From an optimization exercise on the open Yosys and OpenROAD flow, aimed at small area, a short achievable clock period and few clock cycles; shortcuts taken in it are not production practice. In this exercise RTL edits were held to simulation tests only and were not proved equivalent to the original. Not every run is shown, and edits may drop behaviour that the tests do not exercise. Power figures rest on the tool's default switching activity, not on a simulated workload.

==> config.mk <==
export PLATFORM = sky130hd
export DESIGN_NAME = AYUMU
export DESIGN_NICKNAME = AYUMU
export VERILOG_FILES = /design/flow/design.v
export SDC_FILE = /design/flow/constraint.sdc
export NUM_CORES = 4
export LEC_CHECK = 0
export CAP_MARGIN = 20
export CORE_MARGIN = 2
export CORE_UTILIZATION = 40
export SLEW_MARGIN = 20
==> constraint.sdc <==
create_clock -name core_clock -period 10.0 [get_ports {CLK}]
set_input_delay 2.0000 -clock core_clock [delete_from_list [all_inputs] [get_ports {CLK}]]
set_output_delay 2.0000 -clock core_clock [all_outputs]
set_load 0.01 [all_outputs]
==> design.v <==
module PC(
	input CLK,
	input RST,
	input EN,
	input [15:0] NEXT,
	output reg [15:0] ADDR
);
always @(posedge CLK) begin
	if (RST)
		ADDR <= 16'd0;
	else if (EN)
		ADDR <= NEXT;
end
endmodule
module DECODER(
	input [15:0] COMMAND,
	output reg [3:0] CAL,
	output reg [1:0] MODE,
	output reg [7:0] IM,
	output reg [3:0] REG_A,
	output reg [3:0] REG_B,
	output reg [3:0] REG_O,
	output reg [1:0] REG_O_TYPE,
	output reg [1:0] JUMP_MODE,  
	output reg REG_WRITE,
	output reg [1:0] SEL,  
	output reg MEM_WRITE,
	output reg INOUT_FLAG
);
always @* begin
	CAL = 4'b0000;
	MODE = 2'b10;
	IM = 8'd0;
	REG_A = 4'd0;
	REG_B = 4'd0;
	REG_O = 4'd0;
	REG_O_TYPE = 2'b11;
	JUMP_MODE = 2'b11;
	REG_WRITE = 1'b0;
	SEL = 2'b00;
	MEM_WRITE = 1'b0;
	INOUT_FLAG = 1'b0;
	if (COMMAND[15] == 1) begin
		CAL[3] = 1'b0;
		CAL[2:0] = COMMAND[14:12];
		MODE = 2'b00;
		IM = COMMAND[7:0];
		REG_A = COMMAND[11:8];
		SEL = 2'b10;
		REG_WRITE = 1;
	end
	else if (COMMAND[14] == 1) begin
		CAL = COMMAND[13:10];
		if (COMMAND[9:8] == 2'b00) begin
			MODE = 2'b00;
			REG_A = COMMAND[7:4];
			REG_B = COMMAND[3:0];
			SEL = 2'b00;
			REG_WRITE = 1;
		end
		else if (COMMAND[9:8] == 2'b01) begin
			MODE = 2'b01;
			REG_A = COMMAND[7:4];
			REG_B = COMMAND[3:0];
			SEL = 2'b00;
			REG_WRITE = 0;
		end
		else if (COMMAND[9:8] == 2'b10) begin
			MODE = 2'b10;
			REG_O_TYPE = COMMAND[13:12];
			INOUT_FLAG = COMMAND[11];
			REG_O = COMMAND[7:4];
			REG_A = COMMAND[3:0];
			SEL = 2'b01;
			REG_WRITE = 1;
		end
		else begin
			MODE = 2'b11;
			REG_A = COMMAND[7:4];
			REG_B = COMMAND[3:0];
			SEL = 2'b00;
			REG_WRITE = COMMAND[10];
			MEM_WRITE = ~COMMAND[10];
		end
	end
	else if (COMMAND[12] == 1) begin
		if (COMMAND[7:4] == 4'b0000) begin
			CAL = 4'b0000;
			MODE = 2'b10;
			SEL = 2'b11;
			JUMP_MODE = COMMAND[9:8];
			if (COMMAND[3:0] == 4'b0000) begin
				REG_A = 4'd12;
				REG_B = 4'd13;
			end
			else begin
				REG_A = 4'd14;
				REG_B = 4'd15;
			end
			REG_WRITE = 0;
		end
		else if (COMMAND[7:4] == 4'b0001) begin
			CAL = 4'b1011;
			MODE = 2'b00;
			REG_A = COMMAND[3:0];
			IM = 8'b00000000;
			SEL = 2'b10;
			REG_WRITE = 1;
		end
		else if (COMMAND[7:4] == 4'b0010) begin
			CAL = 4'b0000;
			MODE = 2'b10;
			REG_O_TYPE = 2'b10;
			REG_O = COMMAND[3:0];
			SEL = 2'b01;
			REG_WRITE = 0;
			JUMP_MODE = 2'b10;
		end
	end
end
endmodule
module REG_DC (
	input CLK,
	input EN,
	input [127:0] REG_R,
	input [1:0] SEL,
	input [3:0] REG_A_ADDR,
	input [3:0] REG_B_ADDR,
	input [3:0] REG_O_ADDR,
	input [7:0] IM,
	output reg [7:0] REG_A,
	output reg [7:0] REG_B
 );
 wire [7:0] REG_A_VALUE = REG_R[REG_A_ADDR*8 +: 8];
 wire [7:0] REG_B_VALUE = REG_R[REG_B_ADDR*8 +: 8];
 always @(posedge CLK) begin
	if (EN) begin
		case (SEL)
			2'b00: begin
				REG_A <= REG_A_VALUE;
				REG_B <= REG_B_VALUE;
			end
			2'b01: begin
				REG_A <= {4'b0000, REG_O_ADDR};
				REG_B <= 8'd0;
			end
			2'b10: begin
				REG_A <= REG_A_VALUE;
				REG_B <= IM;
			end
			2'b11: begin
				REG_A <= {4'b0000, REG_B_ADDR};
				REG_B <= 8'd0;
			end
		endcase
	end
 end
 endmodule
module ALU(
	input CLK,
	input RST,
	input EN,
	input KILL,
	input [7:0] IN_A,
	input [7:0] IN_B,
	input [3:0] CAL,
	input [1:0] MODE,
	output [7:0] OUT,
	output C_OUT,
	output reg F_OUT
);
reg [8:0] RESULT;
assign C_OUT = RESULT[8];
assign OUT = RESULT[7:0];
wire C_IN = RESULT[8];
always @(posedge CLK) begin
	if (RST) begin
		RESULT <= 9'd0;
		F_OUT <= 1'b0;
	end
	else if (EN) begin
		if (KILL) begin
			RESULT <= 9'd0;
			F_OUT <= 1'b0;
		end
		else begin
			case (MODE)
				2'b00: begin
					case (CAL)
						4'b0000: RESULT <= IN_A + IN_B;
						4'b0001: RESULT <= IN_A - IN_B;
						4'b0010: RESULT <= $signed(IN_A) * $signed(IN_B);
						4'b0011: RESULT <= IN_A << IN_B;
						4'b0100: RESULT <= IN_A >> IN_B;
						4'b0101: RESULT <= IN_A & IN_B;
						4'b0110: RESULT <= IN_A | IN_B;
						4'b0111: RESULT <= IN_A ^ IN_B;
						4'b1000: RESULT <= $unsigned(IN_A) * $unsigned(IN_B);
						4'b1001: RESULT <= IN_A + IN_B + C_IN;
						4'b1010: RESULT <= IN_A - IN_B - C_IN;
						4'b1011: RESULT <= ~IN_A;
						default: RESULT <= 9'b000000000;
					endcase
					F_OUT <= 0;
				end
				2'b01: begin
					case (CAL)
						4'b0000: F_OUT <= IN_A == IN_B;
						4'b0001: F_OUT <= IN_A != IN_B;
						4'b0010: F_OUT <= IN_A < IN_B;
						4'b0011: F_OUT <= IN_A > IN_B;
						4'b0100: F_OUT <= IN_A <= IN_B;
						4'b0101: F_OUT <= IN_A >= IN_B;
						default: F_OUT <= 0;
					endcase
					RESULT <= 9'b000000000;
				end
				default: begin
					F_OUT <= 0;
					RESULT <= {1'b0, IN_A};
				end
			endcase
		end
	end
end
endmodule
module MEM(
	input CLK,
	input EN,
	input KILL,
	input [7:0] REG_A,
	input [7:0] REG_B,
	input [7:0] ADDR,
	input [1:0] MODE,
	input MEM_WRITE,
	output reg [7:0] Q
);
reg [7:0] MEM [255:0];
always @(posedge CLK) begin
	if (EN) begin
		if (MODE == 2'b11) begin
			if (MEM_WRITE) begin
				if (!KILL)
					MEM[REG_B] <= REG_A;
			end
			else
				Q <= MEM[REG_B];
		end
		else
			Q <= ADDR;
	end
end
endmodule
module REG_WB(
	input CLK,
	input RST,
	input EN,
	input REG_WRITE,
	input F_FLAG,
	input INOUT_FLAG,
	input [7:0] INT_FLAG_OUT,
	input [15:0] PC,
	input [3:0] REG_A_ADDR,
	input [1:0] MODE,
	input [1:0] JUMP_MODE,
	input [1:0] REG_O_TYPE,
	input [7:0] DATA,
	input [31:0] INPUT,
	output reg [15:0] NEXT,
	output [127:0] REG_R_OUT,
	output [63:0] REG_IO_OUT,
	output [63:0] REG_INT_FLAG_OUT,
	output INT_PROCESS
);
reg [7:0]  REG_R  [15:0];
reg [7:0]  REG_IO [7:0];
reg [23:0] REG_INT [7:0];
reg INT_FLAG;
reg [15:0] INT_PREV_PC;
assign INT_PROCESS = INT_FLAG;
genvar g;
generate
	for (g = 0; g < 16; g = g + 1) begin : gen_r
		assign REG_R_OUT[g*8 +: 8] = REG_R[g];
	end
	for (g = 0; g < 8; g = g + 1) begin : gen_io
		assign REG_IO_OUT[g*8 +: 8] = REG_IO[g];
		assign REG_INT_FLAG_OUT[g*8 +: 8] = REG_INT[g][23:16];
	end
endgenerate
wire [7:0] IO_READ = DATA[2] ? INPUT[DATA[1:0]*8 +: 8] : REG_IO[DATA[2:0]];
integer i;
always @(posedge CLK) begin
	if (RST) begin
		NEXT <= 16'd0;
		INT_FLAG <= 1'b0;
		INT_PREV_PC <= 16'd0;
		for (i = 0; i < 16; i = i + 1)
			REG_R[i] <= 8'd0;
		for (i = 0; i < 8; i = i + 1) begin
			REG_IO[i] <= 8'd0;
			REG_INT[i] <= 24'd0;
		end
	end
	else if (EN) begin
		if ((INT_FLAG_OUT != 8'b0) & !INT_FLAG) begin
			INT_FLAG <= 1;
			if (INT_FLAG_OUT[0])
				NEXT <= REG_INT[0][15:0];
			else if (INT_FLAG_OUT[1])
				NEXT <= REG_INT[1][15:0];
			else if (INT_FLAG_OUT[2])
				NEXT <= REG_INT[2][15:0];
			else if (INT_FLAG_OUT[3])
				NEXT <= REG_INT[3][15:0];
			else if (INT_FLAG_OUT[4])
				NEXT <= REG_INT[4][15:0];
			else if (INT_FLAG_OUT[5])
				NEXT <= REG_INT[5][15:0];
			else if (INT_FLAG_OUT[6])
				NEXT <= REG_INT[6][15:0];
			else
				NEXT <= REG_INT[7][15:0];
			INT_PREV_PC <= PC;
		end
		else if (REG_WRITE) begin
			case (MODE)
				2'b00: REG_R[REG_A_ADDR] <= DATA;
				2'b11: REG_R[REG_A_ADDR] <= DATA;
				2'b10: begin
					REG_IO[4] <= INPUT[7:0];
					REG_IO[5] <= INPUT[15:8];
					REG_IO[6] <= INPUT[23:16];
					REG_IO[7] <= INPUT[31:24];
					case (REG_O_TYPE)
						2'b00: begin
							if (INOUT_FLAG)
								REG_R[REG_A_ADDR] <= IO_READ;
							else
								REG_IO[DATA[2:0]] <= REG_R[REG_A_ADDR];
						end
						2'b01: begin
							if (REG_A_ADDR == 4'd0) begin
								REG_INT[DATA[2:0]][15:8] <= REG_R[12];
								REG_INT[DATA[2:0]][7:0] <= REG_R[13];
							end
							else begin
								REG_INT[DATA[2:0]][15:8] <= REG_R[14];
								REG_INT[DATA[2:0]][7:0] <= REG_R[15];
							end
						end
						2'b10: REG_INT[DATA[2:0]][23:16] <= REG_R[REG_A_ADDR];
						default: ;
					endcase
				end
				default: ;
			endcase
			NEXT <= PC + 16'b1;
		end
		else begin
			case (JUMP_MODE)
				2'b00: begin
					NEXT[15:8] <= REG_R[REG_A_ADDR];
					NEXT[7:0] <= REG_R[DATA[3:0]];
				end
				2'b01: begin
					if (F_FLAG) begin
						NEXT[15:8] <= REG_R[REG_A_ADDR];
						NEXT[7:0] <= REG_R[DATA[3:0]];
					end
					else
						NEXT <= PC + 16'b1;
				end
				2'b10: begin
					NEXT <= INT_PREV_PC;
					INT_FLAG <= 0;
				end
				default: NEXT <= PC + 16'b1;
			endcase
		end
	end
end
endmodule
module INPUT_INT(
	input CLK,
	input RST,
	input EN,
	input [7:0] INPUT,
	input [7:0] REG_INT,
	output reg INT_FLAG
);
reg [7:0] PREV_INPUT;
always @(posedge CLK) begin
	if (RST) begin
		INT_FLAG <= 1'b0;
		PREV_INPUT <= 8'd0;
	end
	else if (EN) begin
		if (REG_INT[1:0] == 2'b01)
			INT_FLAG <= |(~PREV_INPUT & INPUT);
		else if (REG_INT[1:0] == 2'b11)
			INT_FLAG <= |(PREV_INPUT & ~INPUT);
		else
			INT_FLAG <= 0;
		PREV_INPUT <= INPUT;
	end
end
endmodule
module TIMER_INT(
	input CLK,
	input RST,
	input EN,
	input [7:0] REG_INT,
	output reg INT_FLAG
);
reg [5:0] TIMER_COUNT;
reg [9:0] CNT;
wire CLK_TIMER = CNT == 10'd999;
always @(posedge CLK) begin
	if (RST) begin
		INT_FLAG <= 1'b0;
		TIMER_COUNT <= 6'd0;
		CNT <= 10'd0;
	end
	else if (EN) begin
		if (REG_INT[0] & (REG_INT[7:2] == TIMER_COUNT) & CLK_TIMER) begin
			INT_FLAG <= 1;
			TIMER_COUNT <= 6'b0;
		end
		else if (CLK_TIMER) begin
			TIMER_COUNT <= TIMER_COUNT + 6'b1;
		end
		else
			INT_FLAG <= 0;
		if (CNT == 10'd999)
			CNT <= 10'd0;
		else
			CNT <= CNT + 10'd1;
	end
end
endmodule
module AYUMU(
	input CLK,
	input RST,
	input [31:0] INPUT,
	output [31:0] OUTPUT,
	output [15:0] IADDR,
	input [15:0] IDATA
);
reg [4:0] CLKS;
always @(posedge CLK) begin
	if (RST)
		CLKS <= 5'b00001;
	else begin
		case (CLKS)
			5'b00001: CLKS <= 5'b00010;
			5'b00010: CLKS <= 5'b00100;
			5'b00100: CLKS <= 5'b01000;
			5'b01000: CLKS <= 5'b10000;
			5'b10000: CLKS <= 5'b00001;
			default: CLKS <= 5'b00001;
		endcase
	end
end
wire EN_DC  = CLKS[0];
wire EN_EX  = CLKS[1];
wire EN_MEM = CLKS[2];
wire EN_WB  = CLKS[3];
wire EN_FT  = CLKS[4];
reg F_FLAG;
always @(posedge CLK) begin
	if (RST)
		F_FLAG <= 1'b0;
	else if (EN_EX)
		F_FLAG <= F_OUT;
end
wire [15:0] NEXT;
wire [15:0] ADDR;
wire [15:0] COMMAND;
wire [3:0] CAL;
wire [1:0] MODE;
wire [7:0] IM;
wire [3:0] REG_A_ADDR;
wire [3:0] REG_B_ADDR;
wire [3:0] REG_O_ADDR;
wire [1:0] REG_O_TYPE;
wire [1:0] JUMP_MODE;
wire REG_WRITE;
wire [1:0] SEL;
wire MEM_WRITE;
wire INOUT_FLAG;
wire [127:0] REG_R;
wire [63:0] REG_IO;
wire [63:0] REG_INT;
wire [7:0] REG_A;
wire [7:0] REG_B;
wire [7:0] INT_FLAG_OUT;
wire [7:0] ALU_OUT;
wire C_OUT;
wire F_OUT;
wire [7:0] DATA;
wire INT_PROCESS;
wire INT_TAKE = (INT_FLAG_OUT != 8'b0) & !INT_PROCESS;
assign OUTPUT[31:0] = REG_IO[31:0];
assign IADDR = ADDR;
assign COMMAND = IDATA;
PC PC(.CLK(CLK), .RST(RST), .EN(EN_FT), .NEXT(NEXT), .ADDR(ADDR));
DECODER DECODER(.COMMAND(COMMAND), .CAL(CAL), .MODE(MODE), .IM(IM), .REG_A(REG_A_ADDR), .REG_B(REG_B_ADDR),
															 .REG_O(REG_O_ADDR), .REG_O_TYPE(REG_O_TYPE), .JUMP_MODE(JUMP_MODE), .REG_WRITE(REG_WRITE),
															 .SEL(SEL), .MEM_WRITE(MEM_WRITE), .INOUT_FLAG(INOUT_FLAG));
REG_DC REG_DC(.CLK(CLK), .EN(EN_DC), .REG_R(REG_R), .SEL(SEL), .REG_A_ADDR(REG_A_ADDR),
													.REG_B_ADDR(REG_B_ADDR), .REG_O_ADDR(REG_O_ADDR), .IM(IM), .REG_A(REG_A), .REG_B(REG_B));
ALU ALU(.CLK(CLK), .RST(RST), .EN(EN_EX), .KILL(INT_TAKE), .IN_A(REG_A), .IN_B(REG_B), .CAL(CAL), .MODE(MODE), .OUT(ALU_OUT), .C_OUT(C_OUT), .F_OUT(F_OUT));
MEM MEM(.CLK(CLK), .EN(EN_MEM), .KILL(INT_TAKE), .REG_A(REG_A), .REG_B(REG_B), .ADDR(ALU_OUT), .MODE(MODE), .MEM_WRITE(MEM_WRITE), .Q(DATA));
REG_WB REG_WB(.CLK(CLK), .RST(RST), .EN(EN_WB), .REG_WRITE(REG_WRITE), .F_FLAG(F_FLAG), .INOUT_FLAG(INOUT_FLAG), .INT_FLAG_OUT(INT_FLAG_OUT), .PC(ADDR), .REG_A_ADDR(REG_A_ADDR), .MODE(MODE),
													  .JUMP_MODE(JUMP_MODE), .REG_O_TYPE(REG_O_TYPE), .DATA(DATA), .INPUT(INPUT), .NEXT(NEXT), .REG_R_OUT(REG_R), .REG_IO_OUT(REG_IO), .REG_INT_FLAG_OUT(REG_INT), .INT_PROCESS(INT_PROCESS));
INPUT_INT INPUT_0(.CLK(CLK), .RST(RST), .EN(EN_WB), .INPUT(INPUT[7:0]), .REG_INT(REG_INT[7:0]), .INT_FLAG(INT_FLAG_OUT[0]));
INPUT_INT INPUT_1(.CLK(CLK), .RST(RST), .EN(EN_WB), .INPUT(INPUT[15:8]), .REG_INT(REG_INT[15:8]), .INT_FLAG(INT_FLAG_OUT[1]));
INPUT_INT INPUT_2(.CLK(CLK), .RST(RST), .EN(EN_WB), .INPUT(INPUT[23:16]), .REG_INT(REG_INT[23:16]), .INT_FLAG(INT_FLAG_OUT[2]));
INPUT_INT INPUT_3(.CLK(CLK), .RST(RST), .EN(EN_WB), .INPUT(INPUT[31:24]), .REG_INT(REG_INT[31:24]), .INT_FLAG(INT_FLAG_OUT[3]));
TIMER_INT TIMER_0 (.CLK(CLK), .RST(RST), .EN(EN_WB), .REG_INT(REG_INT[39:32]), .INT_FLAG(INT_FLAG_OUT[4]));
TIMER_INT TIMER_1 (.CLK(CLK), .RST(RST), .EN(EN_WB), .REG_INT(REG_INT[47:40]), .INT_FLAG(INT_FLAG_OUT[5]));
TIMER_INT TIMER_2 (.CLK(CLK), .RST(RST), .EN(EN_WB), .REG_INT(REG_INT[55:48]), .INT_FLAG(INT_FLAG_OUT[6]));
TIMER_INT TIMER_3 (.CLK(CLK), .RST(RST), .EN(EN_WB), .REG_INT(REG_INT[63:56]), .INT_FLAG(INT_FLAG_OUT[7]));
endmodule
==> run.sh <==
#!/bin/bash
# synth_recipe.tcl (not shown) runs the flow's synth.tcl, then flattens the netlist and writes it again
# the make line also repeats each setting of config.mk as NAME=value (left out here)
make -C /OpenROAD-flow-scripts/flow DESIGN_CONFIG=/design/flow/config.mk WORK_HOME=/design/flow/orfs CLKGATE_MAP_FILE= SYNTH_SCRIPT=/design/flow/synth_recipe.tcl finish
**Run 1: wiring heat map**

27 x 27 tiles, from dark blue (low) to red (high), scaled to the fullest tile. Values are wire area over tile area, all layers added.
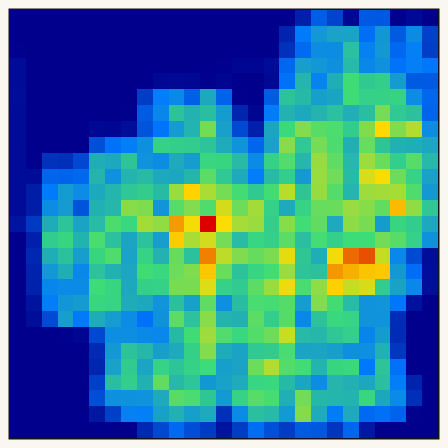
emptiest ninth of the die: upper left
mean over tiles: 0.18
fullest tile: 0.61
tiles over half the peak: 20%
nearly empty tiles: 24%
Total Wirelength: 312000 um
Total GRT Usage: 0.214
post-DR wirelength/cell: 29.2 um

**Run 1: wiring by layer**

Two of the layers only.
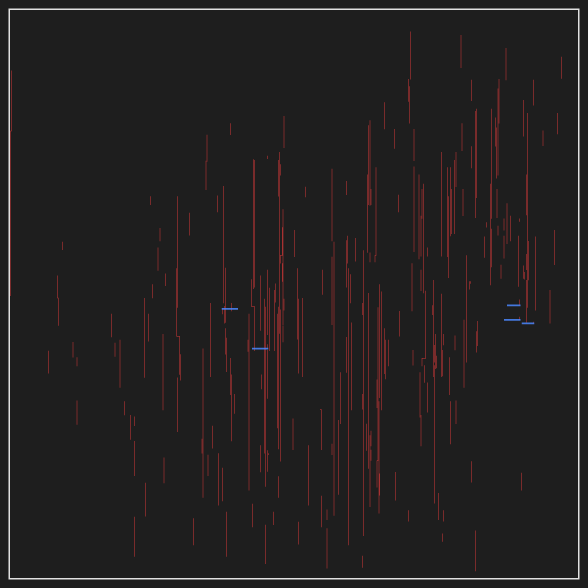
legend:
  metal 5:
    color: blue
    wire_length: 62.6 um
  metal 4:
    color: red
    wire_length: 10900 um
vias: 62900

**Run 1: met2 routing**

Cells faint in the background.
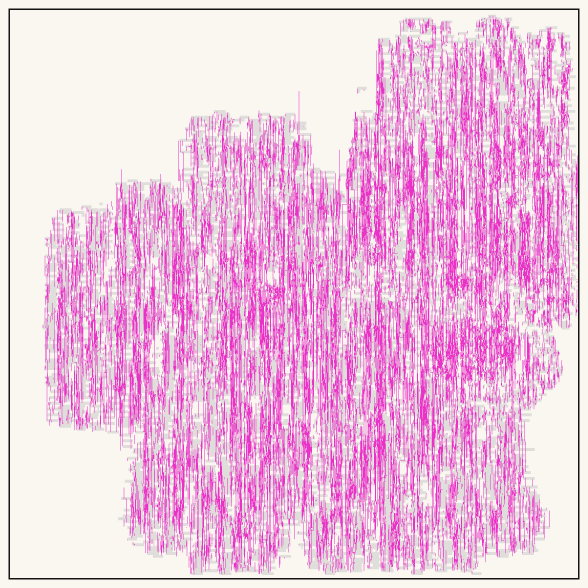
nets with wire on the layer: 6078
wire length on this layer: 144 mm
longest straight run: 170 um
main direction: vertical
share of all routed wire: 46%

**Run 1: track usage over the die**

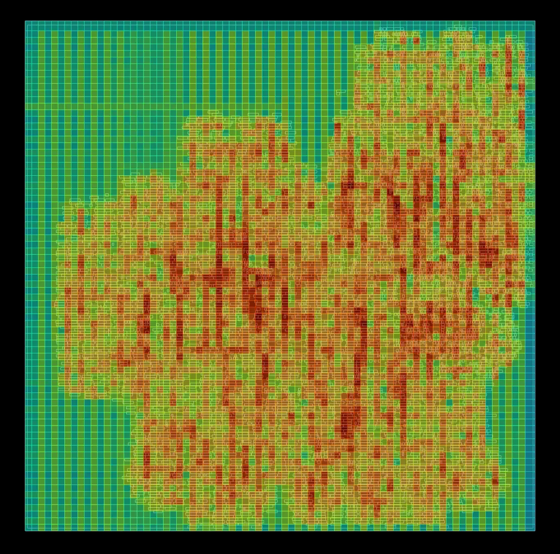
met3 usage: 0.0417
GR Util met2: 0.332

==> notes.md, run 1 <==
STA:
- The final number of max-transition violations is 0.
- The final count of hold timing violations was 0.
- For the final routed database, the setup TNS stands at 0 ns.
- Setup repair after global routing left no endpoint under its margin.
- In the post-route analysis, the smallest setup slack over all paths is 3.27 ns.
- Final hold analysis gives a worst-case slack of 0.457 ns.
- Based on the critical path, the design can be clocked at up to 0.149 GHz.
- Between clock sinks in the finished design, the worst skew comes to 0.0819 ns.
- Setup violations remaining at the end of the flow were counted as 0.
- The worst path in the final design needs a cycle of 6.73 ns, including I/O delays and setup.
- Dividing the final minimum period by the clock period gives 0.673.
- The relative slew slack is 0.227.
- For the pin with the worst max-slew slack, the measured transition is 1.16 ns.

Cells and area:
- Leaving out fill and tap cells, the most frequent cells in the layout are 2428 x sky130_fd_sc_hd__edfxtp_1, 856 x sky130_fd_sc_hd__nor2_1, 676 x sky130_fd_sc_hd__mux4_2.
- The total non-filler cell area in the finished layout is 126000 um2.
- Of the cells placed in the final design, the portion with a size suffix greater than 1 is 0.193.
- The area growth from synthesis to layout is 12.2%.
- The filler cell count is 23800.
- The area of combinational cells with multiple inputs is 33400 um2.
- Summing all flip-flop and latch instances after layout gives 76600 um2.
- After the last flow step, the layout net total stands at 6916.

Min path:
- The worst min-delay path class is reg -> reg.
- The worst hold path passes through 2 cells.

Job:
- Max-cap violations in this run came to 0.

Setup path:
- For this run, the slowest stage of the critical path takes 1.08 ns.
- The most critical setup path has its endpoint at MEM.MEM[64][6]$_DFFE_PP_.
- At the worst endpoint, the arrival time is 7.20 ns.
- The count of buffer and inverter cells on the critical path is 1.
- The critical path goes through clkdlybuf4s50_1 -> nor2b_1 -> nand3_1 -> nor3b_1 -> and3_2 -> nand3_1 -> nor2_1.
- The critical register-to-register path endpoint is ALU.RESULT[8]$_SDFFE_PP0P_.
- The logic depth of the worst path, buffers included is 7.
- The maximum net fanout on the critical path is 26.
- The setup slack of the most critical reg-to-reg path is 4.20 ns.
- Tracing the worst setup path back leads to its startpoint at IDATA[14].
- The critical path start-end classification is in -> reg.
- Among the stages of the critical path, the cell type that occurs most often is sky130_fd_sc_hd__nand3_1.
- For the worst flop-to-flop path, the logic depth is 19.
- The kind of start point of the critical path is an input port.
- In this run the critical register-to-register path is launched from REG_DC.REG_B[0]$_DFFE_PP_.
- Among cell families on the critical path, the largest total delay comes from simple AND/OR/NAND/NOR gates.
- The worst setup path is captured at a register.

Placed design:
- After legalization and detailed placement, the total HPWL measured 197000 um.
- Before CTS, the worst setup slack after placement is 2.51 ns.
- The area of placed instances is 117000 um2.
- The routability congestion estimate is 0.935.

Global routing:
- For this run, global-route usage on met1 was measured as 0.303.
- met2 is the most crowded layer.
- The sum of overflow across all layers after global routing is 0.
- The initial antenna violation count was 10.
- Entering global routing, the biggest net connects 198 pins.
- The via count of the first global-routing pass is 62100.

Synth:
- In this run, synthesis inferred 2428 flip-flops with an integrated enable.
- The number of synthesis warnings is 9.
- By instance count, the leading cell after synthesis is sky130_fd_sc_hd__edfxtp_1.
- Each instance of the synthesized netlist takes up on average 16.9 um2.
- The register area share after synthesis is 0.679.
- In this run, distinct cell masters in the synthesized netlist total 109.
- The compound-gate portion of the synthesized area is 0.0365.
- The synthesized design contains 2609 register bits.
- Of the total synthesized cell area, the portion taken by AND, OR, NAND and NOR gates is 0.0640.
- The share of the synthesized area in the top cell type is 0.647.
- For this run, asynchronously set or reset flops after synthesis account for 0.
- Synthesis produced a netlist whose cell count is 6659.
- After synthesis, the largest family of logic cells by area is multiplexers.
- The multiplexer share of the synthesized area is 0.172.
- The synthesized netlist occupies a cell area of 113000 um2.

Routing:
- The detail route stage leaves a number of antenna-violating nets equal to 0.
- Using the TritonRoute via totals, the vias-per-cell ratio works out to 5.87.
- In this run, the number of DRC markers left after iteration 0 of detailed routing was 7752.
- The first-pass iteration count of the detailed router is 5.
- The post-route DRC violation count is 0.

Die:
- Measured along the y axis, the die boundary spans 535 um.
- The initial cell density of the core is 0.403.
- The die covers 286000 um2.
- The count of standard-cell rows is 194.
- The die is 535 um wide.

Clock tree:
- The clock network latency to the later pin of the worst-skew pair is 0.87 ns.
- The clock passes through at most 4 buffers.
- The number of CTS-inserted buffers is 281.
- TritonCTS built the clock tree.
- CTS built an H-tree with a depth of 5.
- In this run the post-CTS setup repair buffer count came out at 0.
- In this run, post-CTS repair resized a total of 0 instances.
- After clock tree synthesis, the flow added hold-fix buffers numbering 0.
- The clock transition at the registers of the reported paths is 0.06 ns.
- The clock root buffer master is sky130_fd_sc_hd__clkbuf_16.

Pwr:
- The power per standard cell area is 223 nW/um2.
- The cell leakage power is 40.1 nW.
- The peak ir drop on the vdd network is 0.172 mV.

Outcome:
- The flow ran to the end and the layout has no timing, DRC or antenna violations.
Testbench counts for the RTL of run 1, summed over its fixed seeds: cycles 725,950.
run 1: final cells by class:
type,count,share of cell area
inverters,151,0.00448
clock buffers,354,0.0597
well taps,3724,0.0369
flip-flops and latches,2609,0.606
clock inverters,145,0.0124
diodes,2,0.0000396
multi-input cells,3497,0.264
repair buffers,224,0.0165
run 1: where the power goes:
part | leakage, nW | switching [mW] | internal (mW) | total [mW]
Clock | 4.41 | 4.27 | 6.12 | 10.4
Sequential | 23.9 | 0.155 | 12.6 | 12.7
Combinational | 11.8 | 3.34 | 1.80 | 5.14
run 1: layer usage:
layer | wire length [um] | part of all wire
met4 | 10900 | 0.035
met1 | 129000 | 0.41
met5 | 62 | 0.00020
met3 | 28600 | 0.092
met2 | 144000 | 0.46
run 1: stage by stage:
stage | util | cells
2_1_floorplan | - | 6659
3_3_place_gp | 0.419 | 10200
3_5_place_dp | 0.419 | 10200
4_1_cts | 0.452 | 10700
5_1_grt | 0.452 | 10700
6_report | 0.452 | 10700
run 1: sequential cells by signal (all words and copies together) (netlist names), 9 cells and up, named ones only:
register,count
ALU.RESULT,9
MEM.MEM,2048
PC.ADDR,16
REG_WB.INT_PREV_PC,16
REG_WB.NEXT,16
REG_WB.REG_INT,164
REG_WB.REG_IO,64
REG_WB.REG_R,128
TIMER_0.CNT,10
TIMER_1.CNT,10
TIMER_2.CNT,10
TIMER_3.CNT,10
run 1: worst min-delay path by stage:
stage,startpoint,end,slack (ns)
2_1_floorplan,REG_WB.INT_PREV_PC[14]$_SDFFE_PP0P_,REG_WB.INT_PREV_PC[14]$_SDFFE_PP0P_,0.44
3_3_place_gp,REG_WB.INT_PREV_PC[1]$_SDFFE_PP0P_,REG_WB.INT_PREV_PC[1]$_SDFFE_PP0P_,0.44
3_5_place_dp,REG_WB.INT_PREV_PC[2]$_SDFFE_PP0P_,REG_WB.INT_PREV_PC[2]$_SDFFE_PP0P_,0.45
4_1_cts,REG_WB.INT_PREV_PC[2]$_SDFFE_PP0P_,REG_WB.INT_PREV_PC[2]$_SDFFE_PP0P_,0.46
5_1_grt,REG_WB.INT_PREV_PC[2]$_SDFFE_PP0P_,REG_WB.INT_PREV_PC[2]$_SDFFE_PP0P_,0.48
6_report,REG_WB.INT_PREV_PC[11]$_SDFFE_PP0P_,REG_WB.INT_PREV_PC[11]$_SDFFE_PP0P_,0.46
--- run 2 (changed files replaced; the others as in run 1) ---
==> design.v <==
module ALU(
	input [7:0] A,
	input [7:0] B,
	input [3:0] OP,
	input CIN,
	output reg [8:0] RES,
	input [3:0] CMP_OP,
	output reg CMP
);
wire sub = (OP == 4'd1) | (OP == 4'd10);
wire use_c = (OP == 4'd9) | (OP == 4'd10);
wire [8:0] bx = sub ? {1'b1, ~B} : {1'b0, B};
wire cin = sub ? ~(use_c & CIN) : (use_c & CIN);
wire [8:0] sum = {1'b0, A} + bx + {8'd0, cin};
wire sgn = (OP == 4'd2);
wire [8:0] ma = {sgn & A[7], A};
wire [8:0] mb = {sgn & B[7], B};
wire [8:0] prod = ma * mb;
wire [8:0] shl = {1'b0, A} << B;
wire [8:0] shr = {1'b0, A} >> B;
always @* begin
	case (OP)
		4'd0, 4'd1, 4'd9, 4'd10: RES = sum;
		4'd2, 4'd8: RES = prod;
		4'd3: RES = shl;
		4'd4: RES = shr;
		4'd5: RES = {1'b0, A & B};
		4'd6: RES = {1'b0, A | B};
		4'd7: RES = {1'b0, A ^ B};
		4'd11: RES = {1'b1, ~A};
		default: RES = 9'd0;
	endcase
	case (CMP_OP)
		4'd0: CMP = A == B;
		4'd1: CMP = A != B;
		4'd2: CMP = A < B;
		4'd3: CMP = A > B;
		4'd4: CMP = A <= B;
		4'd5: CMP = A >= B;
		default: CMP = 1'b0;
	endcase
end
endmodule
module MEM(
	input CLK,
	input WE,
	input [7:0] ADDR,
	input [7:0] D,
	output [7:0] Q
);
reg [7:0] M [0:255];
assign Q = M[ADDR];
always @(posedge CLK) begin
	if (WE)
		M[ADDR] <= D;
end
endmodule
module INPUT_INT(
	input CLK,
	input RST,
	input EN,
	input [7:0] INPUT,
	input [1:0] CFG,
	output reg INT_FLAG
);
reg [7:0] PREV_INPUT;
always @(posedge CLK) begin
	if (RST) begin
		INT_FLAG <= 1'b0;
		PREV_INPUT <= 8'd0;
	end
	else if (EN) begin
		if (CFG == 2'b01)
			INT_FLAG <= |(~PREV_INPUT & INPUT);
		else if (CFG == 2'b11)
			INT_FLAG <= |(PREV_INPUT & ~INPUT);
		else
			INT_FLAG <= 1'b0;
		PREV_INPUT <= INPUT;
	end
end
endmodule
module TIMER_INT(
	input CLK,
	input RST,
	input EN,
	input [6:0] CFG0,
	input [6:0] CFG1,
	input [6:0] CFG2,
	input [6:0] CFG3,
	output reg [3:0] INT_FLAG
);
reg [9:0] CNT;
reg [5:0] TICK [0:3];
wire WRAP = CNT == 10'd999;
wire [6:0] CFG [0:3];
assign CFG[0] = CFG0;
assign CFG[1] = CFG1;
assign CFG[2] = CFG2;
assign CFG[3] = CFG3;
integer i;
always @(posedge CLK) begin
	if (RST) begin
		CNT <= 10'd0;
		INT_FLAG <= 4'd0;
		for (i = 0; i < 4; i = i + 1)
			TICK[i] <= 6'd0;
	end
	else if (EN) begin
		CNT <= WRAP ? 10'd0 : CNT + 10'd1;
		for (i = 0; i < 4; i = i + 1) begin
			if (WRAP & CFG[i][0] & (CFG[i][6:1] == TICK[i])) begin
				INT_FLAG[i] <= 1'b1;
				TICK[i] <= 6'd0;
			end
			else begin
				INT_FLAG[i] <= 1'b0;
				if (WRAP)
					TICK[i] <= TICK[i] + 6'd1;
			end
		end
	end
end
endmodule
module AYUMU(
	input CLK,
	input RST,
	input [31:0] INPUT,
	output [31:0] OUTPUT,
	output [15:0] IADDR,
	input [15:0] IDATA
);
reg        RUN;       
reg [15:0] IR;        
reg [15:0] PC;        
reg [15:0] PC1;       
reg        C_FLAG;
reg        F_FLAG;
reg        INSERV;    
reg [15:0] SAVED_PC;
reg [7:0]  REQ;       
reg [7:0]  R   [0:15];
reg [7:0]  IO  [0:3];
reg [15:0] VEC [0:7];
reg [1:0]  ICFG [0:3];    
reg [6:0]  TCFG [0:3];    
assign OUTPUT = {IO[3], IO[2], IO[1], IO[0]};
wire c_alui = IR[15];
wire c_01   = ~IR[15] & IR[14];
wire c_alur = c_01 & (IR[9:8] == 2'b00);
wire c_cmp  = c_01 & (IR[9:8] == 2'b01);
wire c_io   = c_01 & (IR[9:8] == 2'b10);
wire c_mem  = c_01 & (IR[9:8] == 2'b11);
wire c_x1   = ~IR[15] & ~IR[14] & IR[12];
wire c_jmp  = c_x1 & (IR[7:4] == 4'd0);
wire c_not  = c_x1 & (IR[7:4] == 4'd1);
wire c_reti = c_x1 & (IR[7:4] == 4'd2);
wire [3:0] a_idx = c_alui ? IR[11:8] : (c_io | c_not) ? IR[3:0] : IR[7:4];
wire [3:0] b_idx = IR[3:0];
wire [3:0] op    = c_alui ? {1'b0, IR[14:12]} : c_not ? 4'd11 : IR[13:10];
wire [7:0] RA = R[a_idx];
wire [7:0] RB = R[b_idx];
wire [7:0] B  = c_alui ? IR[7:0] : RB;
wire [1:0] tt = IR[13:12];
wire [2:0] k  = IR[6:4];
wire int_take = RUN & (REQ != 8'd0) & ~INSERV;
wire exe      = RUN & ~int_take;
reg [15:0] vec;
always @* begin
	if (REQ[0])      vec = VEC[0];
	else if (REQ[1]) vec = VEC[1];
	else if (REQ[2]) vec = VEC[2];
	else if (REQ[3]) vec = VEC[3];
	else if (REQ[4]) vec = VEC[4];
	else if (REQ[5]) vec = VEC[5];
	else if (REQ[6]) vec = VEC[6];
	else             vec = VEC[7];
end
wire [15:0] tgt = (IR[3:0] == 4'd0) ? {R[12], R[13]} : {R[14], R[15]};
wire jump_taken = c_jmp & ((IR[9:8] == 2'b00) | ((IR[9:8] == 2'b01) & F_FLAG));
wire reti = c_reti | (c_jmp & (IR[9:8] == 2'b10));
wire [15:0] NPC = ~RUN ? PC :
                  int_take ? vec :
                  jump_taken ? tgt :
                  reti ? SAVED_PC : PC1;
assign IADDR = NPC;
wire [8:0] alu_res;
wire       cmp_res;
ALU ALU(.A(RA), .B(B), .OP(op), .CIN(C_FLAG), .RES(alu_res), .CMP_OP(IR[13:10]), .CMP(cmp_res));
wire [7:0] mem_q;
wire mem_we = exe & c_mem & ~IR[10];
MEM MEM(.CLK(CLK), .WE(mem_we), .ADDR(RB), .D(RA), .Q(mem_q));
wire [7:0] in_val = k[2] ? INPUT[k[1:0]*8 +: 8] : IO[k[1:0]];
wire is_alu = c_alui | c_alur | c_not;
wire reg_we = exe & (is_alu | (c_mem & IR[10]) | (c_io & (tt == 2'b00) & IR[11]));
wire [7:0] wd = c_mem ? mem_q : c_io ? in_val : alu_res[7:0];
integer i;
always @(posedge CLK) begin
	IR <= IDATA;
	if (RST) begin
		RUN <= 1'b0;
		PC <= 16'd0;
		PC1 <= 16'd1;
		C_FLAG <= 1'b0;
		F_FLAG <= 1'b0;
		INSERV <= 1'b0;
		SAVED_PC <= 16'd0;
		for (i = 0; i < 16; i = i + 1)
			R[i] <= 8'd0;
		for (i = 0; i < 4; i = i + 1) begin
			IO[i] <= 8'd0;
			ICFG[i] <= 2'd0;
			TCFG[i] <= 7'd0;
		end
		for (i = 0; i < 8; i = i + 1)
			VEC[i] <= 16'd0;
	end
	else if (RUN) begin
		PC <= NPC;
		PC1 <= NPC + 16'd1;
		C_FLAG <= exe & is_alu & alu_res[8];
		F_FLAG <= exe & c_cmp & cmp_res;
		if (int_take) begin
			INSERV <= 1'b1;
			SAVED_PC <= PC;
		end
		else if (reti)
			INSERV <= 1'b0;
		if (reg_we)
			R[a_idx] <= wd;
		if (exe & c_io) begin
			case (tt)
				2'b00: if (~IR[11] & ~k[2]) IO[k[1:0]] <= RA;
				2'b01: VEC[k] <= (IR[3:0] == 4'd0) ? {R[12], R[13]} : {R[14], R[15]};
				2'b10: if (k[2]) TCFG[k[1:0]] <= {RA[7:2], RA[0]};
				       else ICFG[k[1:0]] <= RA[1:0];
				default: ;
			endcase
		end
	end
	else
		RUN <= 1'b1;
end
wire [3:0] in_req;
wire [3:0] tm_req;
genvar g;
generate
	for (g = 0; g < 4; g = g + 1) begin : gen_in
		INPUT_INT INPUT_INT(.CLK(CLK), .RST(RST), .EN(RUN), .INPUT(INPUT[g*8 +: 8]), .CFG(ICFG[g]), .INT_FLAG(in_req[g]));
	end
endgenerate
TIMER_INT TIMER_INT(.CLK(CLK), .RST(RST), .EN(RUN),
	.CFG0(TCFG[0]), .CFG1(TCFG[1]), .CFG2(TCFG[2]), .CFG3(TCFG[3]), .INT_FLAG(tm_req));
always @(*) REQ = {tm_req, in_req};
endmodule
==> run 2 against run 1 <==
Synthesized area is 6.4% lower. Cell count down 7.4%. Maximum frequency shrank 22%. Non-clock buffer count increased by 16. Critical path depth is 18 higher. Critical endpoint is now R[14][7]$_SDFFCE_PN0P_.
==> notes.md, run 2 <==
Die:
- The number of tapcells is 3515.
- Measured along the x axis, the die boundary spans 517 um.
- The area inside the core boundary is 262000 um2.
- Pin placement for this block handled 98 I/O pins.
- The initial utilization of the core area, before any placement, comes to 0.402.
- In this run the vertical extent of the chip is 517 um.
- The die covers 268000 um2.
- The count of standard-cell rows is 188.

Cells and area:
- The library cells used most frequently in the layout, excluding fill and tap cells, are 2372 x sky130_fd_sc_hd__edfxtp_1, 701 x sky130_fd_sc_hd__nor2_1, 649 x sky130_fd_sc_hd__mux4_2.
- The utilization of the core after routing is 0.454.
- The most frequent standard cell in the layout excluding fill and tap cells is sky130_fd_sc_hd__edfxtp_1.
- The layout has 240 buffers outside the clock class.
- The number of combinational gates with multiple inputs is 3041.
- The layout has 343 clock buffers.
- Among all cell classes, the greatest summed area belongs to sequential cells.
- 2 antenna diodes ended up in the layout.
- The sequential share of cell area is 0.622.
- The area growth from synthesis to layout is 13.0%.
- The register name with the most flops is MEM.M.
- The layout net count is 6315.
- The largest registers in the layout are MEM.M x2048, R x128, VEC x128.
- Summing all multi-input logic gate instances after layout gives 29400 um2.
- Summing all flip-flop and latch instances after layout gives 74100 um2.
- The inverter count of the layout excluding clock inverters is 122.
- The fraction of area in clock buffers and inverters is 0.0719.
- The non-clock buffer area fraction after layout is 0.0184.
- Once layout is done, the placed cells without fillers occupy 119000 um2.
- The filler cell count is 22300.
- Of the cells placed in the final design, the portion with a size suffix greater than 1 is 0.199.
- The register with the most flip-flops in the layout has 2048 of them.
- The proportion of cell area occupied by multi-input gates is 0.247.
- The finished layout holds 9915 standard cells, fillers aside.

Setup path:
- The signal arrival time at the worst endpoint is 9.08 ns.
- STA classifies the critical path startpoint as a register.
- The setup path with the least slack is of type reg -> reg.
- The launching instance or port of the critical path is IR[15]$_DFF_P_.
- The element type at the critical path end is a register.
- The most critical setup path has its endpoint at R[14][7]$_SDFFCE_PN0P_.
- The critical register-to-register path endpoint is R[14][7]$_SDFFCE_PN0P_.
- The launch point of the worst reg-to-reg path is IR[15]$_DFF_P_.
- The setup slack of the most critical reg-to-reg path is 1.43 ns.
- The maximum net fanout on the critical path is 29.
- The number of cells on the worst reg-to-reg path is 25.
- STA puts the critical path data required time at 10.51 ns.

Placed design:
- The number of input and output port buffers inserted is 97.
- After detailed placement, the design holds a cell count of 9432.
- Summed over all nets, the half-perimeter wirelength after detailed placement is 183000 um.
- The area of placed instances is 111000 um2.
- OpenSTA, run right after detailed placement, puts the worst setup slack at 1.44 ns.
- The routability congestion estimate is 0.885.

Clock tree:
- TritonCTS built the clock tree.
- The worst-case clock buffer depth is 4.
- The clock network latency to the later pin of the worst-skew pair is 0.88 ns.
- The clock transition at the registers of the reported paths is 0.06 ns.
- The root buffer cell chosen for the clock tree is sky130_fd_sc_hd__clkbuf_16.
- The H-tree depth is 5.
- Once the clock tree was built, the resizer swapped 0 gates to a different size.
- The setup fix buffers added after clock tree synthesis is 0.
- In this run, post-CTS hold repair placed 0 buffers.
- The TritonCTS sink count is 2514.

Synth:
- Counting instances in the post-synthesis netlist gives the leading cell types as 2372 x sky130_fd_sc_hd__edfxtp_1, 701 x sky130_fd_sc_hd__nor2_1, 652 x sky130_fd_sc_hd__mux4_2.
- Counting flops with an async set or reset pin after synthesis yields a share of 0.
- The number of synthesis warnings is 6.
- The cell with the most instances after synthesis is sky130_fd_sc_hd__edfxtp_1.
- Summing every instance area after synthesis gives 105000 um2.
- The share of the Yosys chip area taken by registers is 0.703.
- The largest area contributor in the synthesized netlist is sky130_fd_sc_hd__edfxtp_1.
- After synthesis the netlist holds a flip-flop and latch count of 2514.
- The net count after synthesis is 6176.
- Synthesis produced a netlist whose cell count is 6055.
- Ranked by total cell area, the synthesized netlist is headed by sky130_fd_sc_hd__edfxtp_1 68%, sky130_fd_sc_hd__mux4_2 14%, sky130_fd_sc_hd__dfxtp_1 2.7%.
- Dividing the synthesized area by the synthesized cell count gives 17.4 um2.
- Among all flip-flop cells after synthesis, the most frequent one is sky130_fd_sc_hd__edfxtp_1.
- In this run, synthesis inferred 2372 flip-flops with an integrated enable.
- The number of different library cells in the post-synthesis netlist is 92.
- The share of the synthesized area in the top cell type is 0.676.

Routing:
- The routed design uses 23200 um of met3 wire.
- Dividing the detail-routed via count by the number of cells gives 5.87.
- The highest layer touched by signal routing is met4.
- The first-pass iteration count of the detailed router is 6.
- For this block, wires on met1 add up to 118000 um.
- The number of routed nets with antenna violations is 0.
- The number of DRC markers in iteration 0 is 6764.
- In the routed design, unresolved DRC markers number 0.
- Detailed routing placed a total of 138000 um of wire on met2.

Global routing:
- The first global-routing pass estimated 418000 um of wire.
- Entering global routing, the biggest net connects 184 pins.
- The via count of the first global-routing pass is 57600.
- For this run the aggregate overflow at the end of global routing stands at 0.
- The initial antenna violation count is 5.

Job:
- Max-cap violations in this run came to 0.

Pwr:
- The power per standard cell area is 212 nW/um2.
- For this design the static power due to leakage is 37.7 nW.
- VDD sags by at most 0.156 mV.
- Total power for the finished layout comes to 25.2 mW.

STA:
- The final count of hold timing violations is 0.
- The relative slew slack is 0.131.
- Final hold analysis gives a worst-case slack of 0.453 ns.
- The final number of max-transition violations came to 0.
- Setup violations remaining at the end of the flow were counted as 0.
- The actual slew at the worst max-slew pin is 1.29 ns.
- The aggregate negative setup slack is 0 ns.
- Setup slack on the critical path of the routed design comes to 1.43 ns.
- The clock skew after layout is 0.106 ns.
- Setup repair after global routing left no endpoint under its margin.
- The worst path needs 8.57 ns of the cycle, external delays included.
- Timing would allow up to 0.117 GHz.
- In the finished design, the share of the clock period the worst path needs comes to 0.857.

Min path:
- The number of cells traversed by the worst hold path is 2.
- The worst hold path terminates at SAVED_PC[15]$_SDFFE_PP0P_.
- The min-delay analysis places its worst path in the category reg -> reg.
- The critical hold path startpoint is SAVED_PC[15]$_SDFFE_PP0P_.

Outcome:
- The run finished with no timing, DRC or antenna violations.
Testbench counts for the RTL of run 2, summed over its fixed seeds: cycles 145,254.
[run 2: cell types whose count changed after synthesis, sizes merged, moves of 46 or more]
| cell | change |
|---|---|
| o21ai | -50 |
| edfxtp | -56 |
| a21oi | -66 |
| nor2 | -177 |
| xor2 | -46 |
| mux2i | -164 |
| nor2b | +52 |
| nand3 | -53 |
| a211oi | +70 |
| nand2 | +67 |
| buf | -46 |
[run 2: kinds of logic (layout without fill, tap and decap cells)]
group	count (synthesis)	after routing	synth area share
AOI/OAI and AO/OA	594	594	0.0407
xor gates and xnor gates	85	85	0.00719
DFF	2514	2514	0.703
and+or+nand+nor	1438	1438	0.0598
other	0	2	0
adders and majority gates	73	73	0.00997
muxes	851	851	0.159
buffers and inverters	500	843	0.0211
[run 2: worst max-delay path: stages, from the launching register on]
cell and delay (ns):
sky130_fd_sc_hd__dfxtp_1 0.30, sky130_fd_sc_hd__buf_4 0.22, sky130_fd_sc_hd__nor4b_2 0.56, sky130_fd_sc_hd__and4_1 0.87
sky130_fd_sc_hd__or3_1 0.22, sky130_fd_sc_hd__buf_4 0.32, sky130_fd_sc_hd__mux2i_1 0.14, sky130_fd_sc_hd__mux2_2 0.31
sky130_fd_sc_hd__a2111oi_4 0.85, sky130_fd_sc_hd__clkinv_1 0.60, sky130_fd_sc_hd__nor2_1 0.30, sky130_fd_sc_hd__fa_1 0.43
sky130_fd_sc_hd__ha_1 0.30, sky130_fd_sc_hd__ha_1 0.14, sky130_fd_sc_hd__inv_1 0.05, sky130_fd_sc_hd__fa_1 0.44
sky130_fd_sc_hd__inv_1 0.08, sky130_fd_sc_hd__ha_1 0.23, sky130_fd_sc_hd__a21o_1 0.19, sky130_fd_sc_hd__a21oi_1 0.19
sky130_fd_sc_hd__xnor2_1 0.09, sky130_fd_sc_hd__nand2_1 0.06, sky130_fd_sc_hd__o221ai_1 0.14, sky130_fd_sc_hd__a222oi_1 0.37
sky130_fd_sc_hd__a2bb2oi_2 0.78, sky130_fd_sc_hd__nor2_1 0.08
[run 2: routing by layer]
layer	GRT usage	vias up
met5	0	-
met2	0.342	2549
met3	0.0402	507
li1	-	24400
met1	0.294	30700
met4	0.0775	0
[run 2: report_power, final]
part | switching (mW) | total [mW] | internal (mW)
registers | 0.0555 | 12.1 | 12.0
clock network | 4.12 | 9.76 | 5.64
logic | 2.22 | 3.39 | 1.16
**Run 2: met2 routing**

Cells faint in the background.
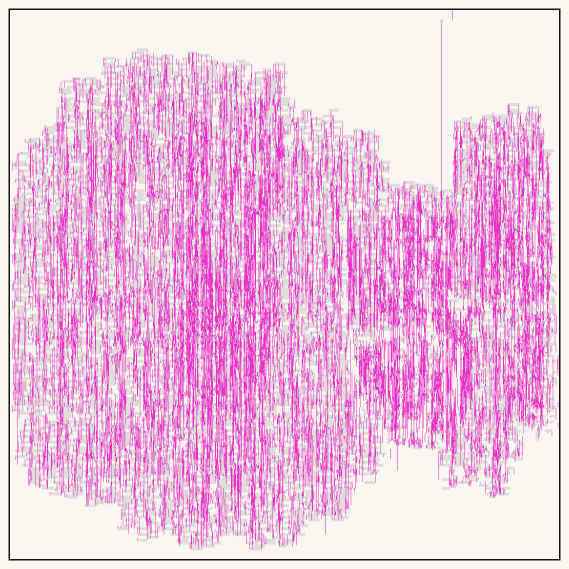
Total Wirelength: 290000 um
GR Util met2: 0.342
vias: 58200

**Run 2: wiring by layer**

Two of the layers only.
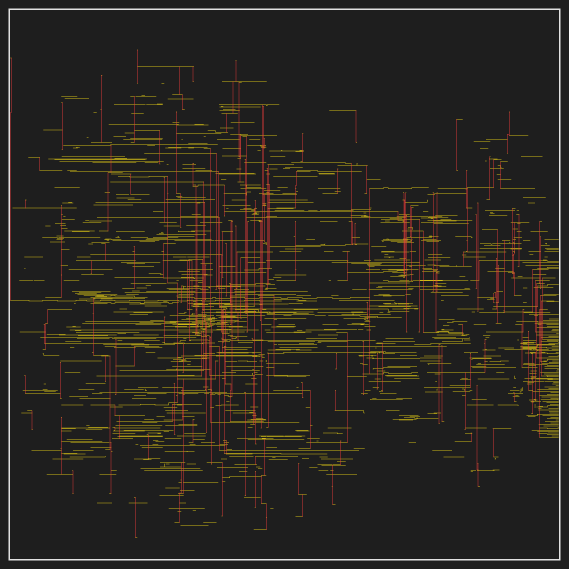
legend:
  metal 4:
    color: red
    wire_length: 11200 um
  metal 3:
    color: yellow
    wire_length: 23.2 mm
post-DR wirelength/cell: 29.3 um
Total GRT Usage: 0.214

**Run 2: clock nets**

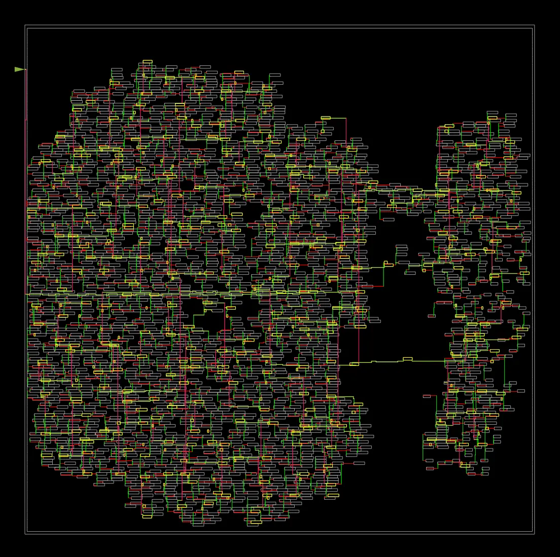
clock network power: 9.76 mW
final sequential cell count: 2514
clock buffer count from CTS: 275

**Run 2: wiring heat map**

26 x 26 tiles, from dark blue (low) to red (high), scaled to the fullest tile. Values are wire area over tile area, all layers added.
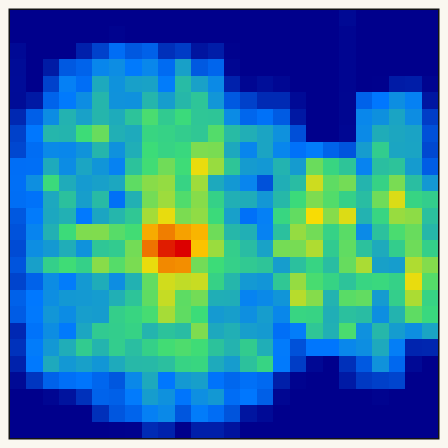
fullest tile: 0.63
nearly empty tiles: 24%
emptiest ninth of the die: upper right
tiles over half the peak: 15%
mean over tiles: 0.18

==> run 3: a larger rewrite; changed files in full <==
==> design.v <==
module ALU(
	input [7:0] A,
	input [7:0] B,
	input CIN,
	input SUB,         
	input USE_C,       
	input SGN,         
	input S_SUM, S_MUL, S_SHL, S_SHR, S_AND, S_OR, S_XOR, S_NOT,
	input [8:0] P_LO,
	input [4:0] P_HI,
	output [8:0] MUL_LO,
	output [4:0] MUL_HI,
	output [8:0] RES,
	input [3:0] CMP_OP,
	output reg CMP
);
wire [8:0] bx = SUB ? {1'b1, ~B} : {1'b0, B};
wire cin = SUB ? ~(USE_C & CIN) : (USE_C & CIN);
wire [8:0] sum = {1'b0, A} + bx + {8'd0, cin};
wire [8:0] ma = {SGN & A[7], A};
wire [8:0] mb = {SGN & B[7], B};
assign MUL_LO = ma * mb[3:0];
assign MUL_HI = ma[4:0] * mb[8:4];
wire [8:0] prod = P_LO + {P_HI, 4'd0};
wire [8:0] shl = {1'b0, A} << B;
wire [8:0] shr = {1'b0, A} >> B;
assign RES = ({9{S_SUM}} & sum)
           | ({9{S_MUL}} & prod)
           | ({9{S_SHL}} & shl)
           | ({9{S_SHR}} & shr)
           | ({9{S_AND}} & {1'b0, A & B})
           | ({9{S_OR}}  & {1'b0, A | B})
           | ({9{S_XOR}} & {1'b0, A ^ B})
           | ({9{S_NOT}} & {1'b1, ~A});
always @* begin
	case (CMP_OP)
		4'd0: CMP = A == B;
		4'd1: CMP = A != B;
		4'd2: CMP = A < B;
		4'd3: CMP = A > B;
		4'd4: CMP = A <= B;
		4'd5: CMP = A >= B;
		default: CMP = 1'b0;
	endcase
end
endmodule
module MEM(
	input CLK,
	input WE,
	input [7:0] ADDR,
	input [7:0] D,
	output reg [7:0] Q
);
reg [7:0] M [0:255];
wire [15:0] hi = 16'd1 << ADDR[7:4];
wire [15:0] lo = 16'd1 << ADDR[3:0];
reg [7:0] part;
integer i, j;
always @* begin
	Q = 8'd0;
	for (j = 0; j < 16; j = j + 1) begin
		part = 8'd0;
		for (i = 0; i < 16; i = i + 1)
			part = part | (M[16*j+i] & {8{lo[i]}});
		Q = Q | (part & {8{hi[j]}});
	end
end
always @(posedge CLK) begin
	if (WE)
		M[ADDR] <= D;
end
endmodule
module INPUT_INT(
	input CLK,
	input RST,
	input EN,
	input [7:0] INPUT,
	input [1:0] CFG,
	output reg INT_FLAG
);
reg [7:0] PREV_INPUT;
always @(posedge CLK) begin
	if (RST) begin
		INT_FLAG <= 1'b0;
		PREV_INPUT <= 8'd0;
	end
	else if (EN) begin
		if (CFG == 2'b01)
			INT_FLAG <= |(~PREV_INPUT & INPUT);
		else if (CFG == 2'b11)
			INT_FLAG <= |(PREV_INPUT & ~INPUT);
		else
			INT_FLAG <= 1'b0;
		PREV_INPUT <= INPUT;
	end
end
endmodule
module TIMER_INT(
	input CLK,
	input RST,
	input EN,
	input [6:0] CFG0,
	input [6:0] CFG1,
	input [6:0] CFG2,
	input [6:0] CFG3,
	output reg [3:0] INT_FLAG
);
reg [9:0] CNT;
reg [5:0] TICK [0:3];
wire WRAP = CNT == 10'd999;
wire [6:0] CFG [0:3];
assign CFG[0] = CFG0;
assign CFG[1] = CFG1;
assign CFG[2] = CFG2;
assign CFG[3] = CFG3;
integer i;
always @(posedge CLK) begin
	if (RST) begin
		CNT <= 10'd0;
		INT_FLAG <= 4'd0;
		for (i = 0; i < 4; i = i + 1)
			TICK[i] <= 6'd0;
	end
	else if (EN) begin
		CNT <= WRAP ? 10'd0 : CNT + 10'd1;
		for (i = 0; i < 4; i = i + 1) begin
			if (WRAP & CFG[i][0] & (CFG[i][6:1] == TICK[i])) begin
				INT_FLAG[i] <= 1'b1;
				TICK[i] <= 6'd0;
			end
			else begin
				INT_FLAG[i] <= 1'b0;
				if (WRAP)
					TICK[i] <= TICK[i] + 6'd1;
			end
		end
	end
end
endmodule
module AYUMU(
	input CLK,
	input RST,
	input [31:0] INPUT,
	output [31:0] OUTPUT,
	output [15:0] IADDR,
	input [15:0] IDATA
);
reg        RUN;       
reg        MULDONE;   
reg [15:0] PC;        
reg [15:0] PC1;       
reg        C_FLAG;
reg        F_FLAG;
reg        INSERV;    
reg [15:0] SAVED_PC;
reg [8:0]  P_LO;
reg [4:0]  P_HI;
reg [7:0]  R   [0:15];
reg [7:0]  IO  [0:3];
reg [15:0] VEC [0:7];
reg [1:0]  ICFG [0:3];    
reg [6:0]  TCFG [0:3];    
assign OUTPUT = {IO[3], IO[2], IO[1], IO[0]};
wire [15:0] w = IDATA;
wire f_alui = w[15];
wire f_01   = ~w[15] & w[14];
wire f_alur = f_01 & (w[9:8] == 2'b00);
wire f_cmp  = f_01 & (w[9:8] == 2'b01);
wire f_io   = f_01 & (w[9:8] == 2'b10);
wire f_mem  = f_01 & (w[9:8] == 2'b11);
wire f_x1   = ~w[15] & ~w[14] & w[12];
wire f_jmp  = f_x1 & (w[7:4] == 4'd0);
wire f_not  = f_x1 & (w[7:4] == 4'd1);
wire f_reti = f_x1 & (w[7:4] == 4'd2);
wire [3:0] f_a  = f_alui ? w[11:8] : (f_io | f_not) ? w[3:0] : w[7:4];
wire [3:0] f_op = f_alui ? {1'b0, w[14:12]} : w[13:10];
wire f_alu2 = f_alui | f_alur;    
wire [15:0] f_opd = {16{f_alu2}} & (16'd1 << f_op);
reg [15:0] A_OH;        
reg [15:0] B_OH;        
reg [7:0]  IMM;         
reg        S_SUM, S_MUL, S_SHL, S_SHR, S_AND, S_OR, S_XOR, S_NOT;
reg        D_SUB, D_USEC, D_SGN;
reg [3:0]  CMPOP;       
reg        D_ALU, D_CMP, D_MEM, D_LD, D_IN, D_OUT, D_SETV, D_SETC;
reg        D_JMP, D_JCOND, D_RETI, D_VSEL;
reg [2:0]  D_K;         
always @(posedge CLK) begin
	A_OH   <= 16'd1 << f_a;
	B_OH   <= f_alui ? 16'd0 : 16'd1 << w[3:0];
	IMM    <= f_alui ? w[7:0] : 8'd0;
	S_SUM  <= f_opd[0] | f_opd[1] | f_opd[9] | f_opd[10];
	S_MUL  <= f_opd[2] | f_opd[8];
	S_SHL  <= f_opd[3];
	S_SHR  <= f_opd[4];
	S_AND  <= f_opd[5];
	S_OR   <= f_opd[6];
	S_XOR  <= f_opd[7];
	S_NOT  <= f_opd[11] | f_not;
	D_SUB  <= (f_op == 4'd1) | (f_op == 4'd10);
	D_USEC <= (f_op == 4'd9) | (f_op == 4'd10);
	D_SGN  <= f_op == 4'd2;
	CMPOP  <= w[13:10];
	D_ALU  <= f_alu2 | f_not;
	D_CMP  <= f_cmp;
	D_MEM  <= f_mem;
	D_LD   <= f_mem & w[10];
	D_IN   <= f_io & (w[13:12] == 2'b00) & w[11];
	D_OUT  <= f_io & (w[13:12] == 2'b00) & ~w[11] & ~w[6];
	D_SETV <= f_io & (w[13:12] == 2'b01);
	D_SETC <= f_io & (w[13:12] == 2'b10);
	D_JMP  <= f_jmp & (w[9:8] == 2'b00);
	D_JCOND <= f_jmp & (w[9:8] == 2'b01);
	D_RETI <= f_reti | (f_jmp & (w[9:8] == 2'b10));
	D_VSEL <= w[3:0] != 4'd0;
	D_K    <= w[6:4];
end
reg [7:0] RA, RB;
integer i;
always @* begin
	RA = 8'd0;
	RB = 8'd0;
	for (i = 0; i < 16; i = i + 1) begin
		RA = RA | (R[i] & {8{A_OH[i]}});
		RB = RB | (R[i] & {8{B_OH[i]}});
	end
end
wire [7:0] B = RB | IMM;
wire [15:0] PAIR = D_VSEL ? {R[14], R[15]} : {R[12], R[13]};
wire [7:0] REQ;
wire int_take = RUN & (REQ != 8'd0) & ~INSERV;
wire stall    = RUN & ~int_take & S_MUL & ~MULDONE;   
wire adv      = RUN & ~stall;                         
wire exe      = adv & ~int_take;
reg [15:0] vec;
always @* begin
	if (REQ[0])      vec = VEC[0];
	else if (REQ[1]) vec = VEC[1];
	else if (REQ[2]) vec = VEC[2];
	else if (REQ[3]) vec = VEC[3];
	else if (REQ[4]) vec = VEC[4];
	else if (REQ[5]) vec = VEC[5];
	else if (REQ[6]) vec = VEC[6];
	else             vec = VEC[7];
end
wire jump_taken = D_JMP | (D_JCOND & F_FLAG);
wire [15:0] NPC = ~adv ? PC :
                  int_take ? vec :
                  jump_taken ? PAIR :
                  D_RETI ? SAVED_PC : PC1;
assign IADDR = NPC;
wire [8:0] alu_res;
wire       cmp_res;
wire [8:0] mul_lo;
wire [4:0] mul_hi;
ALU ALU(.A(RA), .B(B), .CIN(C_FLAG), .SUB(D_SUB), .USE_C(D_USEC), .SGN(D_SGN),
	.S_SUM(S_SUM), .S_MUL(S_MUL), .S_SHL(S_SHL), .S_SHR(S_SHR), .S_AND(S_AND), .S_OR(S_OR),
	.S_XOR(S_XOR), .S_NOT(S_NOT), .P_LO(P_LO), .P_HI(P_HI), .MUL_LO(mul_lo), .MUL_HI(mul_hi),
	.RES(alu_res), .CMP_OP(CMPOP), .CMP(cmp_res));
wire [7:0] mem_q;
wire mem_we = exe & D_MEM & ~D_LD;
MEM MEM(.CLK(CLK), .WE(mem_we), .ADDR(B), .D(RA), .Q(mem_q));
wire [7:0] in_val = D_K[2] ? INPUT[D_K[1:0]*8 +: 8] : IO[D_K[1:0]];
wire reg_we = exe & (D_ALU | D_LD | D_IN);
wire [7:0] wd = alu_res[7:0] | ({8{D_LD}} & mem_q) | ({8{D_IN}} & in_val);
always @(posedge CLK) begin
	if (stall) begin
		P_LO <= mul_lo;
		P_HI <= mul_hi;
	end
end
always @(posedge CLK) begin
	if (RST) begin
		RUN <= 1'b0;
		MULDONE <= 1'b0;
		PC <= 16'd0;
		PC1 <= 16'd1;
		C_FLAG <= 1'b0;
		F_FLAG <= 1'b0;
		INSERV <= 1'b0;
		SAVED_PC <= 16'd0;
		for (i = 0; i < 16; i = i + 1)
			R[i] <= 8'd0;
		for (i = 0; i < 4; i = i + 1) begin
			IO[i] <= 8'd0;
			ICFG[i] <= 2'd0;
			TCFG[i] <= 7'd0;
		end
		for (i = 0; i < 8; i = i + 1)
			VEC[i] <= 16'd0;
	end
	else if (stall)
		MULDONE <= 1'b1;
	else if (RUN) begin
		MULDONE <= 1'b0;
		PC <= NPC;
		PC1 <= NPC + 16'd1;
		C_FLAG <= exe & alu_res[8];
		F_FLAG <= exe & D_CMP & cmp_res;
		if (int_take) begin
			INSERV <= 1'b1;
			SAVED_PC <= PC;
		end
		else if (D_RETI)
			INSERV <= 1'b0;
		for (i = 0; i < 16; i = i + 1)
			if (reg_we & A_OH[i])
				R[i] <= wd;
		if (exe & D_OUT)
			IO[D_K[1:0]] <= RA;
		if (exe & D_SETV)
			VEC[D_K] <= PAIR;
		if (exe & D_SETC) begin
			if (D_K[2]) TCFG[D_K[1:0]] <= {RA[7:2], RA[0]};
			else ICFG[D_K[1:0]] <= RA[1:0];
		end
	end
	else
		RUN <= 1'b1;
end
genvar g;
generate
	for (g = 0; g < 4; g = g + 1) begin : gen_in
		INPUT_INT INPUT_INT(.CLK(CLK), .RST(RST), .EN(adv), .INPUT(INPUT[g*8 +: 8]), .CFG(ICFG[g]), .INT_FLAG(REQ[g]));
	end
endgenerate
TIMER_INT TIMER_INT(.CLK(CLK), .RST(RST), .EN(adv),
	.CFG0(TCFG[0]), .CFG1(TCFG[1]), .CFG2(TCFG[2]), .CFG3(TCFG[3]), .INT_FLAG(REQ[7:4]));
endmodule
==> config.mk <==
export PLATFORM = sky130hd
export DESIGN_NAME = AYUMU
export DESIGN_NICKNAME = AYUMU
export VERILOG_FILES = /design/flow/design.v
export SDC_FILE = /design/flow/constraint.sdc
export NUM_CORES = 4
export LEC_CHECK = 0
export CAP_MARGIN = 20
export CORE_MARGIN = 2
export CORE_UTILIZATION = 40
export CTS_BUF_LIST = sky130_fd_sc_hd__clkbuf_4 sky130_fd_sc_hd__clkbuf_8
export SETUP_SLACK_MARGIN = 5
export SLEW_MARGIN = 20
==> run 3 against run 2 <==
Cell count is 25% higher. Clock power is 5.9% lower. Highest routed layer is now met5. Design area is 6.7% higher. Total power is 9.3% lower. Critical path depth is 15 lower. Register-to-register slack better by 3.2 ns. First-iteration DRC count is 130% higher. Still clean.
==> notes.md, run 3 <==
Outcome:
- The flow ran to the end and the layout has no timing, DRC or antenna violations.

Cells and area:
- The largest registers in the layout are MEM.M x2048, R x128, VEC x128.
- The register with the most flip-flops in the layout has 2048 of them.
- The layout net count is 8667.
- MEM.M holds more flip-flops than any other register.
- Compared with the post-synthesis result, the final layout area differs by 19.8%.
- The finished cells cover 127000 um2.
- The filler cell count is 23100.
- Leaving out fill and tap cells, the most frequent cell in the layout is sky130_fd_sc_hd__edfxtp_1.
- In the layout the commonest cells are 2258 x sky130_fd_sc_hd__edfxtp_1, 801 x sky130_fd_sc_hd__nand2_1, 692 x sky130_fd_sc_hd__nor2_1.

Pwr:
- The cell leakage power is 42.7 nW.
- The proportion of total power due to net switching is 0.258.
- For the sequential group, total power comes out at 11.7 mW.
- VDD sags by at most 0.132 mV.
- The combinational fraction of design power is 0.086.
- The clock share of power is 0.401.
- The biggest slice of the total power is consumed by registers.

Routing:
- The met2 wire length is 205000 um.
- The number of DRC markers in iteration 0 is 15200.
- The routed design uses 78600 um of met3 wire.
- The number of routed nets with antenna violations is 0.
- The routed via count divided by cell count is 6.67.

Synth:
- The most instantiated flip-flop cell in the synthesis netlist is sky130_fd_sc_hd__edfxtp_1.
- After synthesis, the most frequently instantiated cells are 2258 x sky130_fd_sc_hd__edfxtp_1, 838 x sky130_fd_sc_hd__nand2_1, 817 x sky130_fd_sc_hd__nor2_1.
- Of the total synthesized cell area, the portion taken by AND, OR, NAND and NOR gates is 0.0830.
- Synthesis produced a netlist whose cell count is 7953.
- The largest area contributor in the synthesized netlist is sky130_fd_sc_hd__edfxtp_1.
- In this run, synthesis produced a sequential element count of 2583.
- Of the post-synthesis cell area, the dominant cell type holds 0.639.
- The number of nets in the synthesized netlist is 8075.
- The multiplexer share of the synthesized area is 0.0368.
- Among all cell types in the netlist, the one instantiated most often is sky130_fd_sc_hd__edfxtp_1.
- The number of synthesis warnings is 8.
- By area, the combinational part of the netlist is dominated by compound AO/OA/AOI/OAI gates.
- The xor and xnor area share after synthesis is 0.00776.

Placed design:
- Input and output buffers added on the ports amount to 97.
- The area of placed instances is 113000 um2.
- The placed cell count is 11400.
- The routability congestion estimate is 1.02.

Die:
- In this run the vertical extent of the chip is 519 um.
- The count of standard-cell rows is 189.
- The floorplan die area is 269000 um2.
- The area inside the core boundary is 264000 um2.
- For this configuration, the core starts out at a cell density of 0.401.
- The total I/O pin count is 98.
- The width of the die is 519 um.

Setup path:
- Traced cell by cell, the critical path runs through buf_12 -> nor4_4 -> a21oi_4 -> buf_4 -> nand2b_1 -> nor2_1 -> and3_4 -> nand3_1 -> buf_4 -> nor2_1.
- The worst setup path is captured at a register.
- In this run the critical register-to-register path is launched from gen_in[2].INPUT_INT.INT_FLAG$_SDFFE_PP0P_.
- The slowest stage cell on the critical path is sky130_fd_sc_hd__nor2_1.
- For the worst flop-to-flop path, the logic depth is 10.
- The setup slack of the most critical reg-to-reg path is 4.59 ns.
- STA puts the critical path data required time at 10.69 ns.
- Of all nets on the critical path, the largest fanout is 16.
- The kind of start point of the critical path is a register.
- The count of buffer and inverter cells on the critical path is 3.

STA:
- Setup violations remaining at the end of the flow were counted as 0.
- In the finished design, the share of the clock period the worst path needs comes to 0.541.
- Setup repair after global routing could not meet its margin everywhere.
- The aggregate negative setup slack is 0 ns.
- The final count of hold timing violations is 0.
- The final number of max-transition violations is 0.
- Measured against its own limit, the worst slew margin works out to 0.0954.
- The maximum operating frequency is 0.185 GHz.
- The worst path needs 5.41 ns of the cycle, external delays included.

Global routing:
- The wire length of the first global-routing pass is 653000 um.
- The pin count of the biggest net entering global routing is 176.
- The initial antenna violation count is 44.
- The via count of the first global-routing pass was 76100.
- Global routing finished with a remaining overflow of 0.

Min path:
- The worst hold path belongs to the class reg -> reg.
- The path with the worst hold slack has its endpoint at gen_in[0].INPUT_INT.PREV_INPUT[7]$_SDFFE_PP0P_.

Clock tree:
- After clock tree synthesis, the flow added hold-fix buffers numbering 0.
- The clock tree from TritonCTS is built.
- TritonCTS created 419 clock buffers.
- The H-tree depth is 5.
- Clock-pin slew was measured on the worst setup and hold paths at 0.06 ns.
Testbench counts for the RTL of run 3, summed over its fixed seeds: cycles 149,932.
run 3: cell count changes in the layout (fill, tap and decap cells not counted), moves of 133 or more:
cell,change
sky130_fd_sc_hd__clkbuf_8,+434
sky130_fd_sc_hd__nand2_1,+475
sky130_fd_sc_hd__buf_4,+268
sky130_fd_sc_hd__a22oi_1,+353
sky130_fd_sc_hd__clkbuf_4,+133
sky130_fd_sc_hd__mux4_2,-633
sky130_fd_sc_hd__dfxtp_1,+155
sky130_fd_sc_hd__o21ai_0,+218
sky130_fd_sc_hd__a21oi_1,+322
sky130_fd_sc_hd__clkbuf_16,-271
run 3: area by class of cell:
type                    instances  area (um2)  area share
clock buffers                 564        6930      0.0545
flip-flops and latches       2583       74400       0.585
multi-input cells            4739       32000       0.251
clock inverters               176        1110     0.00872
repair inverters               12        93.8    0.000738
inverters                      94         488     0.00384
repair buffers                696        7630      0.0600
diodes                         37        92.6    0.000728
well taps                    3533        4420      0.0348
run 3: worst max-delay path by stage:
stage	startpoint	end	slack, ns	depth (start not counted)
3_5_place_dp	B_OH[0]$_SDFF_PP0_	R[0][7]$_SDFFE_PP0P_	2.81	14
6_report	gen_in[2].INPUT_INT.INT_FLAG$_SDFFE_PP0P_	MEM.M[51][4]$_DFFE_PP_	4.59	10
3_3_place_gp	B_OH[0]$_SDFF_PP0_	R[0][7]$_SDFFE_PP0P_	2.57	14
4_1_cts	gen_in[1].INPUT_INT.INT_FLAG$_SDFFE_PP0P_	IADDR[5]	4.71	10
2_1_floorplan	A_OH[0]$_SDFF_PP0_	P_LO[8]$_DFFE_PP_	4.09	19
5_1_grt	gen_in[2].INPUT_INT.INT_FLAG$_SDFFE_PP0P_	IADDR[9]	4.61	10
run 3: through the flow:
stage / setup WS, ns / hold slack, ns
after floorplan: 4.09 / 0.429
after global placement: 2.57 / 0.438
after detailed placement: 2.81 / 0.446
after CTS: 4.71 / 0.454
after global routing: 4.61 / 0.470
final: 4.59 / 0.453
run 3: per-layer routing:
metal / vias up / track usage
met3: 2006 / 0.148
met1: 41000 / 0.427
li1: 31900 / -
met5: - / 0.00196
met2: 7987 / 0.498
met4: 40 / 0.257
run 3: what timing repair did:
item	4_1_cts	5_1_grt
gates cloned	31	15
pin swaps	77	90
endpoints found under the setup margin	2135	411
setup buffers	137	113
gates resized for setup	489	305
**Run 3: track usage over the die**

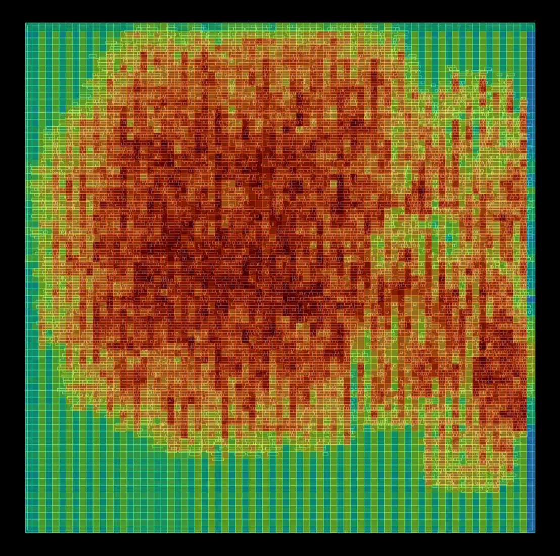
met3 usage: 0.148
GR Util met2: 0.498
global routing usage on met1: 0.427
Total GRT Usage: 0.352
core occupancy in the finished layout: 0.481

**Run 3: clock nets**

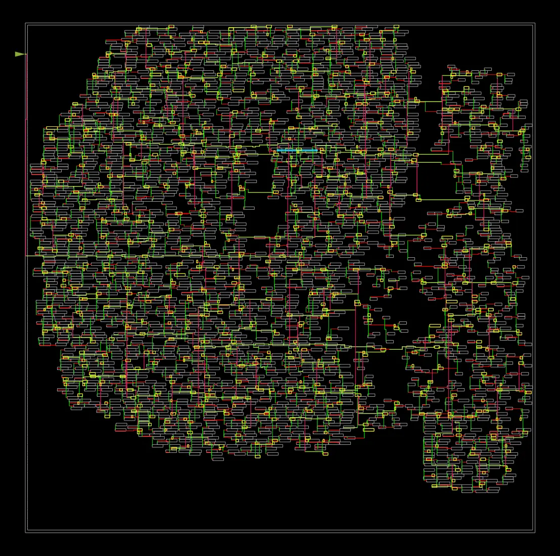
final sequential cell count: 2583
clock buffers: 564
setup clock skew after layout: 0.128 ns
Sink Count: 2583
clock network power: 9.18 mW

**Run 3: met2 routing**

Cells faint in the background.
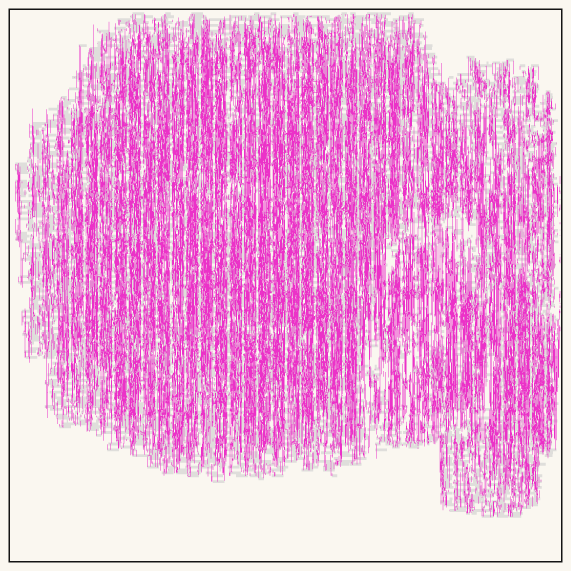
longest straight run: 160 um
nets with wire on the layer: 7225
vias: 82900
Total Wirelength: 495000 um

**Run 3: wiring by layer**

Two of the layers only.
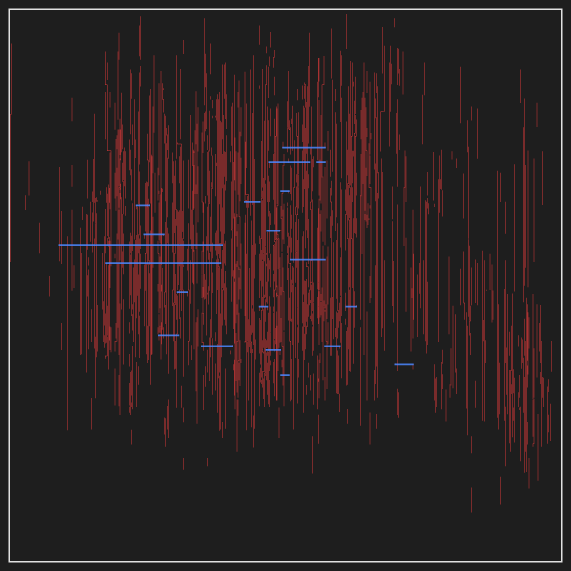
post-DR wirelength/cell: 39.8 um

## Run 4: files that changed since run 3, shown whole
removed: run.sh
==> design.v <==
module ALU(
	input [7:0] A,
	input [7:0] B,
	input CIN,
	input SUB,         
	input USE_C,       
	input SGN,         
	input S_SUM, S_MUL, S_SHL, S_SHR, S_AND, S_OR, S_XOR, S_NOT,
	input [8:0] P_LO,
	input [4:0] P_HI,
	output [8:0] MUL_LO,
	output [4:0] MUL_HI,
	output [8:0] RES,
	input [3:0] CMP_OP,
	output reg CMP
);
wire [8:0] bx = SUB ? {1'b1, ~B} : {1'b0, B};
wire cin = SUB ? ~(USE_C & CIN) : (USE_C & CIN);
wire [8:0] sum = {1'b0, A} + bx + {8'd0, cin};
wire [8:0] ma = {SGN & A[7], A};
wire [8:0] mb = {SGN & B[7], B};
assign MUL_LO = ma * mb[3:0];
assign MUL_HI = ma[4:0] * mb[8:4];
wire [8:0] prod = P_LO + {P_HI, 4'd0};
wire [8:0] shl = {1'b0, A} << B;
wire [8:0] shr = {1'b0, A} >> B;
assign RES = ({9{S_SUM}} & sum)
           | ({9{S_MUL}} & prod)
           | ({9{S_SHL}} & shl)
           | ({9{S_SHR}} & shr)
           | ({9{S_AND}} & {1'b0, A & B})
           | ({9{S_OR}}  & {1'b0, A | B})
           | ({9{S_XOR}} & {1'b0, A ^ B})
           | ({9{S_NOT}} & {1'b1, ~A});
always @* begin
	case (CMP_OP)
		4'd0: CMP = A == B;
		4'd1: CMP = A != B;
		4'd2: CMP = A < B;
		4'd3: CMP = A > B;
		4'd4: CMP = A <= B;
		4'd5: CMP = A >= B;
		default: CMP = 1'b0;
	endcase
end
endmodule
module MEM(
	input CLK,
	input WE,
	input [7:0] ADDR,
	input [7:0] D,
	output reg [7:0] Q
);
reg [7:0] M [0:255];
wire [15:0] hi = 16'd1 << ADDR[7:4];
wire [15:0] lo = 16'd1 << ADDR[3:0];
reg [7:0] part;
integer i, j;
always @* begin
	Q = 8'd0;
	for (j = 0; j < 16; j = j + 1) begin
		part = 8'd0;
		for (i = 0; i < 16; i = i + 1)
			part = part | (M[16*j+i] & {8{lo[i]}});
		Q = Q | (part & {8{hi[j]}});
	end
end
always @(posedge CLK) begin
	if (WE)
		M[ADDR] <= D;
end
endmodule
module INPUT_INT(
	input CLK,
	input RST,
	input EN,
	input [7:0] INPUT,
	input [1:0] CFG,
	output reg INT_FLAG,
	output INT_NEXT
);
reg [7:0] PREV_INPUT;
wire edge_hit = (CFG == 2'b01) ? |(~PREV_INPUT & INPUT) :
                (CFG == 2'b11) ? |(PREV_INPUT & ~INPUT) : 1'b0;
assign INT_NEXT = EN ? edge_hit : INT_FLAG;
always @(posedge CLK) begin
	if (RST) begin
		INT_FLAG <= 1'b0;
		PREV_INPUT <= 8'd0;
	end
	else begin
		INT_FLAG <= INT_NEXT;
		if (EN)
			PREV_INPUT <= INPUT;
	end
end
endmodule
module TIMER_INT(
	input CLK,
	input RST,
	input EN,
	input [6:0] CFG0,
	input [6:0] CFG1,
	input [6:0] CFG2,
	input [6:0] CFG3,
	output reg [3:0] INT_FLAG,
	output [3:0] INT_NEXT
);
reg [9:0] CNT;
reg [5:0] TICK [0:3];
wire WRAP = CNT == 10'd999;
wire [6:0] CFG [0:3];
assign CFG[0] = CFG0;
assign CFG[1] = CFG1;
assign CFG[2] = CFG2;
assign CFG[3] = CFG3;
wire [3:0] hit;
genvar g;
generate
	for (g = 0; g < 4; g = g + 1) begin : gen_hit
		assign hit[g] = WRAP & CFG[g][0] & (CFG[g][6:1] == TICK[g]);
	end
endgenerate
assign INT_NEXT = EN ? hit : INT_FLAG;
integer i;
always @(posedge CLK) begin
	if (RST) begin
		CNT <= 10'd0;
		INT_FLAG <= 4'd0;
		for (i = 0; i < 4; i = i + 1)
			TICK[i] <= 6'd0;
	end
	else begin
		INT_FLAG <= INT_NEXT;
		if (EN) begin
			CNT <= WRAP ? 10'd0 : CNT + 10'd1;
			for (i = 0; i < 4; i = i + 1) begin
				if (hit[i])
					TICK[i] <= 6'd0;
				else if (WRAP)
					TICK[i] <= TICK[i] + 6'd1;
			end
		end
	end
end
endmodule
module AYUMU(
	input CLK,
	input RST,
	input [31:0] INPUT,
	output [31:0] OUTPUT,
	output [15:0] IADDR,
	input [15:0] IDATA
);
reg        RUN;       
reg        HOLD;      
reg        TAKE;      
reg [15:0] NPC;       
reg [15:0] PC;        
reg        C_FLAG;
reg        F_FLAG;
reg        INSERV;    
reg [15:0] SAVED_PC;
reg [8:0]  P_LO;      
reg [4:0]  P_HI;
reg [7:0]  R   [0:15];
reg [7:0]  IO  [0:3];
reg [15:0] VEC [0:7];
reg [1:0]  ICFG [0:3];    
reg [6:0]  TCFG [0:3];    
assign OUTPUT = {IO[3], IO[2], IO[1], IO[0]};
assign IADDR = NPC;
integer i;
wire [15:0] w = IDATA;
wire f_alui = w[15];
wire f_01   = ~w[15] & w[14];
wire f_alur = f_01 & (w[9:8] == 2'b00);
wire f_cmp  = f_01 & (w[9:8] == 2'b01);
wire f_io   = f_01 & (w[9:8] == 2'b10);
wire f_mem  = f_01 & (w[9:8] == 2'b11);
wire f_x1   = ~w[15] & ~w[14] & w[12];
wire f_jmp  = f_x1 & (w[7:4] == 4'd0);
wire f_not  = f_x1 & (w[7:4] == 4'd1);
wire f_reti = f_x1 & (w[7:4] == 4'd2);
wire [3:0] f_a  = f_alui ? w[11:8] : (f_io | f_not) ? w[3:0] : w[7:4];
wire [3:0] f_b  = w[3:0];
wire [3:0] f_op = f_alui ? {1'b0, w[14:12]} : w[13:10];
wire f_alu2 = f_alui | f_alur;    
wire [15:0] f_opd = {16{f_alu2}} & (16'd1 << f_op);
wire f_mul  = f_opd[2] | f_opd[8];
wire f_jmpu = f_jmp & (w[9:8] == 2'b00);
wire f_jmpc = f_jmp & (w[9:8] == 2'b01);
wire f_ret  = f_reti | (f_jmp & (w[9:8] == 2'b10));
wire f_vsel = w[3:0] != 4'd0;
reg [15:0] A_OH;        
reg [7:0]  OPA;         
reg [7:0]  OPB;         
reg        FWD_A, FWD_B;    
reg [7:0]  LAST;        
reg        S_SUM, S_MUL, S_SHL, S_SHR, S_AND, S_OR, S_XOR, S_NOT;
reg        D_SUB, D_USEC, D_SGN;
reg [3:0]  CMPOP;       
reg        D_ALU, D_CMP, D_MEM, D_LD, D_IN, D_OUT, D_SETV, D_SETC;
reg        D_RETI, D_VSEL;
reg [2:0]  D_K;         
wire adv = RUN & ~HOLD;       
wire exe = adv & ~TAKE;       
wire reg_we = exe & (D_ALU | D_LD | D_IN);
wire [7:0] wd;
wire [15:0] PAIR = D_VSEL ? {R[14], R[15]} : {R[12], R[13]};
wire [7:0] A = FWD_A ? LAST : OPA;
wire [7:0] B = FWD_B ? LAST : OPB;
wire [8:0] alu_res;
wire       cmp_res;
wire [8:0] mul_lo;
wire [4:0] mul_hi;
ALU ALU(.A(A), .B(B), .CIN(C_FLAG), .SUB(D_SUB), .USE_C(D_USEC), .SGN(D_SGN),
	.S_SUM(S_SUM), .S_MUL(S_MUL), .S_SHL(S_SHL), .S_SHR(S_SHR), .S_AND(S_AND), .S_OR(S_OR),
	.S_XOR(S_XOR), .S_NOT(S_NOT), .P_LO(P_LO), .P_HI(P_HI), .MUL_LO(mul_lo), .MUL_HI(mul_hi),
	.RES(alu_res), .CMP_OP(CMPOP), .CMP(cmp_res));
wire [7:0] mem_q;
wire mem_we = exe & D_MEM & ~D_LD;
MEM MEM(.CLK(CLK), .WE(mem_we), .ADDR(B), .D(A), .Q(mem_q));
wire [7:0] in_val = D_K[2] ? INPUT[D_K[1:0]*8 +: 8] : IO[D_K[1:0]];
assign wd = alu_res[7:0] | ({8{D_LD}} & mem_q) | ({8{D_IN}} & in_val);
wire [7:0] REQ;
wire [7:0] REQ_N;
genvar g;
generate
	for (g = 0; g < 4; g = g + 1) begin : gen_in
		INPUT_INT INPUT_INT(.CLK(CLK), .RST(RST), .EN(adv), .INPUT(INPUT[g*8 +: 8]), .CFG(ICFG[g]),
			.INT_FLAG(REQ[g]), .INT_NEXT(REQ_N[g]));
	end
endgenerate
TIMER_INT TIMER_INT(.CLK(CLK), .RST(RST), .EN(adv),
	.CFG0(TCFG[0]), .CFG1(TCFG[1]), .CFG2(TCFG[2]), .CFG3(TCFG[3]),
	.INT_FLAG(REQ[7:4]), .INT_NEXT(REQ_N[7:4]));
wire insrv_n = (adv & TAKE) ? 1'b1 : (exe & D_RETI) ? 1'b0 : INSERV;
wire f_n     = adv ? (exe & D_CMP & cmp_res) : F_FLAG;
wire [15:0] saved_n = (adv & TAKE) ? PC : SAVED_PC;
wire take_n  = (REQ_N != 8'd0) & ~insrv_n;
reg [15:0] vec_n [0:7];
always @* begin
	for (i = 0; i < 8; i = i + 1)
		vec_n[i] = (exe & D_SETV & (D_K == i)) ? PAIR : VEC[i];
end
reg [15:0] vsel_n;
always @* begin
	if (REQ_N[0])      vsel_n = vec_n[0];
	else if (REQ_N[1]) vsel_n = vec_n[1];
	else if (REQ_N[2]) vsel_n = vec_n[2];
	else if (REQ_N[3]) vsel_n = vec_n[3];
	else if (REQ_N[4]) vsel_n = vec_n[4];
	else if (REQ_N[5]) vsel_n = vec_n[5];
	else if (REQ_N[6]) vsel_n = vec_n[6];
	else               vsel_n = vec_n[7];
end
wire pair_wr = reg_we & (A_OH[12] | A_OH[13] | A_OH[14] | A_OH[15]);
wire hold_n  = ~HOLD & ~take_n & (f_mul | ((f_jmpu | f_jmpc) & pair_wr));
wire jt_n    = f_jmpu | (f_jmpc & f_n);
wire [15:0] tgt_n = f_vsel ? {R[14], R[15]} : {R[12], R[13]};
wire [15:0] npc_n = hold_n ? NPC :
                    take_n ? vsel_n :
                    jt_n ? tgt_n :
                    f_ret ? saved_n : NPC + 16'd1;
wire [15:0] f_aoh = 16'd1 << f_a;
always @(posedge CLK) begin
	A_OH   <= f_aoh;
	OPA    <= R[f_a];
	OPB    <= f_alui ? w[7:0] : R[f_b];
	FWD_A  <= reg_we & A_OH[f_a];
	FWD_B  <= reg_we & ~f_alui & A_OH[f_b];
	LAST   <= wd;
	S_SUM  <= f_opd[0] | f_opd[1] | f_opd[9] | f_opd[10];
	S_MUL  <= f_mul;
	S_SHL  <= f_opd[3];
	S_SHR  <= f_opd[4];
	S_AND  <= f_opd[5];
	S_OR   <= f_opd[6];
	S_XOR  <= f_opd[7];
	S_NOT  <= f_opd[11] | f_not;
	D_SUB  <= (f_op == 4'd1) | (f_op == 4'd10);
	D_USEC <= (f_op == 4'd9) | (f_op == 4'd10);
	D_SGN  <= f_op == 4'd2;
	CMPOP  <= w[13:10];
	D_ALU  <= f_alu2 | f_not;
	D_CMP  <= f_cmp;
	D_MEM  <= f_mem;
	D_LD   <= f_mem & w[10];
	D_IN   <= f_io & (w[13:12] == 2'b00) & w[11];
	D_OUT  <= f_io & (w[13:12] == 2'b00) & ~w[11] & ~w[6];
	D_SETV <= f_io & (w[13:12] == 2'b01);
	D_SETC <= f_io & (w[13:12] == 2'b10);
	D_RETI <= f_ret;
	D_VSEL <= f_vsel;
	D_K    <= w[6:4];
end
always @(posedge CLK) begin
	if (RUN & HOLD) begin
		P_LO <= mul_lo;
		P_HI <= mul_hi;
	end
end
always @(posedge CLK) begin
	if (RST) begin
		RUN <= 1'b0;
		HOLD <= 1'b0;
		TAKE <= 1'b0;
		NPC <= 16'd0;
		PC <= 16'd0;
		C_FLAG <= 1'b0;
		F_FLAG <= 1'b0;
		INSERV <= 1'b0;
		SAVED_PC <= 16'd0;
		for (i = 0; i < 16; i = i + 1)
			R[i] <= 8'd0;
		for (i = 0; i < 4; i = i + 1) begin
			IO[i] <= 8'd0;
			ICFG[i] <= 2'd0;
			TCFG[i] <= 7'd0;
		end
		for (i = 0; i < 8; i = i + 1)
			VEC[i] <= 16'd0;
	end
	else begin
		RUN <= 1'b1;
		HOLD <= hold_n;
		TAKE <= take_n;
		NPC <= npc_n;
		PC <= NPC;
		INSERV <= insrv_n;
		F_FLAG <= f_n;
		SAVED_PC <= saved_n;
		for (i = 0; i < 8; i = i + 1)
			VEC[i] <= vec_n[i];
		if (adv)
			C_FLAG <= exe & alu_res[8];
		for (i = 0; i < 16; i = i + 1)
			if (reg_we & A_OH[i])
				R[i] <= wd;
		if (exe & D_OUT)
			IO[D_K[1:0]] <= A;
		if (exe & D_SETC) begin
			if (D_K[2]) TCFG[D_K[1:0]] <= {A[7:2], A[0]};
			else ICFG[D_K[1:0]] <= A[1:0];
		end
	end
end
endmodule
==> flow/run.sh <==
#!/bin/bash
set -o pipefail
bash standard.sh SETUP_SLACK_MARGIN=6.3 finish > standard.log 2>&1
==> standard.sh <==
#!/bin/bash
# synth_recipe.tcl (not shown) runs the flow's synth.tcl, then flattens the netlist and writes it again
# the make line also repeats each setting of config.mk as NAME=value (left out here)
make -C /OpenROAD-flow-scripts/flow DESIGN_CONFIG=/design/flow/config.mk WORK_HOME=/design/flow/orfs CLKGATE_MAP_FILE= SYNTH_SCRIPT=/design/flow/synth_recipe.tcl "${@:-finish}"
==> config.mk <==
export PLATFORM = sky130hd
export DESIGN_NAME = AYUMU
export DESIGN_NICKNAME = AYUMU
export VERILOG_FILES = /design/flow/design.v
export SDC_FILE = /design/flow/constraint.sdc
export NUM_CORES = 4
export LEC_CHECK = 0
export CAP_MARGIN = 20
export CORE_MARGIN = 2
export CORE_UTILIZATION = 40
export SLEW_MARGIN = 20
==> run 4 against run 3 <==
Sequential share of layout area down 2.1 points. Setup slack better by 0.88 ns. Synthesized cell count down 1.6%. Total power up 11%. Critical endpoint is now R[5][4]$_SDFFE_PP0P_. Via count down 1.8%. Non-clock buffer count up 53. Critical path type unchanged. Highest routed layer unchanged. Synthesized area down 1.2%. Clock power up 14%. Die area down 1.2%. Largest cell class unchanged.
==> notes.md, run 4 <==
Routing:
- The first detailed-routing pass ran for 10 iterations.
- The met2 wire length is 186000 um.
- In this run the remaining antenna-violating nets after routing total 0.
- The detailed router put a total of 159000 um of wire on met1.
- After detailed routing, the number of vias per cell comes to 6.75.
- The detailed router used layers up to and including met5.
- The number of DRC markers in iteration 0 is 14900.
- The post-route DRC violation count is 0.
- In the detailed route, the total length drawn on met3 is 73300 um.

Synth:
- During synthesis, Yosys emitted a total of 12 warnings.
- The net count after synthesis is 7950.
- The multiplexer share of the synthesized area is 0.0156.
- The xor and xnor area share after synthesis is 0.00835.
- The post-synthesis adder-cell area fraction is 0.00974.
- The synthesized design contains 2584 register bits.
- The combinational family with the most area after synthesis is compound AO/OA/AOI/OAI gates.
- Ranked by total cell area, the synthesized netlist is headed by sky130_fd_sc_hd__edfxtp_1 61%, sky130_fd_sc_hd__dfxtp_1 8.7%, sky130_fd_sc_hd__a22oi_1 3.9%.
- The netlist area before placement is 105000 um2.
- The most instantiated flip-flop cell in the synthesis netlist is sky130_fd_sc_hd__edfxtp_1.
- The number of different library cells in the post-synthesis netlist is 98.
- After synthesis, the most frequently instantiated cells are 2130 x sky130_fd_sc_hd__edfxtp_1, 841 x sky130_fd_sc_hd__nor2_1, 604 x sky130_fd_sc_hd__nand2_1.
- The register area share after synthesis is 0.697.
- After synthesis, the share of flip-flops with an asynchronous set or reset is 0.
- The compound-gate portion of the synthesized area came to 0.153.
- The synthesized-area fraction occupied by and/or/nand/nor cells is 0.0900.
- The share of the synthesized area in the top cell type is 0.610.
- The number of enable flip-flop cells after synthesis is 2130.
- The largest area contributor in the synthesized netlist is sky130_fd_sc_hd__edfxtp_1.
- Dividing the synthesized area by the synthesized cell count gives 13.4 um2.
- The synthesized instance count is 7828.
- The cell with the most instances after synthesis is sky130_fd_sc_hd__edfxtp_1.

STA:
- The maximum operating frequency is 0.221 GHz.
- The tightest hold margin is 0.455 ns.
- Setup repair after global routing could not meet its margin everywhere.
- Headroom to the max-slew limit came out at 0.0888.
- The final number of max-transition violations is 0.
- Setup violations remaining at the end of the flow were counted as 0.
- Across the routed clock network, the largest skew measured is 0.105 ns.
- Of the available clock period, the critical path in the final layout requires 0.453.
- The final count of hold timing violations is 0.
- The post-layout minimum cycle time is 4.53 ns.
- The aggregate negative setup slack is 0 ns.
- At the pin with the least slew margin, the transition time is 1.37 ns.

Pwr:
- The total power consumption of the routed design is 25.4 mW.
- The peak ir drop on the vdd network is 0.190 mV.
- The power per standard cell area is 196 nW/um2.
- For this design the static power due to leakage is 42.6 nW.

Die:
- The floorplan has 187 rows.
- The die is 516 um tall.
- The initial cell density of the core is 0.403.
- In this run the horizontal extent of the chip is 516 um.
- The floorplan die area is 266000 um2.
- The total I/O pin count is 98.
- In this run the standard cell core region covers 260000 um2.

Global routing:
- The wire length of the first global-routing pass is 613000 um.
- The pin count of the biggest net entering global routing is 179.
- The initial antenna violation count is 33.
- The sum of overflow across all layers after global routing is 0.
- The via count of the first global-routing pass is 75000.
- The layer flagged by global routing as most heavily used is met2.

Outcome:
- The run finished with no timing, DRC or antenna violations.

Placed design:
- Once placement completed, the tool counted placed cells totaling 11100.
- The routability congestion estimate is 1.00.
- The number of input and output port buffers inserted is 97.
- After legalization and detailed placement, the total HPWL measured 246000 um.

Cells and area:
- The synthesis-to-finish area growth is 23.6%.
- The library cell used most frequently in the layout, excluding fill and tap cells, is sky130_fd_sc_hd__edfxtp_1.
- In the final layout, the registers with the most flip-flops are MEM.M x2048, R x128, VEC x128.
- In the layout the commonest cells are 2130 x sky130_fd_sc_hd__edfxtp_1, 655 x sky130_fd_sc_hd__nor2_1, 580 x sky130_fd_sc_hd__nand2_1.
- The final layout contains 8437 nets.
- The register name with the most flops is MEM.M.
- The filler cells instantiated in the layout total 21900.
- The non-filler instance count after layout is 12100.
- The layout cell share with drive strength beyond 1 is 0.214.
- The number of flip-flops under the largest register name is 2048.
- For this run, the share of the core covered by cells in the final layout is 0.498.

Setup path:
- The required time of the worst setup path is 10.68 ns.
- The slowest stage cell on the critical path is sky130_fd_sc_hd__a222oi_1.
- At the worst endpoint, the arrival time is 5.21 ns.
- The maximum net fanout on the critical path is 8.
- The kind of start point of the critical path is a register.
- STA classifies the critical path endpoint as a register.
- The critical path is of the reg -> reg type.
- The largest single stage delay on the critical path is 0.55 ns.
- Counting stages on the worst path, the most repeated cell is sky130_fd_sc_hd__buf_12.
- The critical path goes through buf_12 -> mux2i_4 -> buf_12 -> buf_12 -> buf_16 -> nor2_4 -> buf_12 -> buf_16 -> a22o_1 -> a222oi_1 -> nand4_1 -> nor2_1 -> o22ai_1 -> o41ai_4 -> buf_12 -> buf_12 -> buf_16 -> a311oi_1.

Clock tree:
- The root buffer cell chosen for the clock tree is sky130_fd_sc_hd__clkbuf_16.
- CTS saw 2584 sinks.
- The longest clock path from root to sink contains 4 buffers.
- The H-tree was split into 5 levels.
- The clock transition at the registers of the reported paths is 0.06 ns.
- The hold buffer count at cts is 0.
- The clock network latency to the later pin of the worst-skew pair is 0.91 ns.
- TritonCTS built the clock tree.
- The number of CTS-inserted buffers is 284.

Min path:
- The worst min-delay path class is reg -> reg.

Job:
- The number of maximum-capacitance constraint violations is 0.
Testbench counts for the RTL of run 4, summed over its fixed seeds: cycles 149,932.
-- run 4: worst paths after layout --
path                                                        from                                             end  slack, ns  cells after the start
setup / recovery                                   FWD_B$_DFF_P_                            R[5][4]$_SDFFE_PP0P_       5.47                     18
hold / removal    gen_in[0].INPUT_INT.PREV_INPUT[7]$_SDFFE_PP0P_  gen_in[0].INPUT_INT.PREV_INPUT[7]$_SDFFE_PP0P_       0.45                      2
setup reg to reg                                   FWD_B$_DFF_P_                            R[5][4]$_SDFFE_PP0P_       5.47                     18
hold reg to reg   gen_in[0].INPUT_INT.PREV_INPUT[7]$_SDFFE_PP0P_  gen_in[0].INPUT_INT.PREV_INPUT[7]$_SDFFE_PP0P_       0.45                      2
-- run 4: kinds of logic (layout without fill, tap and decap cells) --
group / after synthesis / in the layout
AND/OR/NAND/NOR: 2121 / 2128
AO/OA/AOI/OAI: 2168 / 2168
other: 0 / 26
adder cells (fa/ha/maj): 72 / 72
XOR/XNOR: 100 / 100
flip-flops: 2584 / 2584
buffers and inverters: 651 / 1347
multiplexers: 132 / 132
-- run 4: critical path, delay by kind of cell (launching register included) --
kind / cells / cell delay (ns)
AND/OR/NAND/NOR: 3 / 0.75
AO/OA/AOI/OAI: 5 / 1.54
flip-flops: 1 / 0.37
buffers and inverters: 9 / 1.36
multiplexers: 1 / 0.27
-- run 4: area by class of cell --
| type | count | area [um2] | area share |
|---|---|---|---|
| multi-input combinational | 4600 | 33000 | 0.254 |
| inverter | 88 | 430 | 0.00332 |
| antenna | 26 | 65.1 | 0.000502 |
| sequential | 2584 | 73100 | 0.564 |
| clock inverter | 146 | 1450 | 0.0112 |
| timing repair inverter | 8 | 52.6 | 0.000406 |
| tap | 3496 | 4370 | 0.0338 |
| timing repair buffer | 749 | 9440 | 0.0729 |
| clock buffer | 356 | 7670 | 0.0592 |
-- run 4: power by group --
part | switching [mW] | internal, mW | leakage [nW]
registers | 0.0906 | 11.8 | 23.3
logic | 2.07 | 0.929 | 14.8
clock network | 4.40 | 6.13 | 4.46
-- run 4: stage by stage --
stage                     setup WS [ns]  area (um2)
after global routing               5.59      129000
after detailed placement           3.84      111000
final                              5.47      130000
after floorplan                    4.53      105000
after CTS                          5.68      128000
after global placement             3.49      111000
-- run 4: repair_timing --
action	CTS	global route
cloned	82	4
pin swaps	208	98
gates resized for setup	967	264
endpoints found under the setup margin	2535	768
setup buffers	279	46
**Run 4: met2 routing**

Cells faint in the background.
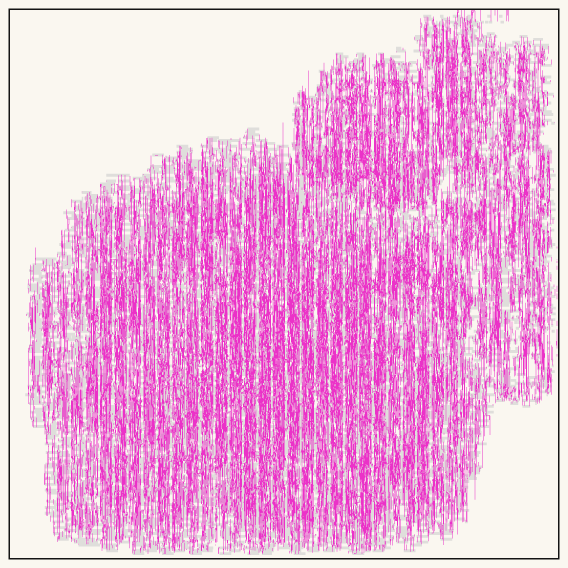
wire length on this layer: 186 mm
nets with wire on the layer: 7069
main direction: vertical
share of all routed wire: 41%
longest straight run: 106 um
vias: 81400
GR Util met2: 0.468
Total Wirelength: 453000 um

**Run 4: clock network drawn from the DEF**

The bar under the picture is 200 um long.
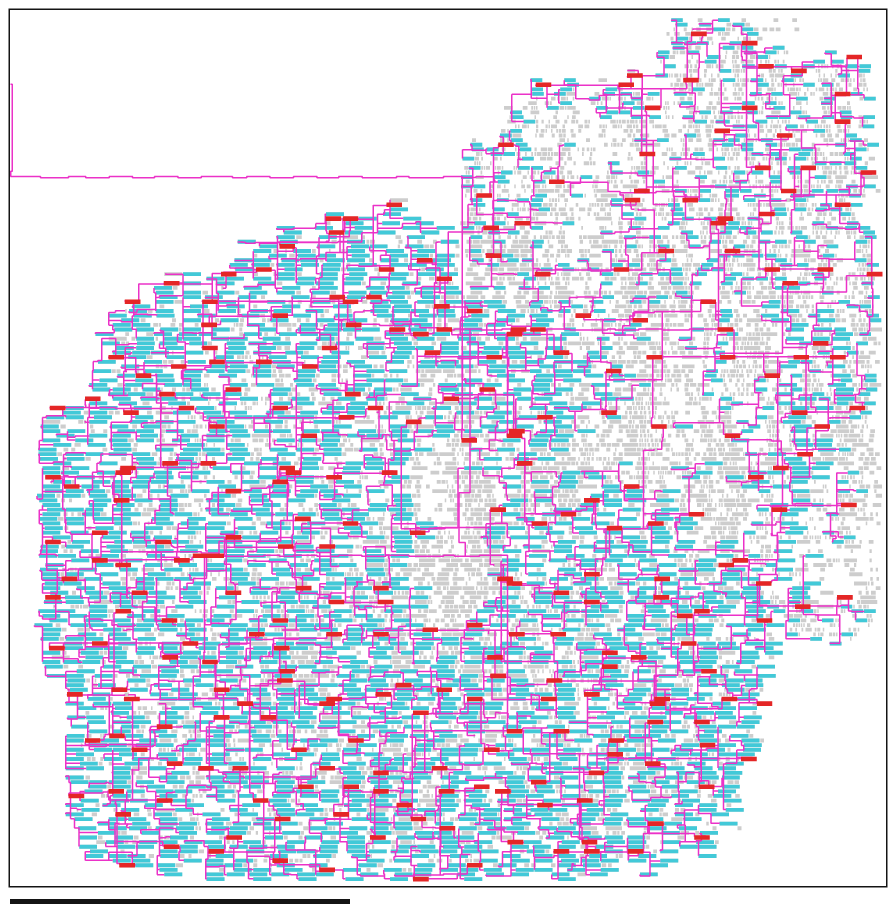
legend:
  flip-flops:
    color: cyan
    count: 2584
  clock wires:
    color: magenta
    length: 31.0 mm
  clock drivers:
    color: red
    count: 284
flops lie: all over the die
routed clock nets: 285

**Run 4: track usage over the die**

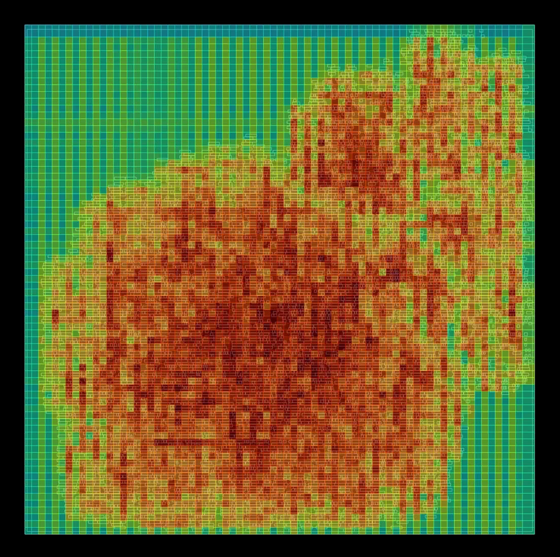
global routing usage on met1: 0.419
met3 usage: 0.137

**Run 4: wiring by layer**

Two of the layers only.
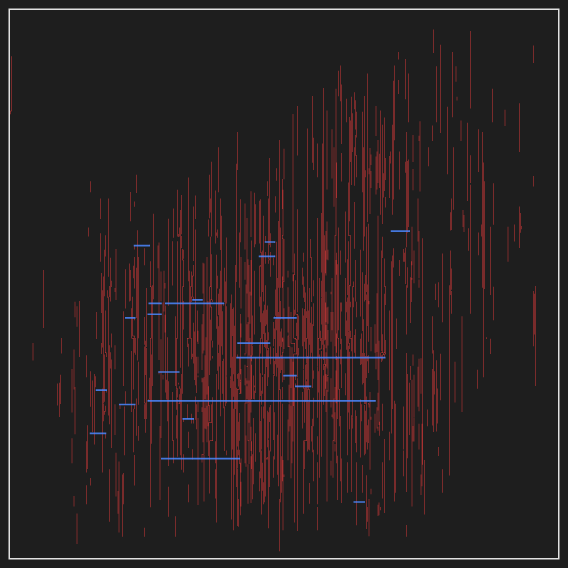
legend:
  metal 5:
    color: blue
    wire_length: 719 um
  metal 4:
    color: red
    wire_length: 33.2 mm
post-DR wirelength/cell: 37.6 um
Total GRT Usage: 0.329

## Run 5: what changed since run 4
--- a/design.v
+++ b/design.v
@@ -6,10 +6,6 @@
 	input USE_C,       
 	input SGN,         
 	input S_SUM, S_MUL, S_SHL, S_SHR, S_AND, S_OR, S_XOR, S_NOT,
-	input [8:0] P_LO,
-	input [4:0] P_HI,
-	output [8:0] MUL_LO,
-	output [4:0] MUL_HI,
 	output [8:0] RES,
 	input [3:0] CMP_OP,
 	output reg CMP
@@ -19,9 +15,7 @@
 wire [8:0] sum = {1'b0, A} + bx + {8'd0, cin};
 wire [8:0] ma = {SGN & A[7], A};
 wire [8:0] mb = {SGN & B[7], B};
-assign MUL_LO = ma * mb[3:0];
-assign MUL_HI = ma[4:0] * mb[8:4];
-wire [8:0] prod = P_LO + {P_HI, 4'd0};
+wire [8:0] prod = ma * mb;
 wire [8:0] shl = {1'b0, A} << B;
 wire [8:0] shr = {1'b0, A} >> B;
 assign RES = ({9{S_SUM}} & sum)
@@ -161,8 +155,6 @@
 reg        F_FLAG;
 reg        INSERV;    
 reg [15:0] SAVED_PC;
-reg [8:0]  P_LO;      
-reg [4:0]  P_HI;
 reg [7:0]  R   [0:15];
 reg [7:0]  IO  [0:3];
 reg [15:0] VEC [0:7];
@@ -212,11 +204,9 @@
 wire [7:0] B = FWD_B ? LAST : OPB;
 wire [8:0] alu_res;
 wire       cmp_res;
-wire [8:0] mul_lo;
-wire [4:0] mul_hi;
 ALU ALU(.A(A), .B(B), .CIN(C_FLAG), .SUB(D_SUB), .USE_C(D_USEC), .SGN(D_SGN),
 	.S_SUM(S_SUM), .S_MUL(S_MUL), .S_SHL(S_SHL), .S_SHR(S_SHR), .S_AND(S_AND), .S_OR(S_OR),
-	.S_XOR(S_XOR), .S_NOT(S_NOT), .P_LO(P_LO), .P_HI(P_HI), .MUL_LO(mul_lo), .MUL_HI(mul_hi),
+	.S_XOR(S_XOR), .S_NOT(S_NOT),
 	.RES(alu_res), .CMP_OP(CMPOP), .CMP(cmp_res));
 wire [7:0] mem_q;
 wire mem_we = exe & D_MEM & ~D_LD;
@@ -256,7 +246,7 @@
 	else               vsel_n = vec_n[7];
 end
 wire pair_wr = reg_we & (A_OH[12] | A_OH[13] | A_OH[14] | A_OH[15]);
-wire hold_n  = ~HOLD & ~take_n & (f_mul | ((f_jmpu | f_jmpc) & pair_wr));
+wire hold_n  = ~HOLD & ~take_n & (f_jmpu | f_jmpc) & pair_wr;
 wire jt_n    = f_jmpu | (f_jmpc & f_n);
 wire [15:0] tgt_n = f_vsel ? {R[14], R[15]} : {R[12], R[13]};
 wire [15:0] npc_n = hold_n ? NPC :
@@ -296,12 +286,6 @@
 	D_K    <= w[6:4];
 end
 always @(posedge CLK) begin
-	if (RUN & HOLD) begin
-		P_LO <= mul_lo;
-		P_HI <= mul_hi;
-	end
-end
-always @(posedge CLK) begin
 	if (RST) begin
 		RUN <= 1'b0;
 		HOLD <= 1'b0;
--- a/config.mk
+++ b/config.mk
@@ -7,5 +7,7 @@
 export LEC_CHECK = 0
 export CAP_MARGIN = 20
 export CORE_MARGIN = 2
-export CORE_UTILIZATION = 40
+export CORE_UTILIZATION = 60
+export CTS_CLUSTER_DIAMETER = 80
+export CTS_CLUSTER_SIZE = 30
 export SLEW_MARGIN = 20
==> run 5 against run 4 <==
Combinational power is 4% lower. Largest power group unchanged. Maximum frequency is 12% lower. Flip-flop and latch count is 14 lower. Core utilization is 21 points higher. Synthesized area is 0.76% lower. Critical path depth is 3 lower. Hold slack better by 0.0092 ns. Critical endpoint is now R[6][7]$_SDFFE_PP0P_.
==> notes.md, run 5 <==
Cells and area:
- The filler cell count is 11700.
- The layout cell share with drive strength beyond 1 is 0.193.
- The synthesis-to-finish area growth is 16.3%.
- After the last flow step, the layout net total stands at 8024.
- At the end of the flow the core is filled with cells to 0.704.
- For this run, the number of standard cells in the final layout without fillers is 10300.
- Counting flops per register, the top entry is MEM.M.
- The finished cells cover 121000 um2.
- The number of flip-flops under the largest register name is 2048.
- Leaving out fill and tap cells, the most frequent cell in the layout is sky130_fd_sc_hd__edfxtp_1.

Die:
- In this run the vertical extent of the chip is 420 um.
- The floorplan die area is 177000 um2.
- The initial utilization of the core area, before any placement, comes to 0.605.
- The count of standard-cell rows is 152.
- For this design the top-level I/O count stands at 98.
- The area inside the core boundary is 172000 um2.

Clock tree:
- The setup fix buffers added after clock tree synthesis is 184.
- At the later pin of the worst-skew pair, clock insertion delay measures 0.86 ns.
- Clock tree synthesis found a total of 2570 sinks.
- CTS placed an instance of sky130_fd_sc_hd__clkbuf_16 at the clock tree root.
- The clock transition at the registers of the reported paths is 0.10 ns.
- In this run, post-CTS hold repair placed 0 buffers.
- TritonCTS built the clock tree.
- TritonCTS created 131 clock buffers.
- The H-tree generated during clock tree synthesis spans 4 levels.
- The worst-case clock buffer depth is 3.
- Gates resized during post-CTS repair numbered 853.

Synth:
- The share of the synthesized area in the top cell type is 0.611.
- The netlist area before placement is 104000 um2.
- Yosys attributes the largest share of cell area to sky130_fd_sc_hd__edfxtp_1 61%, sky130_fd_sc_hd__dfxtp_1 8.7%, sky130_fd_sc_hd__a22oi_1 3.5%.
- The synthesized instance count is 7662.
- The number of different library cells used by synthesis comes to 100.
- Counting flops with a built-in enable in the synthesized netlist gives 2116.
- The register area share after synthesis is 0.698.
- During synthesis, Yosys emitted a total of 12 warnings.
- The average footprint of a synthesized cell is 13.6 um2.
- Sorting the synthesized cells by how often they occur yields 2116 x sky130_fd_sc_hd__edfxtp_1, 732 x sky130_fd_sc_hd__nor2_1, 540 x sky130_fd_sc_hd__nand2_1.
- The synthesized design spends more area on one cell type than any other, namely sky130_fd_sc_hd__edfxtp_1.
- The cell with the most instances after synthesis is sky130_fd_sc_hd__edfxtp_1.
- The flop and latch count out of synthesis is 2570.
- Counting every net in the synthesized netlist gives 7786.
- The share of synthesized flip-flops with an asynchronous set or reset is 0.

Min path:
- The min-delay analysis places its worst path in the category reg -> reg.
- Along the worst hold path, the cell count comes to 2.
- The worst hold path begins at gen_in[0].INPUT_INT.PREV_INPUT[7]$_SDFFE_PP0P_.
- The worst hold path endpoint is gen_in[0].INPUT_INT.PREV_INPUT[7]$_SDFFE_PP0P_.

STA:
- The ratio of final minimum period to clock period is 0.512.
- Setup slack on the critical path of the routed design comes to 4.88 ns.
- The maximum operating frequency is 0.195 GHz.
- Adding up every negative setup slack in the final design gives 0 ns.
- Setup violations remaining at the end of the flow were counted as 0.
- At the pin with the least slew margin, the transition time is 1.44 ns.
- Across all hold checks on the routed design, the worst slack comes to 0.464 ns.
- Counting I/O delays and the setup requirement, the final critical path takes 5.12 ns.
- Measured against its own limit, the worst slew margin works out to 0.0333.
- The final count of hold timing violations is 0.
- Setup repair after global routing could not meet its margin everywhere.

Routing:
- The number of DRC markers in iteration 0 is 14500.
- The number of routed nets with antenna violations is 0.
- The post-route DRC violation count is 0.
- The first-pass iteration count of the detailed router is 12.
- Using the TritonRoute via totals, the vias-per-cell ratio works out to 7.49.

Placed design:
- Prior to clock tree synthesis, the placed netlist has a worst setup slack of 2.93 ns.
- The area of placed instances is 108000 um2.
- The HPWL after detailed placement is 223000 um.
- The placed cell count is 9727.
- Port buffering added 97 buffers.
- The congestion estimate from routability-driven global placement came to 0.951.

Pwr:
- The analysis attributes to net switching a power of 5.80 mW.
- The power dissipated in the clock network is 6.50 mW.
- The total power consumption of the routed design is 21.2 mW.
- The combinational fraction of design power is 0.135.
- VDD sags by at most 0.229 mV.
- The proportion of power drawn by flip-flops and latches is 0.558.
- The proportion of total power due to net switching is 0.274.
- Summed over all combinational cells, the power is 2.86 mW.
- The power per standard cell area is 175 nW/um2.
- Power attributed to sequential cells is 11.8 mW.

Outcome:
- The flow ran to the end and the layout has no timing, DRC or antenna violations.

Global routing:
- The sum of overflow across all layers after global routing is 0.
- The first global-routing pass estimated 557000 um of wire.
- The initial antenna violation count is 33.
- The via count of the first global-routing pass is 71300.

Setup path:
- The setup check on the worst reg-to-reg path leaves a slack of 4.88 ns.
- Of all nets on the critical path, the largest fanout is 33.
- The critical path start-end classification is reg -> reg.
- STA classifies the critical path endpoint as a register.
- The critical register-to-register path endpoint is R[6][7]$_SDFFE_PP0P_.
- For the worst setup path, the data required time is 10.70 ns.
- The most critical setup path has its startpoint at FWD_B$_DFF_P_.
- The worst register-to-register path has a depth of 15.
- Data arrives at the worst endpoint at 5.83 ns.
- The worst register-to-register path begins at FWD_B$_DFF_P_.
- STA classifies the critical path startpoint as a register.
- The capturing element of the worst setup path is R[6][7]$_SDFFE_PP0P_.

Job:
- The tool flagged a number of max-cap violations equal to 0.
Testbench counts for the RTL of run 5, summed over its fixed seeds: cycles 145,254.
==> run 5: cell count changes after synthesis, sizes merged, moves of 42 or more <==
cell,previous run,this run
a222oi,166,233
mux2i,90,132
a21oi,224,294
nand2,604,541
a22oi,548,482
o21ai,313,355
nor2,842,735
a211oi,140,85
a311oi,50,2
a31oi,23,82
==> run 5: area by class of cell <==
class | instances | area (um2) | share of cell area
flip-flops and latches | 2570 | 72700 | 0.601
well taps | 2310 | 2890 | 0.0239
clock buffers | 138 | 3390 | 0.0280
diodes | 24 | 60.1 | 0.000496
inverters | 106 | 571 | 0.00472
repair buffers | 669 | 7870 | 0.0651
clock inverters | 86 | 1020 | 0.00843
repair inverters | 12 | 120 | 0.000993
multi-input cells | 4410 | 32400 | 0.268
==> run 5: critical path, stage by stage, from the launching register on <==
cell and delay [ns]:
sky130_fd_sc_hd__dfxtp_4 0.40, sky130_fd_sc_hd__buf_6 0.14, sky130_fd_sc_hd__mux2i_4 0.20, sky130_fd_sc_hd__bufinv_16 0.22, sky130_fd_sc_hd__buf_4 0.14, sky130_fd_sc_hd__buf_16 0.21, sky130_fd_sc_hd__a211oi_4 0.10, sky130_fd_sc_hd__bufbuf_16 0.40
sky130_fd_sc_hd__a222oi_1 0.40, sky130_fd_sc_hd__nand2_1 0.14, sky130_fd_sc_hd__o41ai_1 0.85, sky130_fd_sc_hd__o2111ai_1 0.28, sky130_fd_sc_hd__or4_1 0.83, sky130_fd_sc_hd__a21oi_4 0.37, sky130_fd_sc_hd__clkbuf_16 0.23, sky130_fd_sc_hd__a21oi_1 0.06
==> run 5: logic make-up (layout without fill, tap and decap cells) <==
family | Yosys count | count (layout) | synth area share
AOI/OAI and AO/OA | 2209 | 2209 | 0.155
xor gates and xnor gates | 95 | 95 | 0.00800
adders and majority gates | 74 | 74 | 0.0103
buffers and inverters | 692 | 1011 | 0.0279
DFF | 2570 | 2570 | 0.698
muxes | 202 | 202 | 0.0234
other | 0 | 24 | 0
and+or+nand+nor | 1820 | 1830 | 0.0772
==> run 5: layer usage <==
layer / GRT usage / part of all wire / vias up
li1: - / - / 30600
met1: 0.559 / 0.32 / 37900
met2: 0.674 / 0.43 / 7063
met3: 0.147 / 0.15 / 1823
met4: 0.340 / 0.098 / 24
met5: 0 / 0.00045 / -
**Run 5: wiring by layer**

Two of the layers only.
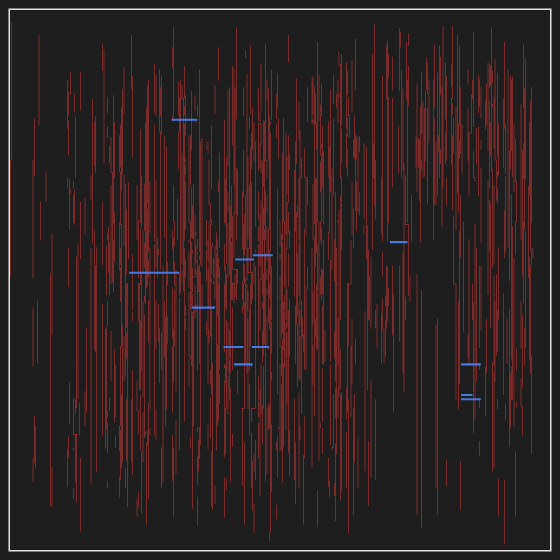
Total Wirelength: 412000 um
vias: 77400
post-DR wirelength/cell: 39.9 um

**Run 5: clock network drawn from the DEF**

The bar under the picture is 100 um long.
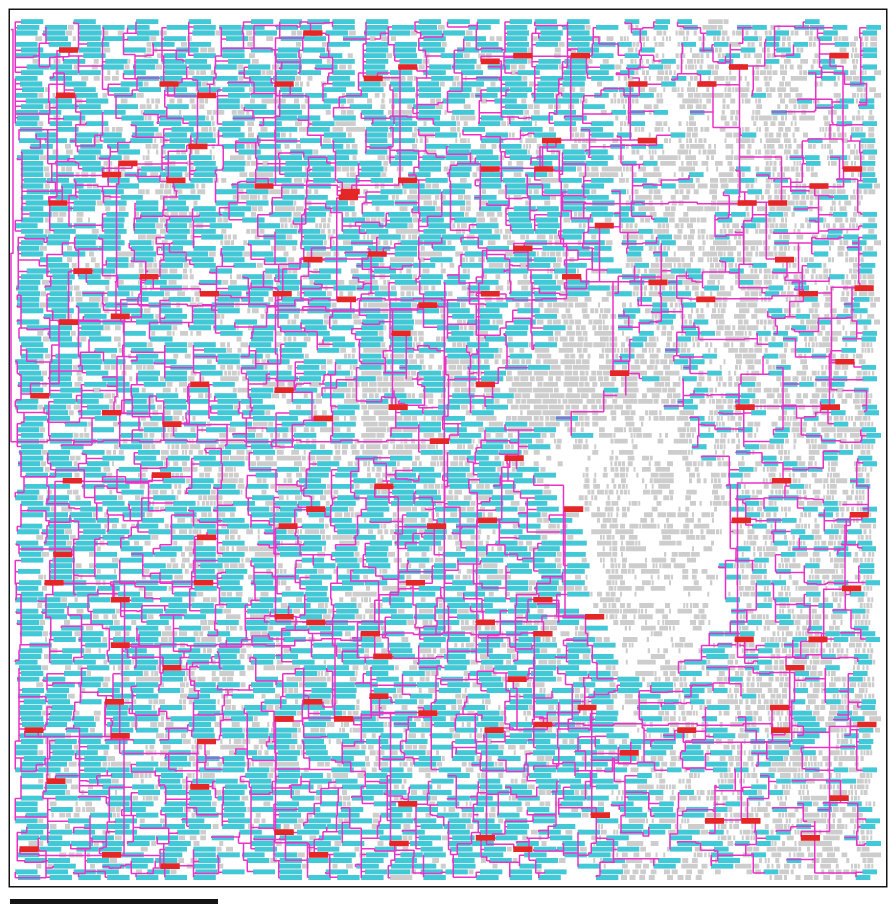
legend:
  clock drivers:
    color: red
    count: 131
  clock wires:
    color: magenta
    length: 25.6 mm
  flip-flops:
    color: cyan
    count: 2570
routed clock nets: 132
flops lie: all over the die
clock share of power: 0.307
setup clock skew after layout: 0.0406 ns

**Run 5: wiring heat map**

21 x 21 tiles, from dark blue (low) to red (high), scaled to the fullest tile. Values are wire area over tile area, all layers added.
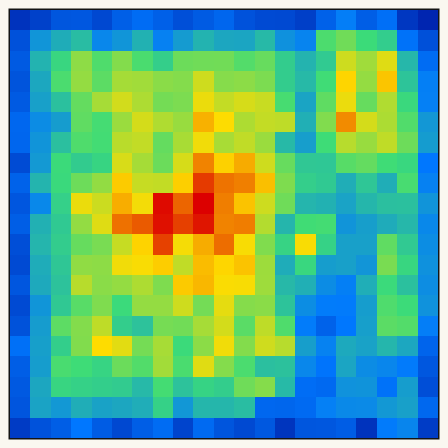
emptiest ninth of the die: lower right
densest ninth of the die: center
tiles over half the peak: 45%
Total GRT Usage: 0.455

**Run 5: met2 routing**

Cells faint in the background.
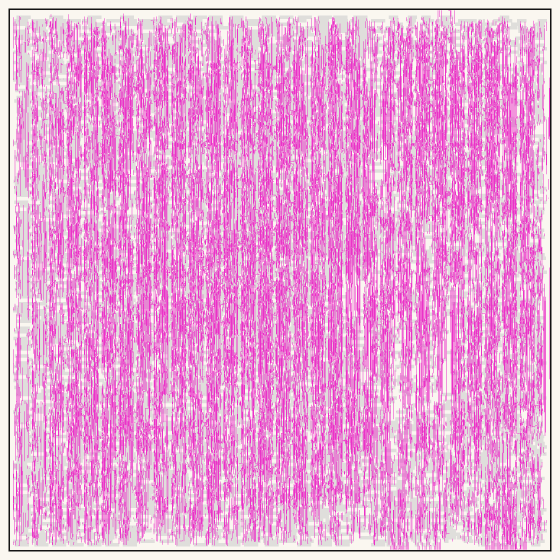
share of all routed wire: 43%
nets with wire on the layer: 6673
wire length on this layer: 179 mm
main direction: vertical


==> layout pictures side by side <==
Clock network drawn from the DEF.
The bar under the picture is 200 um long.
shot_01.png
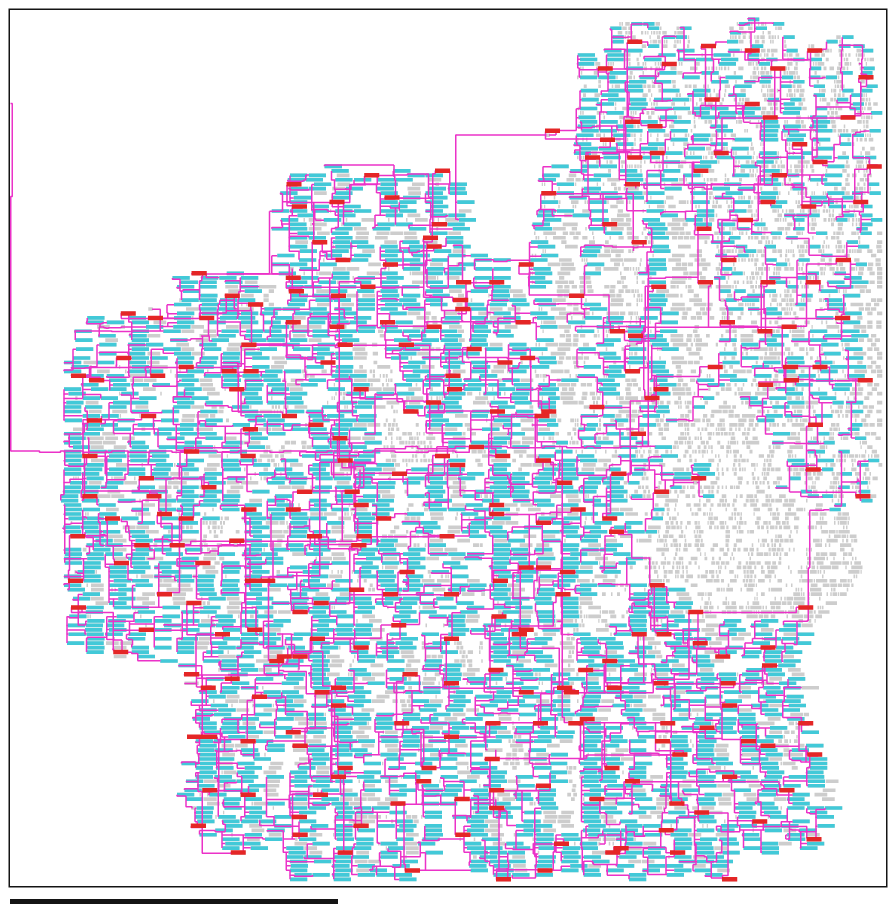
shot_02.png
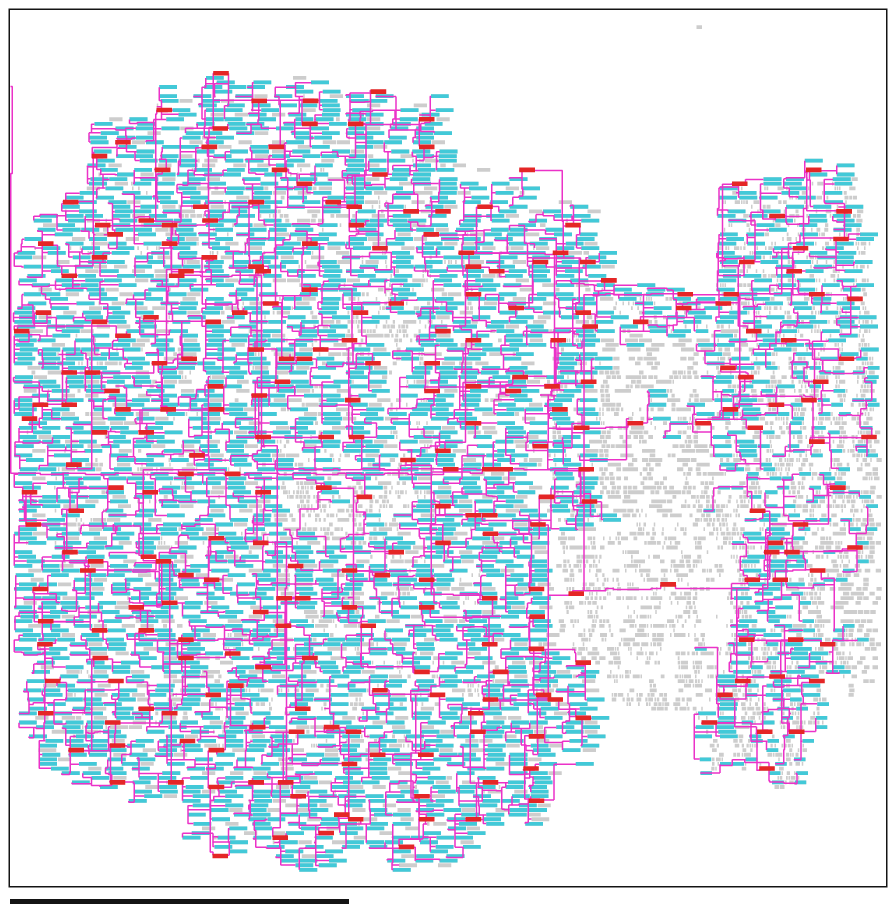
shot_03.png
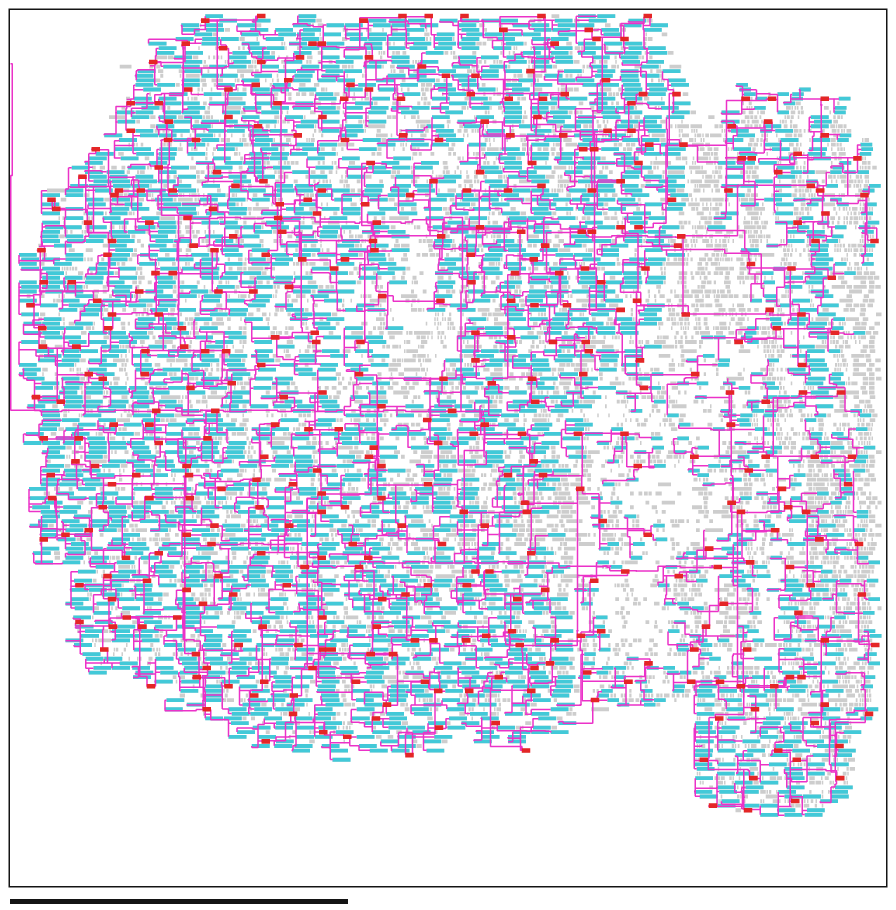
Run 3 is shot_03.png.
Run 1 is shot_01.png.
Run 2 is shot_02.png.

Key to shot_02.png:
legend:
  flip-flops:
    color: cyan
    count: 2514
  clock wires:
    color: magenta
    length: 29.8 mm
  clock drivers:
    color: red
    count: 275
routed clock nets: 276


==> screenshots <==
Clock nets.
(a)
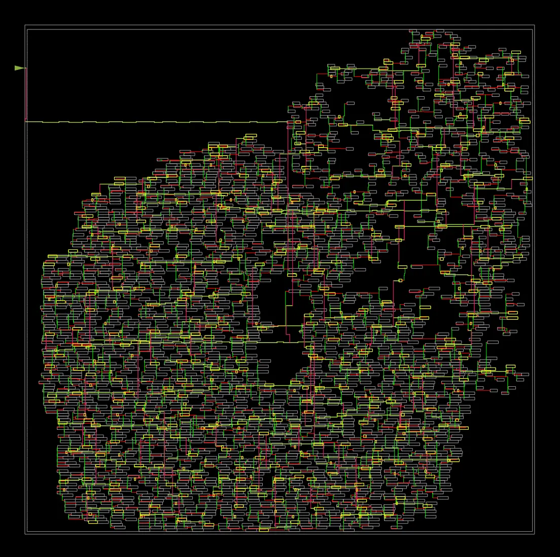
(b)
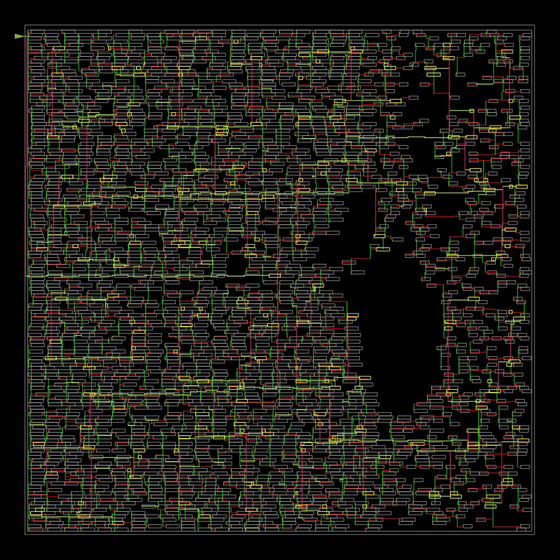
- run 5 = (b)
- run 4 = (a)

[afterwards: timing with drivers on the ports]
The results above use ideal ports. As a check the final layouts listed here were re-extracted and re-timed, cells and wires unchanged. Step 1 (the two cells are an assumption about what drives the block):
set clk [get_ports {CLK}]
set_driving_cell -lib_cell sky130_fd_sc_hd__clkbuf_16 $clk
set_driving_cell -lib_cell sky130_fd_sc_hd__buf_2 [delete_from_list [all_inputs] $clk]
Step 2 moves the port delays by t, midway between the first and last clock arrival at a register: inputs arrive t later, outputs are due t later. That takes back most of the time a late clock gives input paths. a / b / c = ideal ports / drivers / drivers and shift; a / b = the first two.
run | t, ns | slack for setup (ns) | worst setup path at the end | latest minus earliest clock arrival (ns) | worst register clock-pin slew, ns
run 1 | 0.935 | 3.273 / 3.274 / 2.338 | input to register | 0.106 / 0.105 | 0.07 / 0.07
run 2 | 0.913 | 1.429 / 1.429 / 1.429 | register to register | 0.117 / 0.118 | 0.07 / 0.07
run 3 | 1.149 | 4.587 / 4.587 / 4.587 | register to register | 0.128 / 0.128 | 0.08 / 0.08
run 4 | 0.943 | 5.470 / 5.470 / 5.269 | input to register | 0.114 / 0.114 | 0.07 / 0.07
run 5 | 0.924 | 4.875 / 4.875 / 4.790 | input to register | 0.048 / 0.048 | 0.12 / 0.12
After both steps setup and hold are still met in every run listed. The setup slack of run 1, which loses most, moves by +0.001 ns with the drivers and by -0.935 ns with both steps.
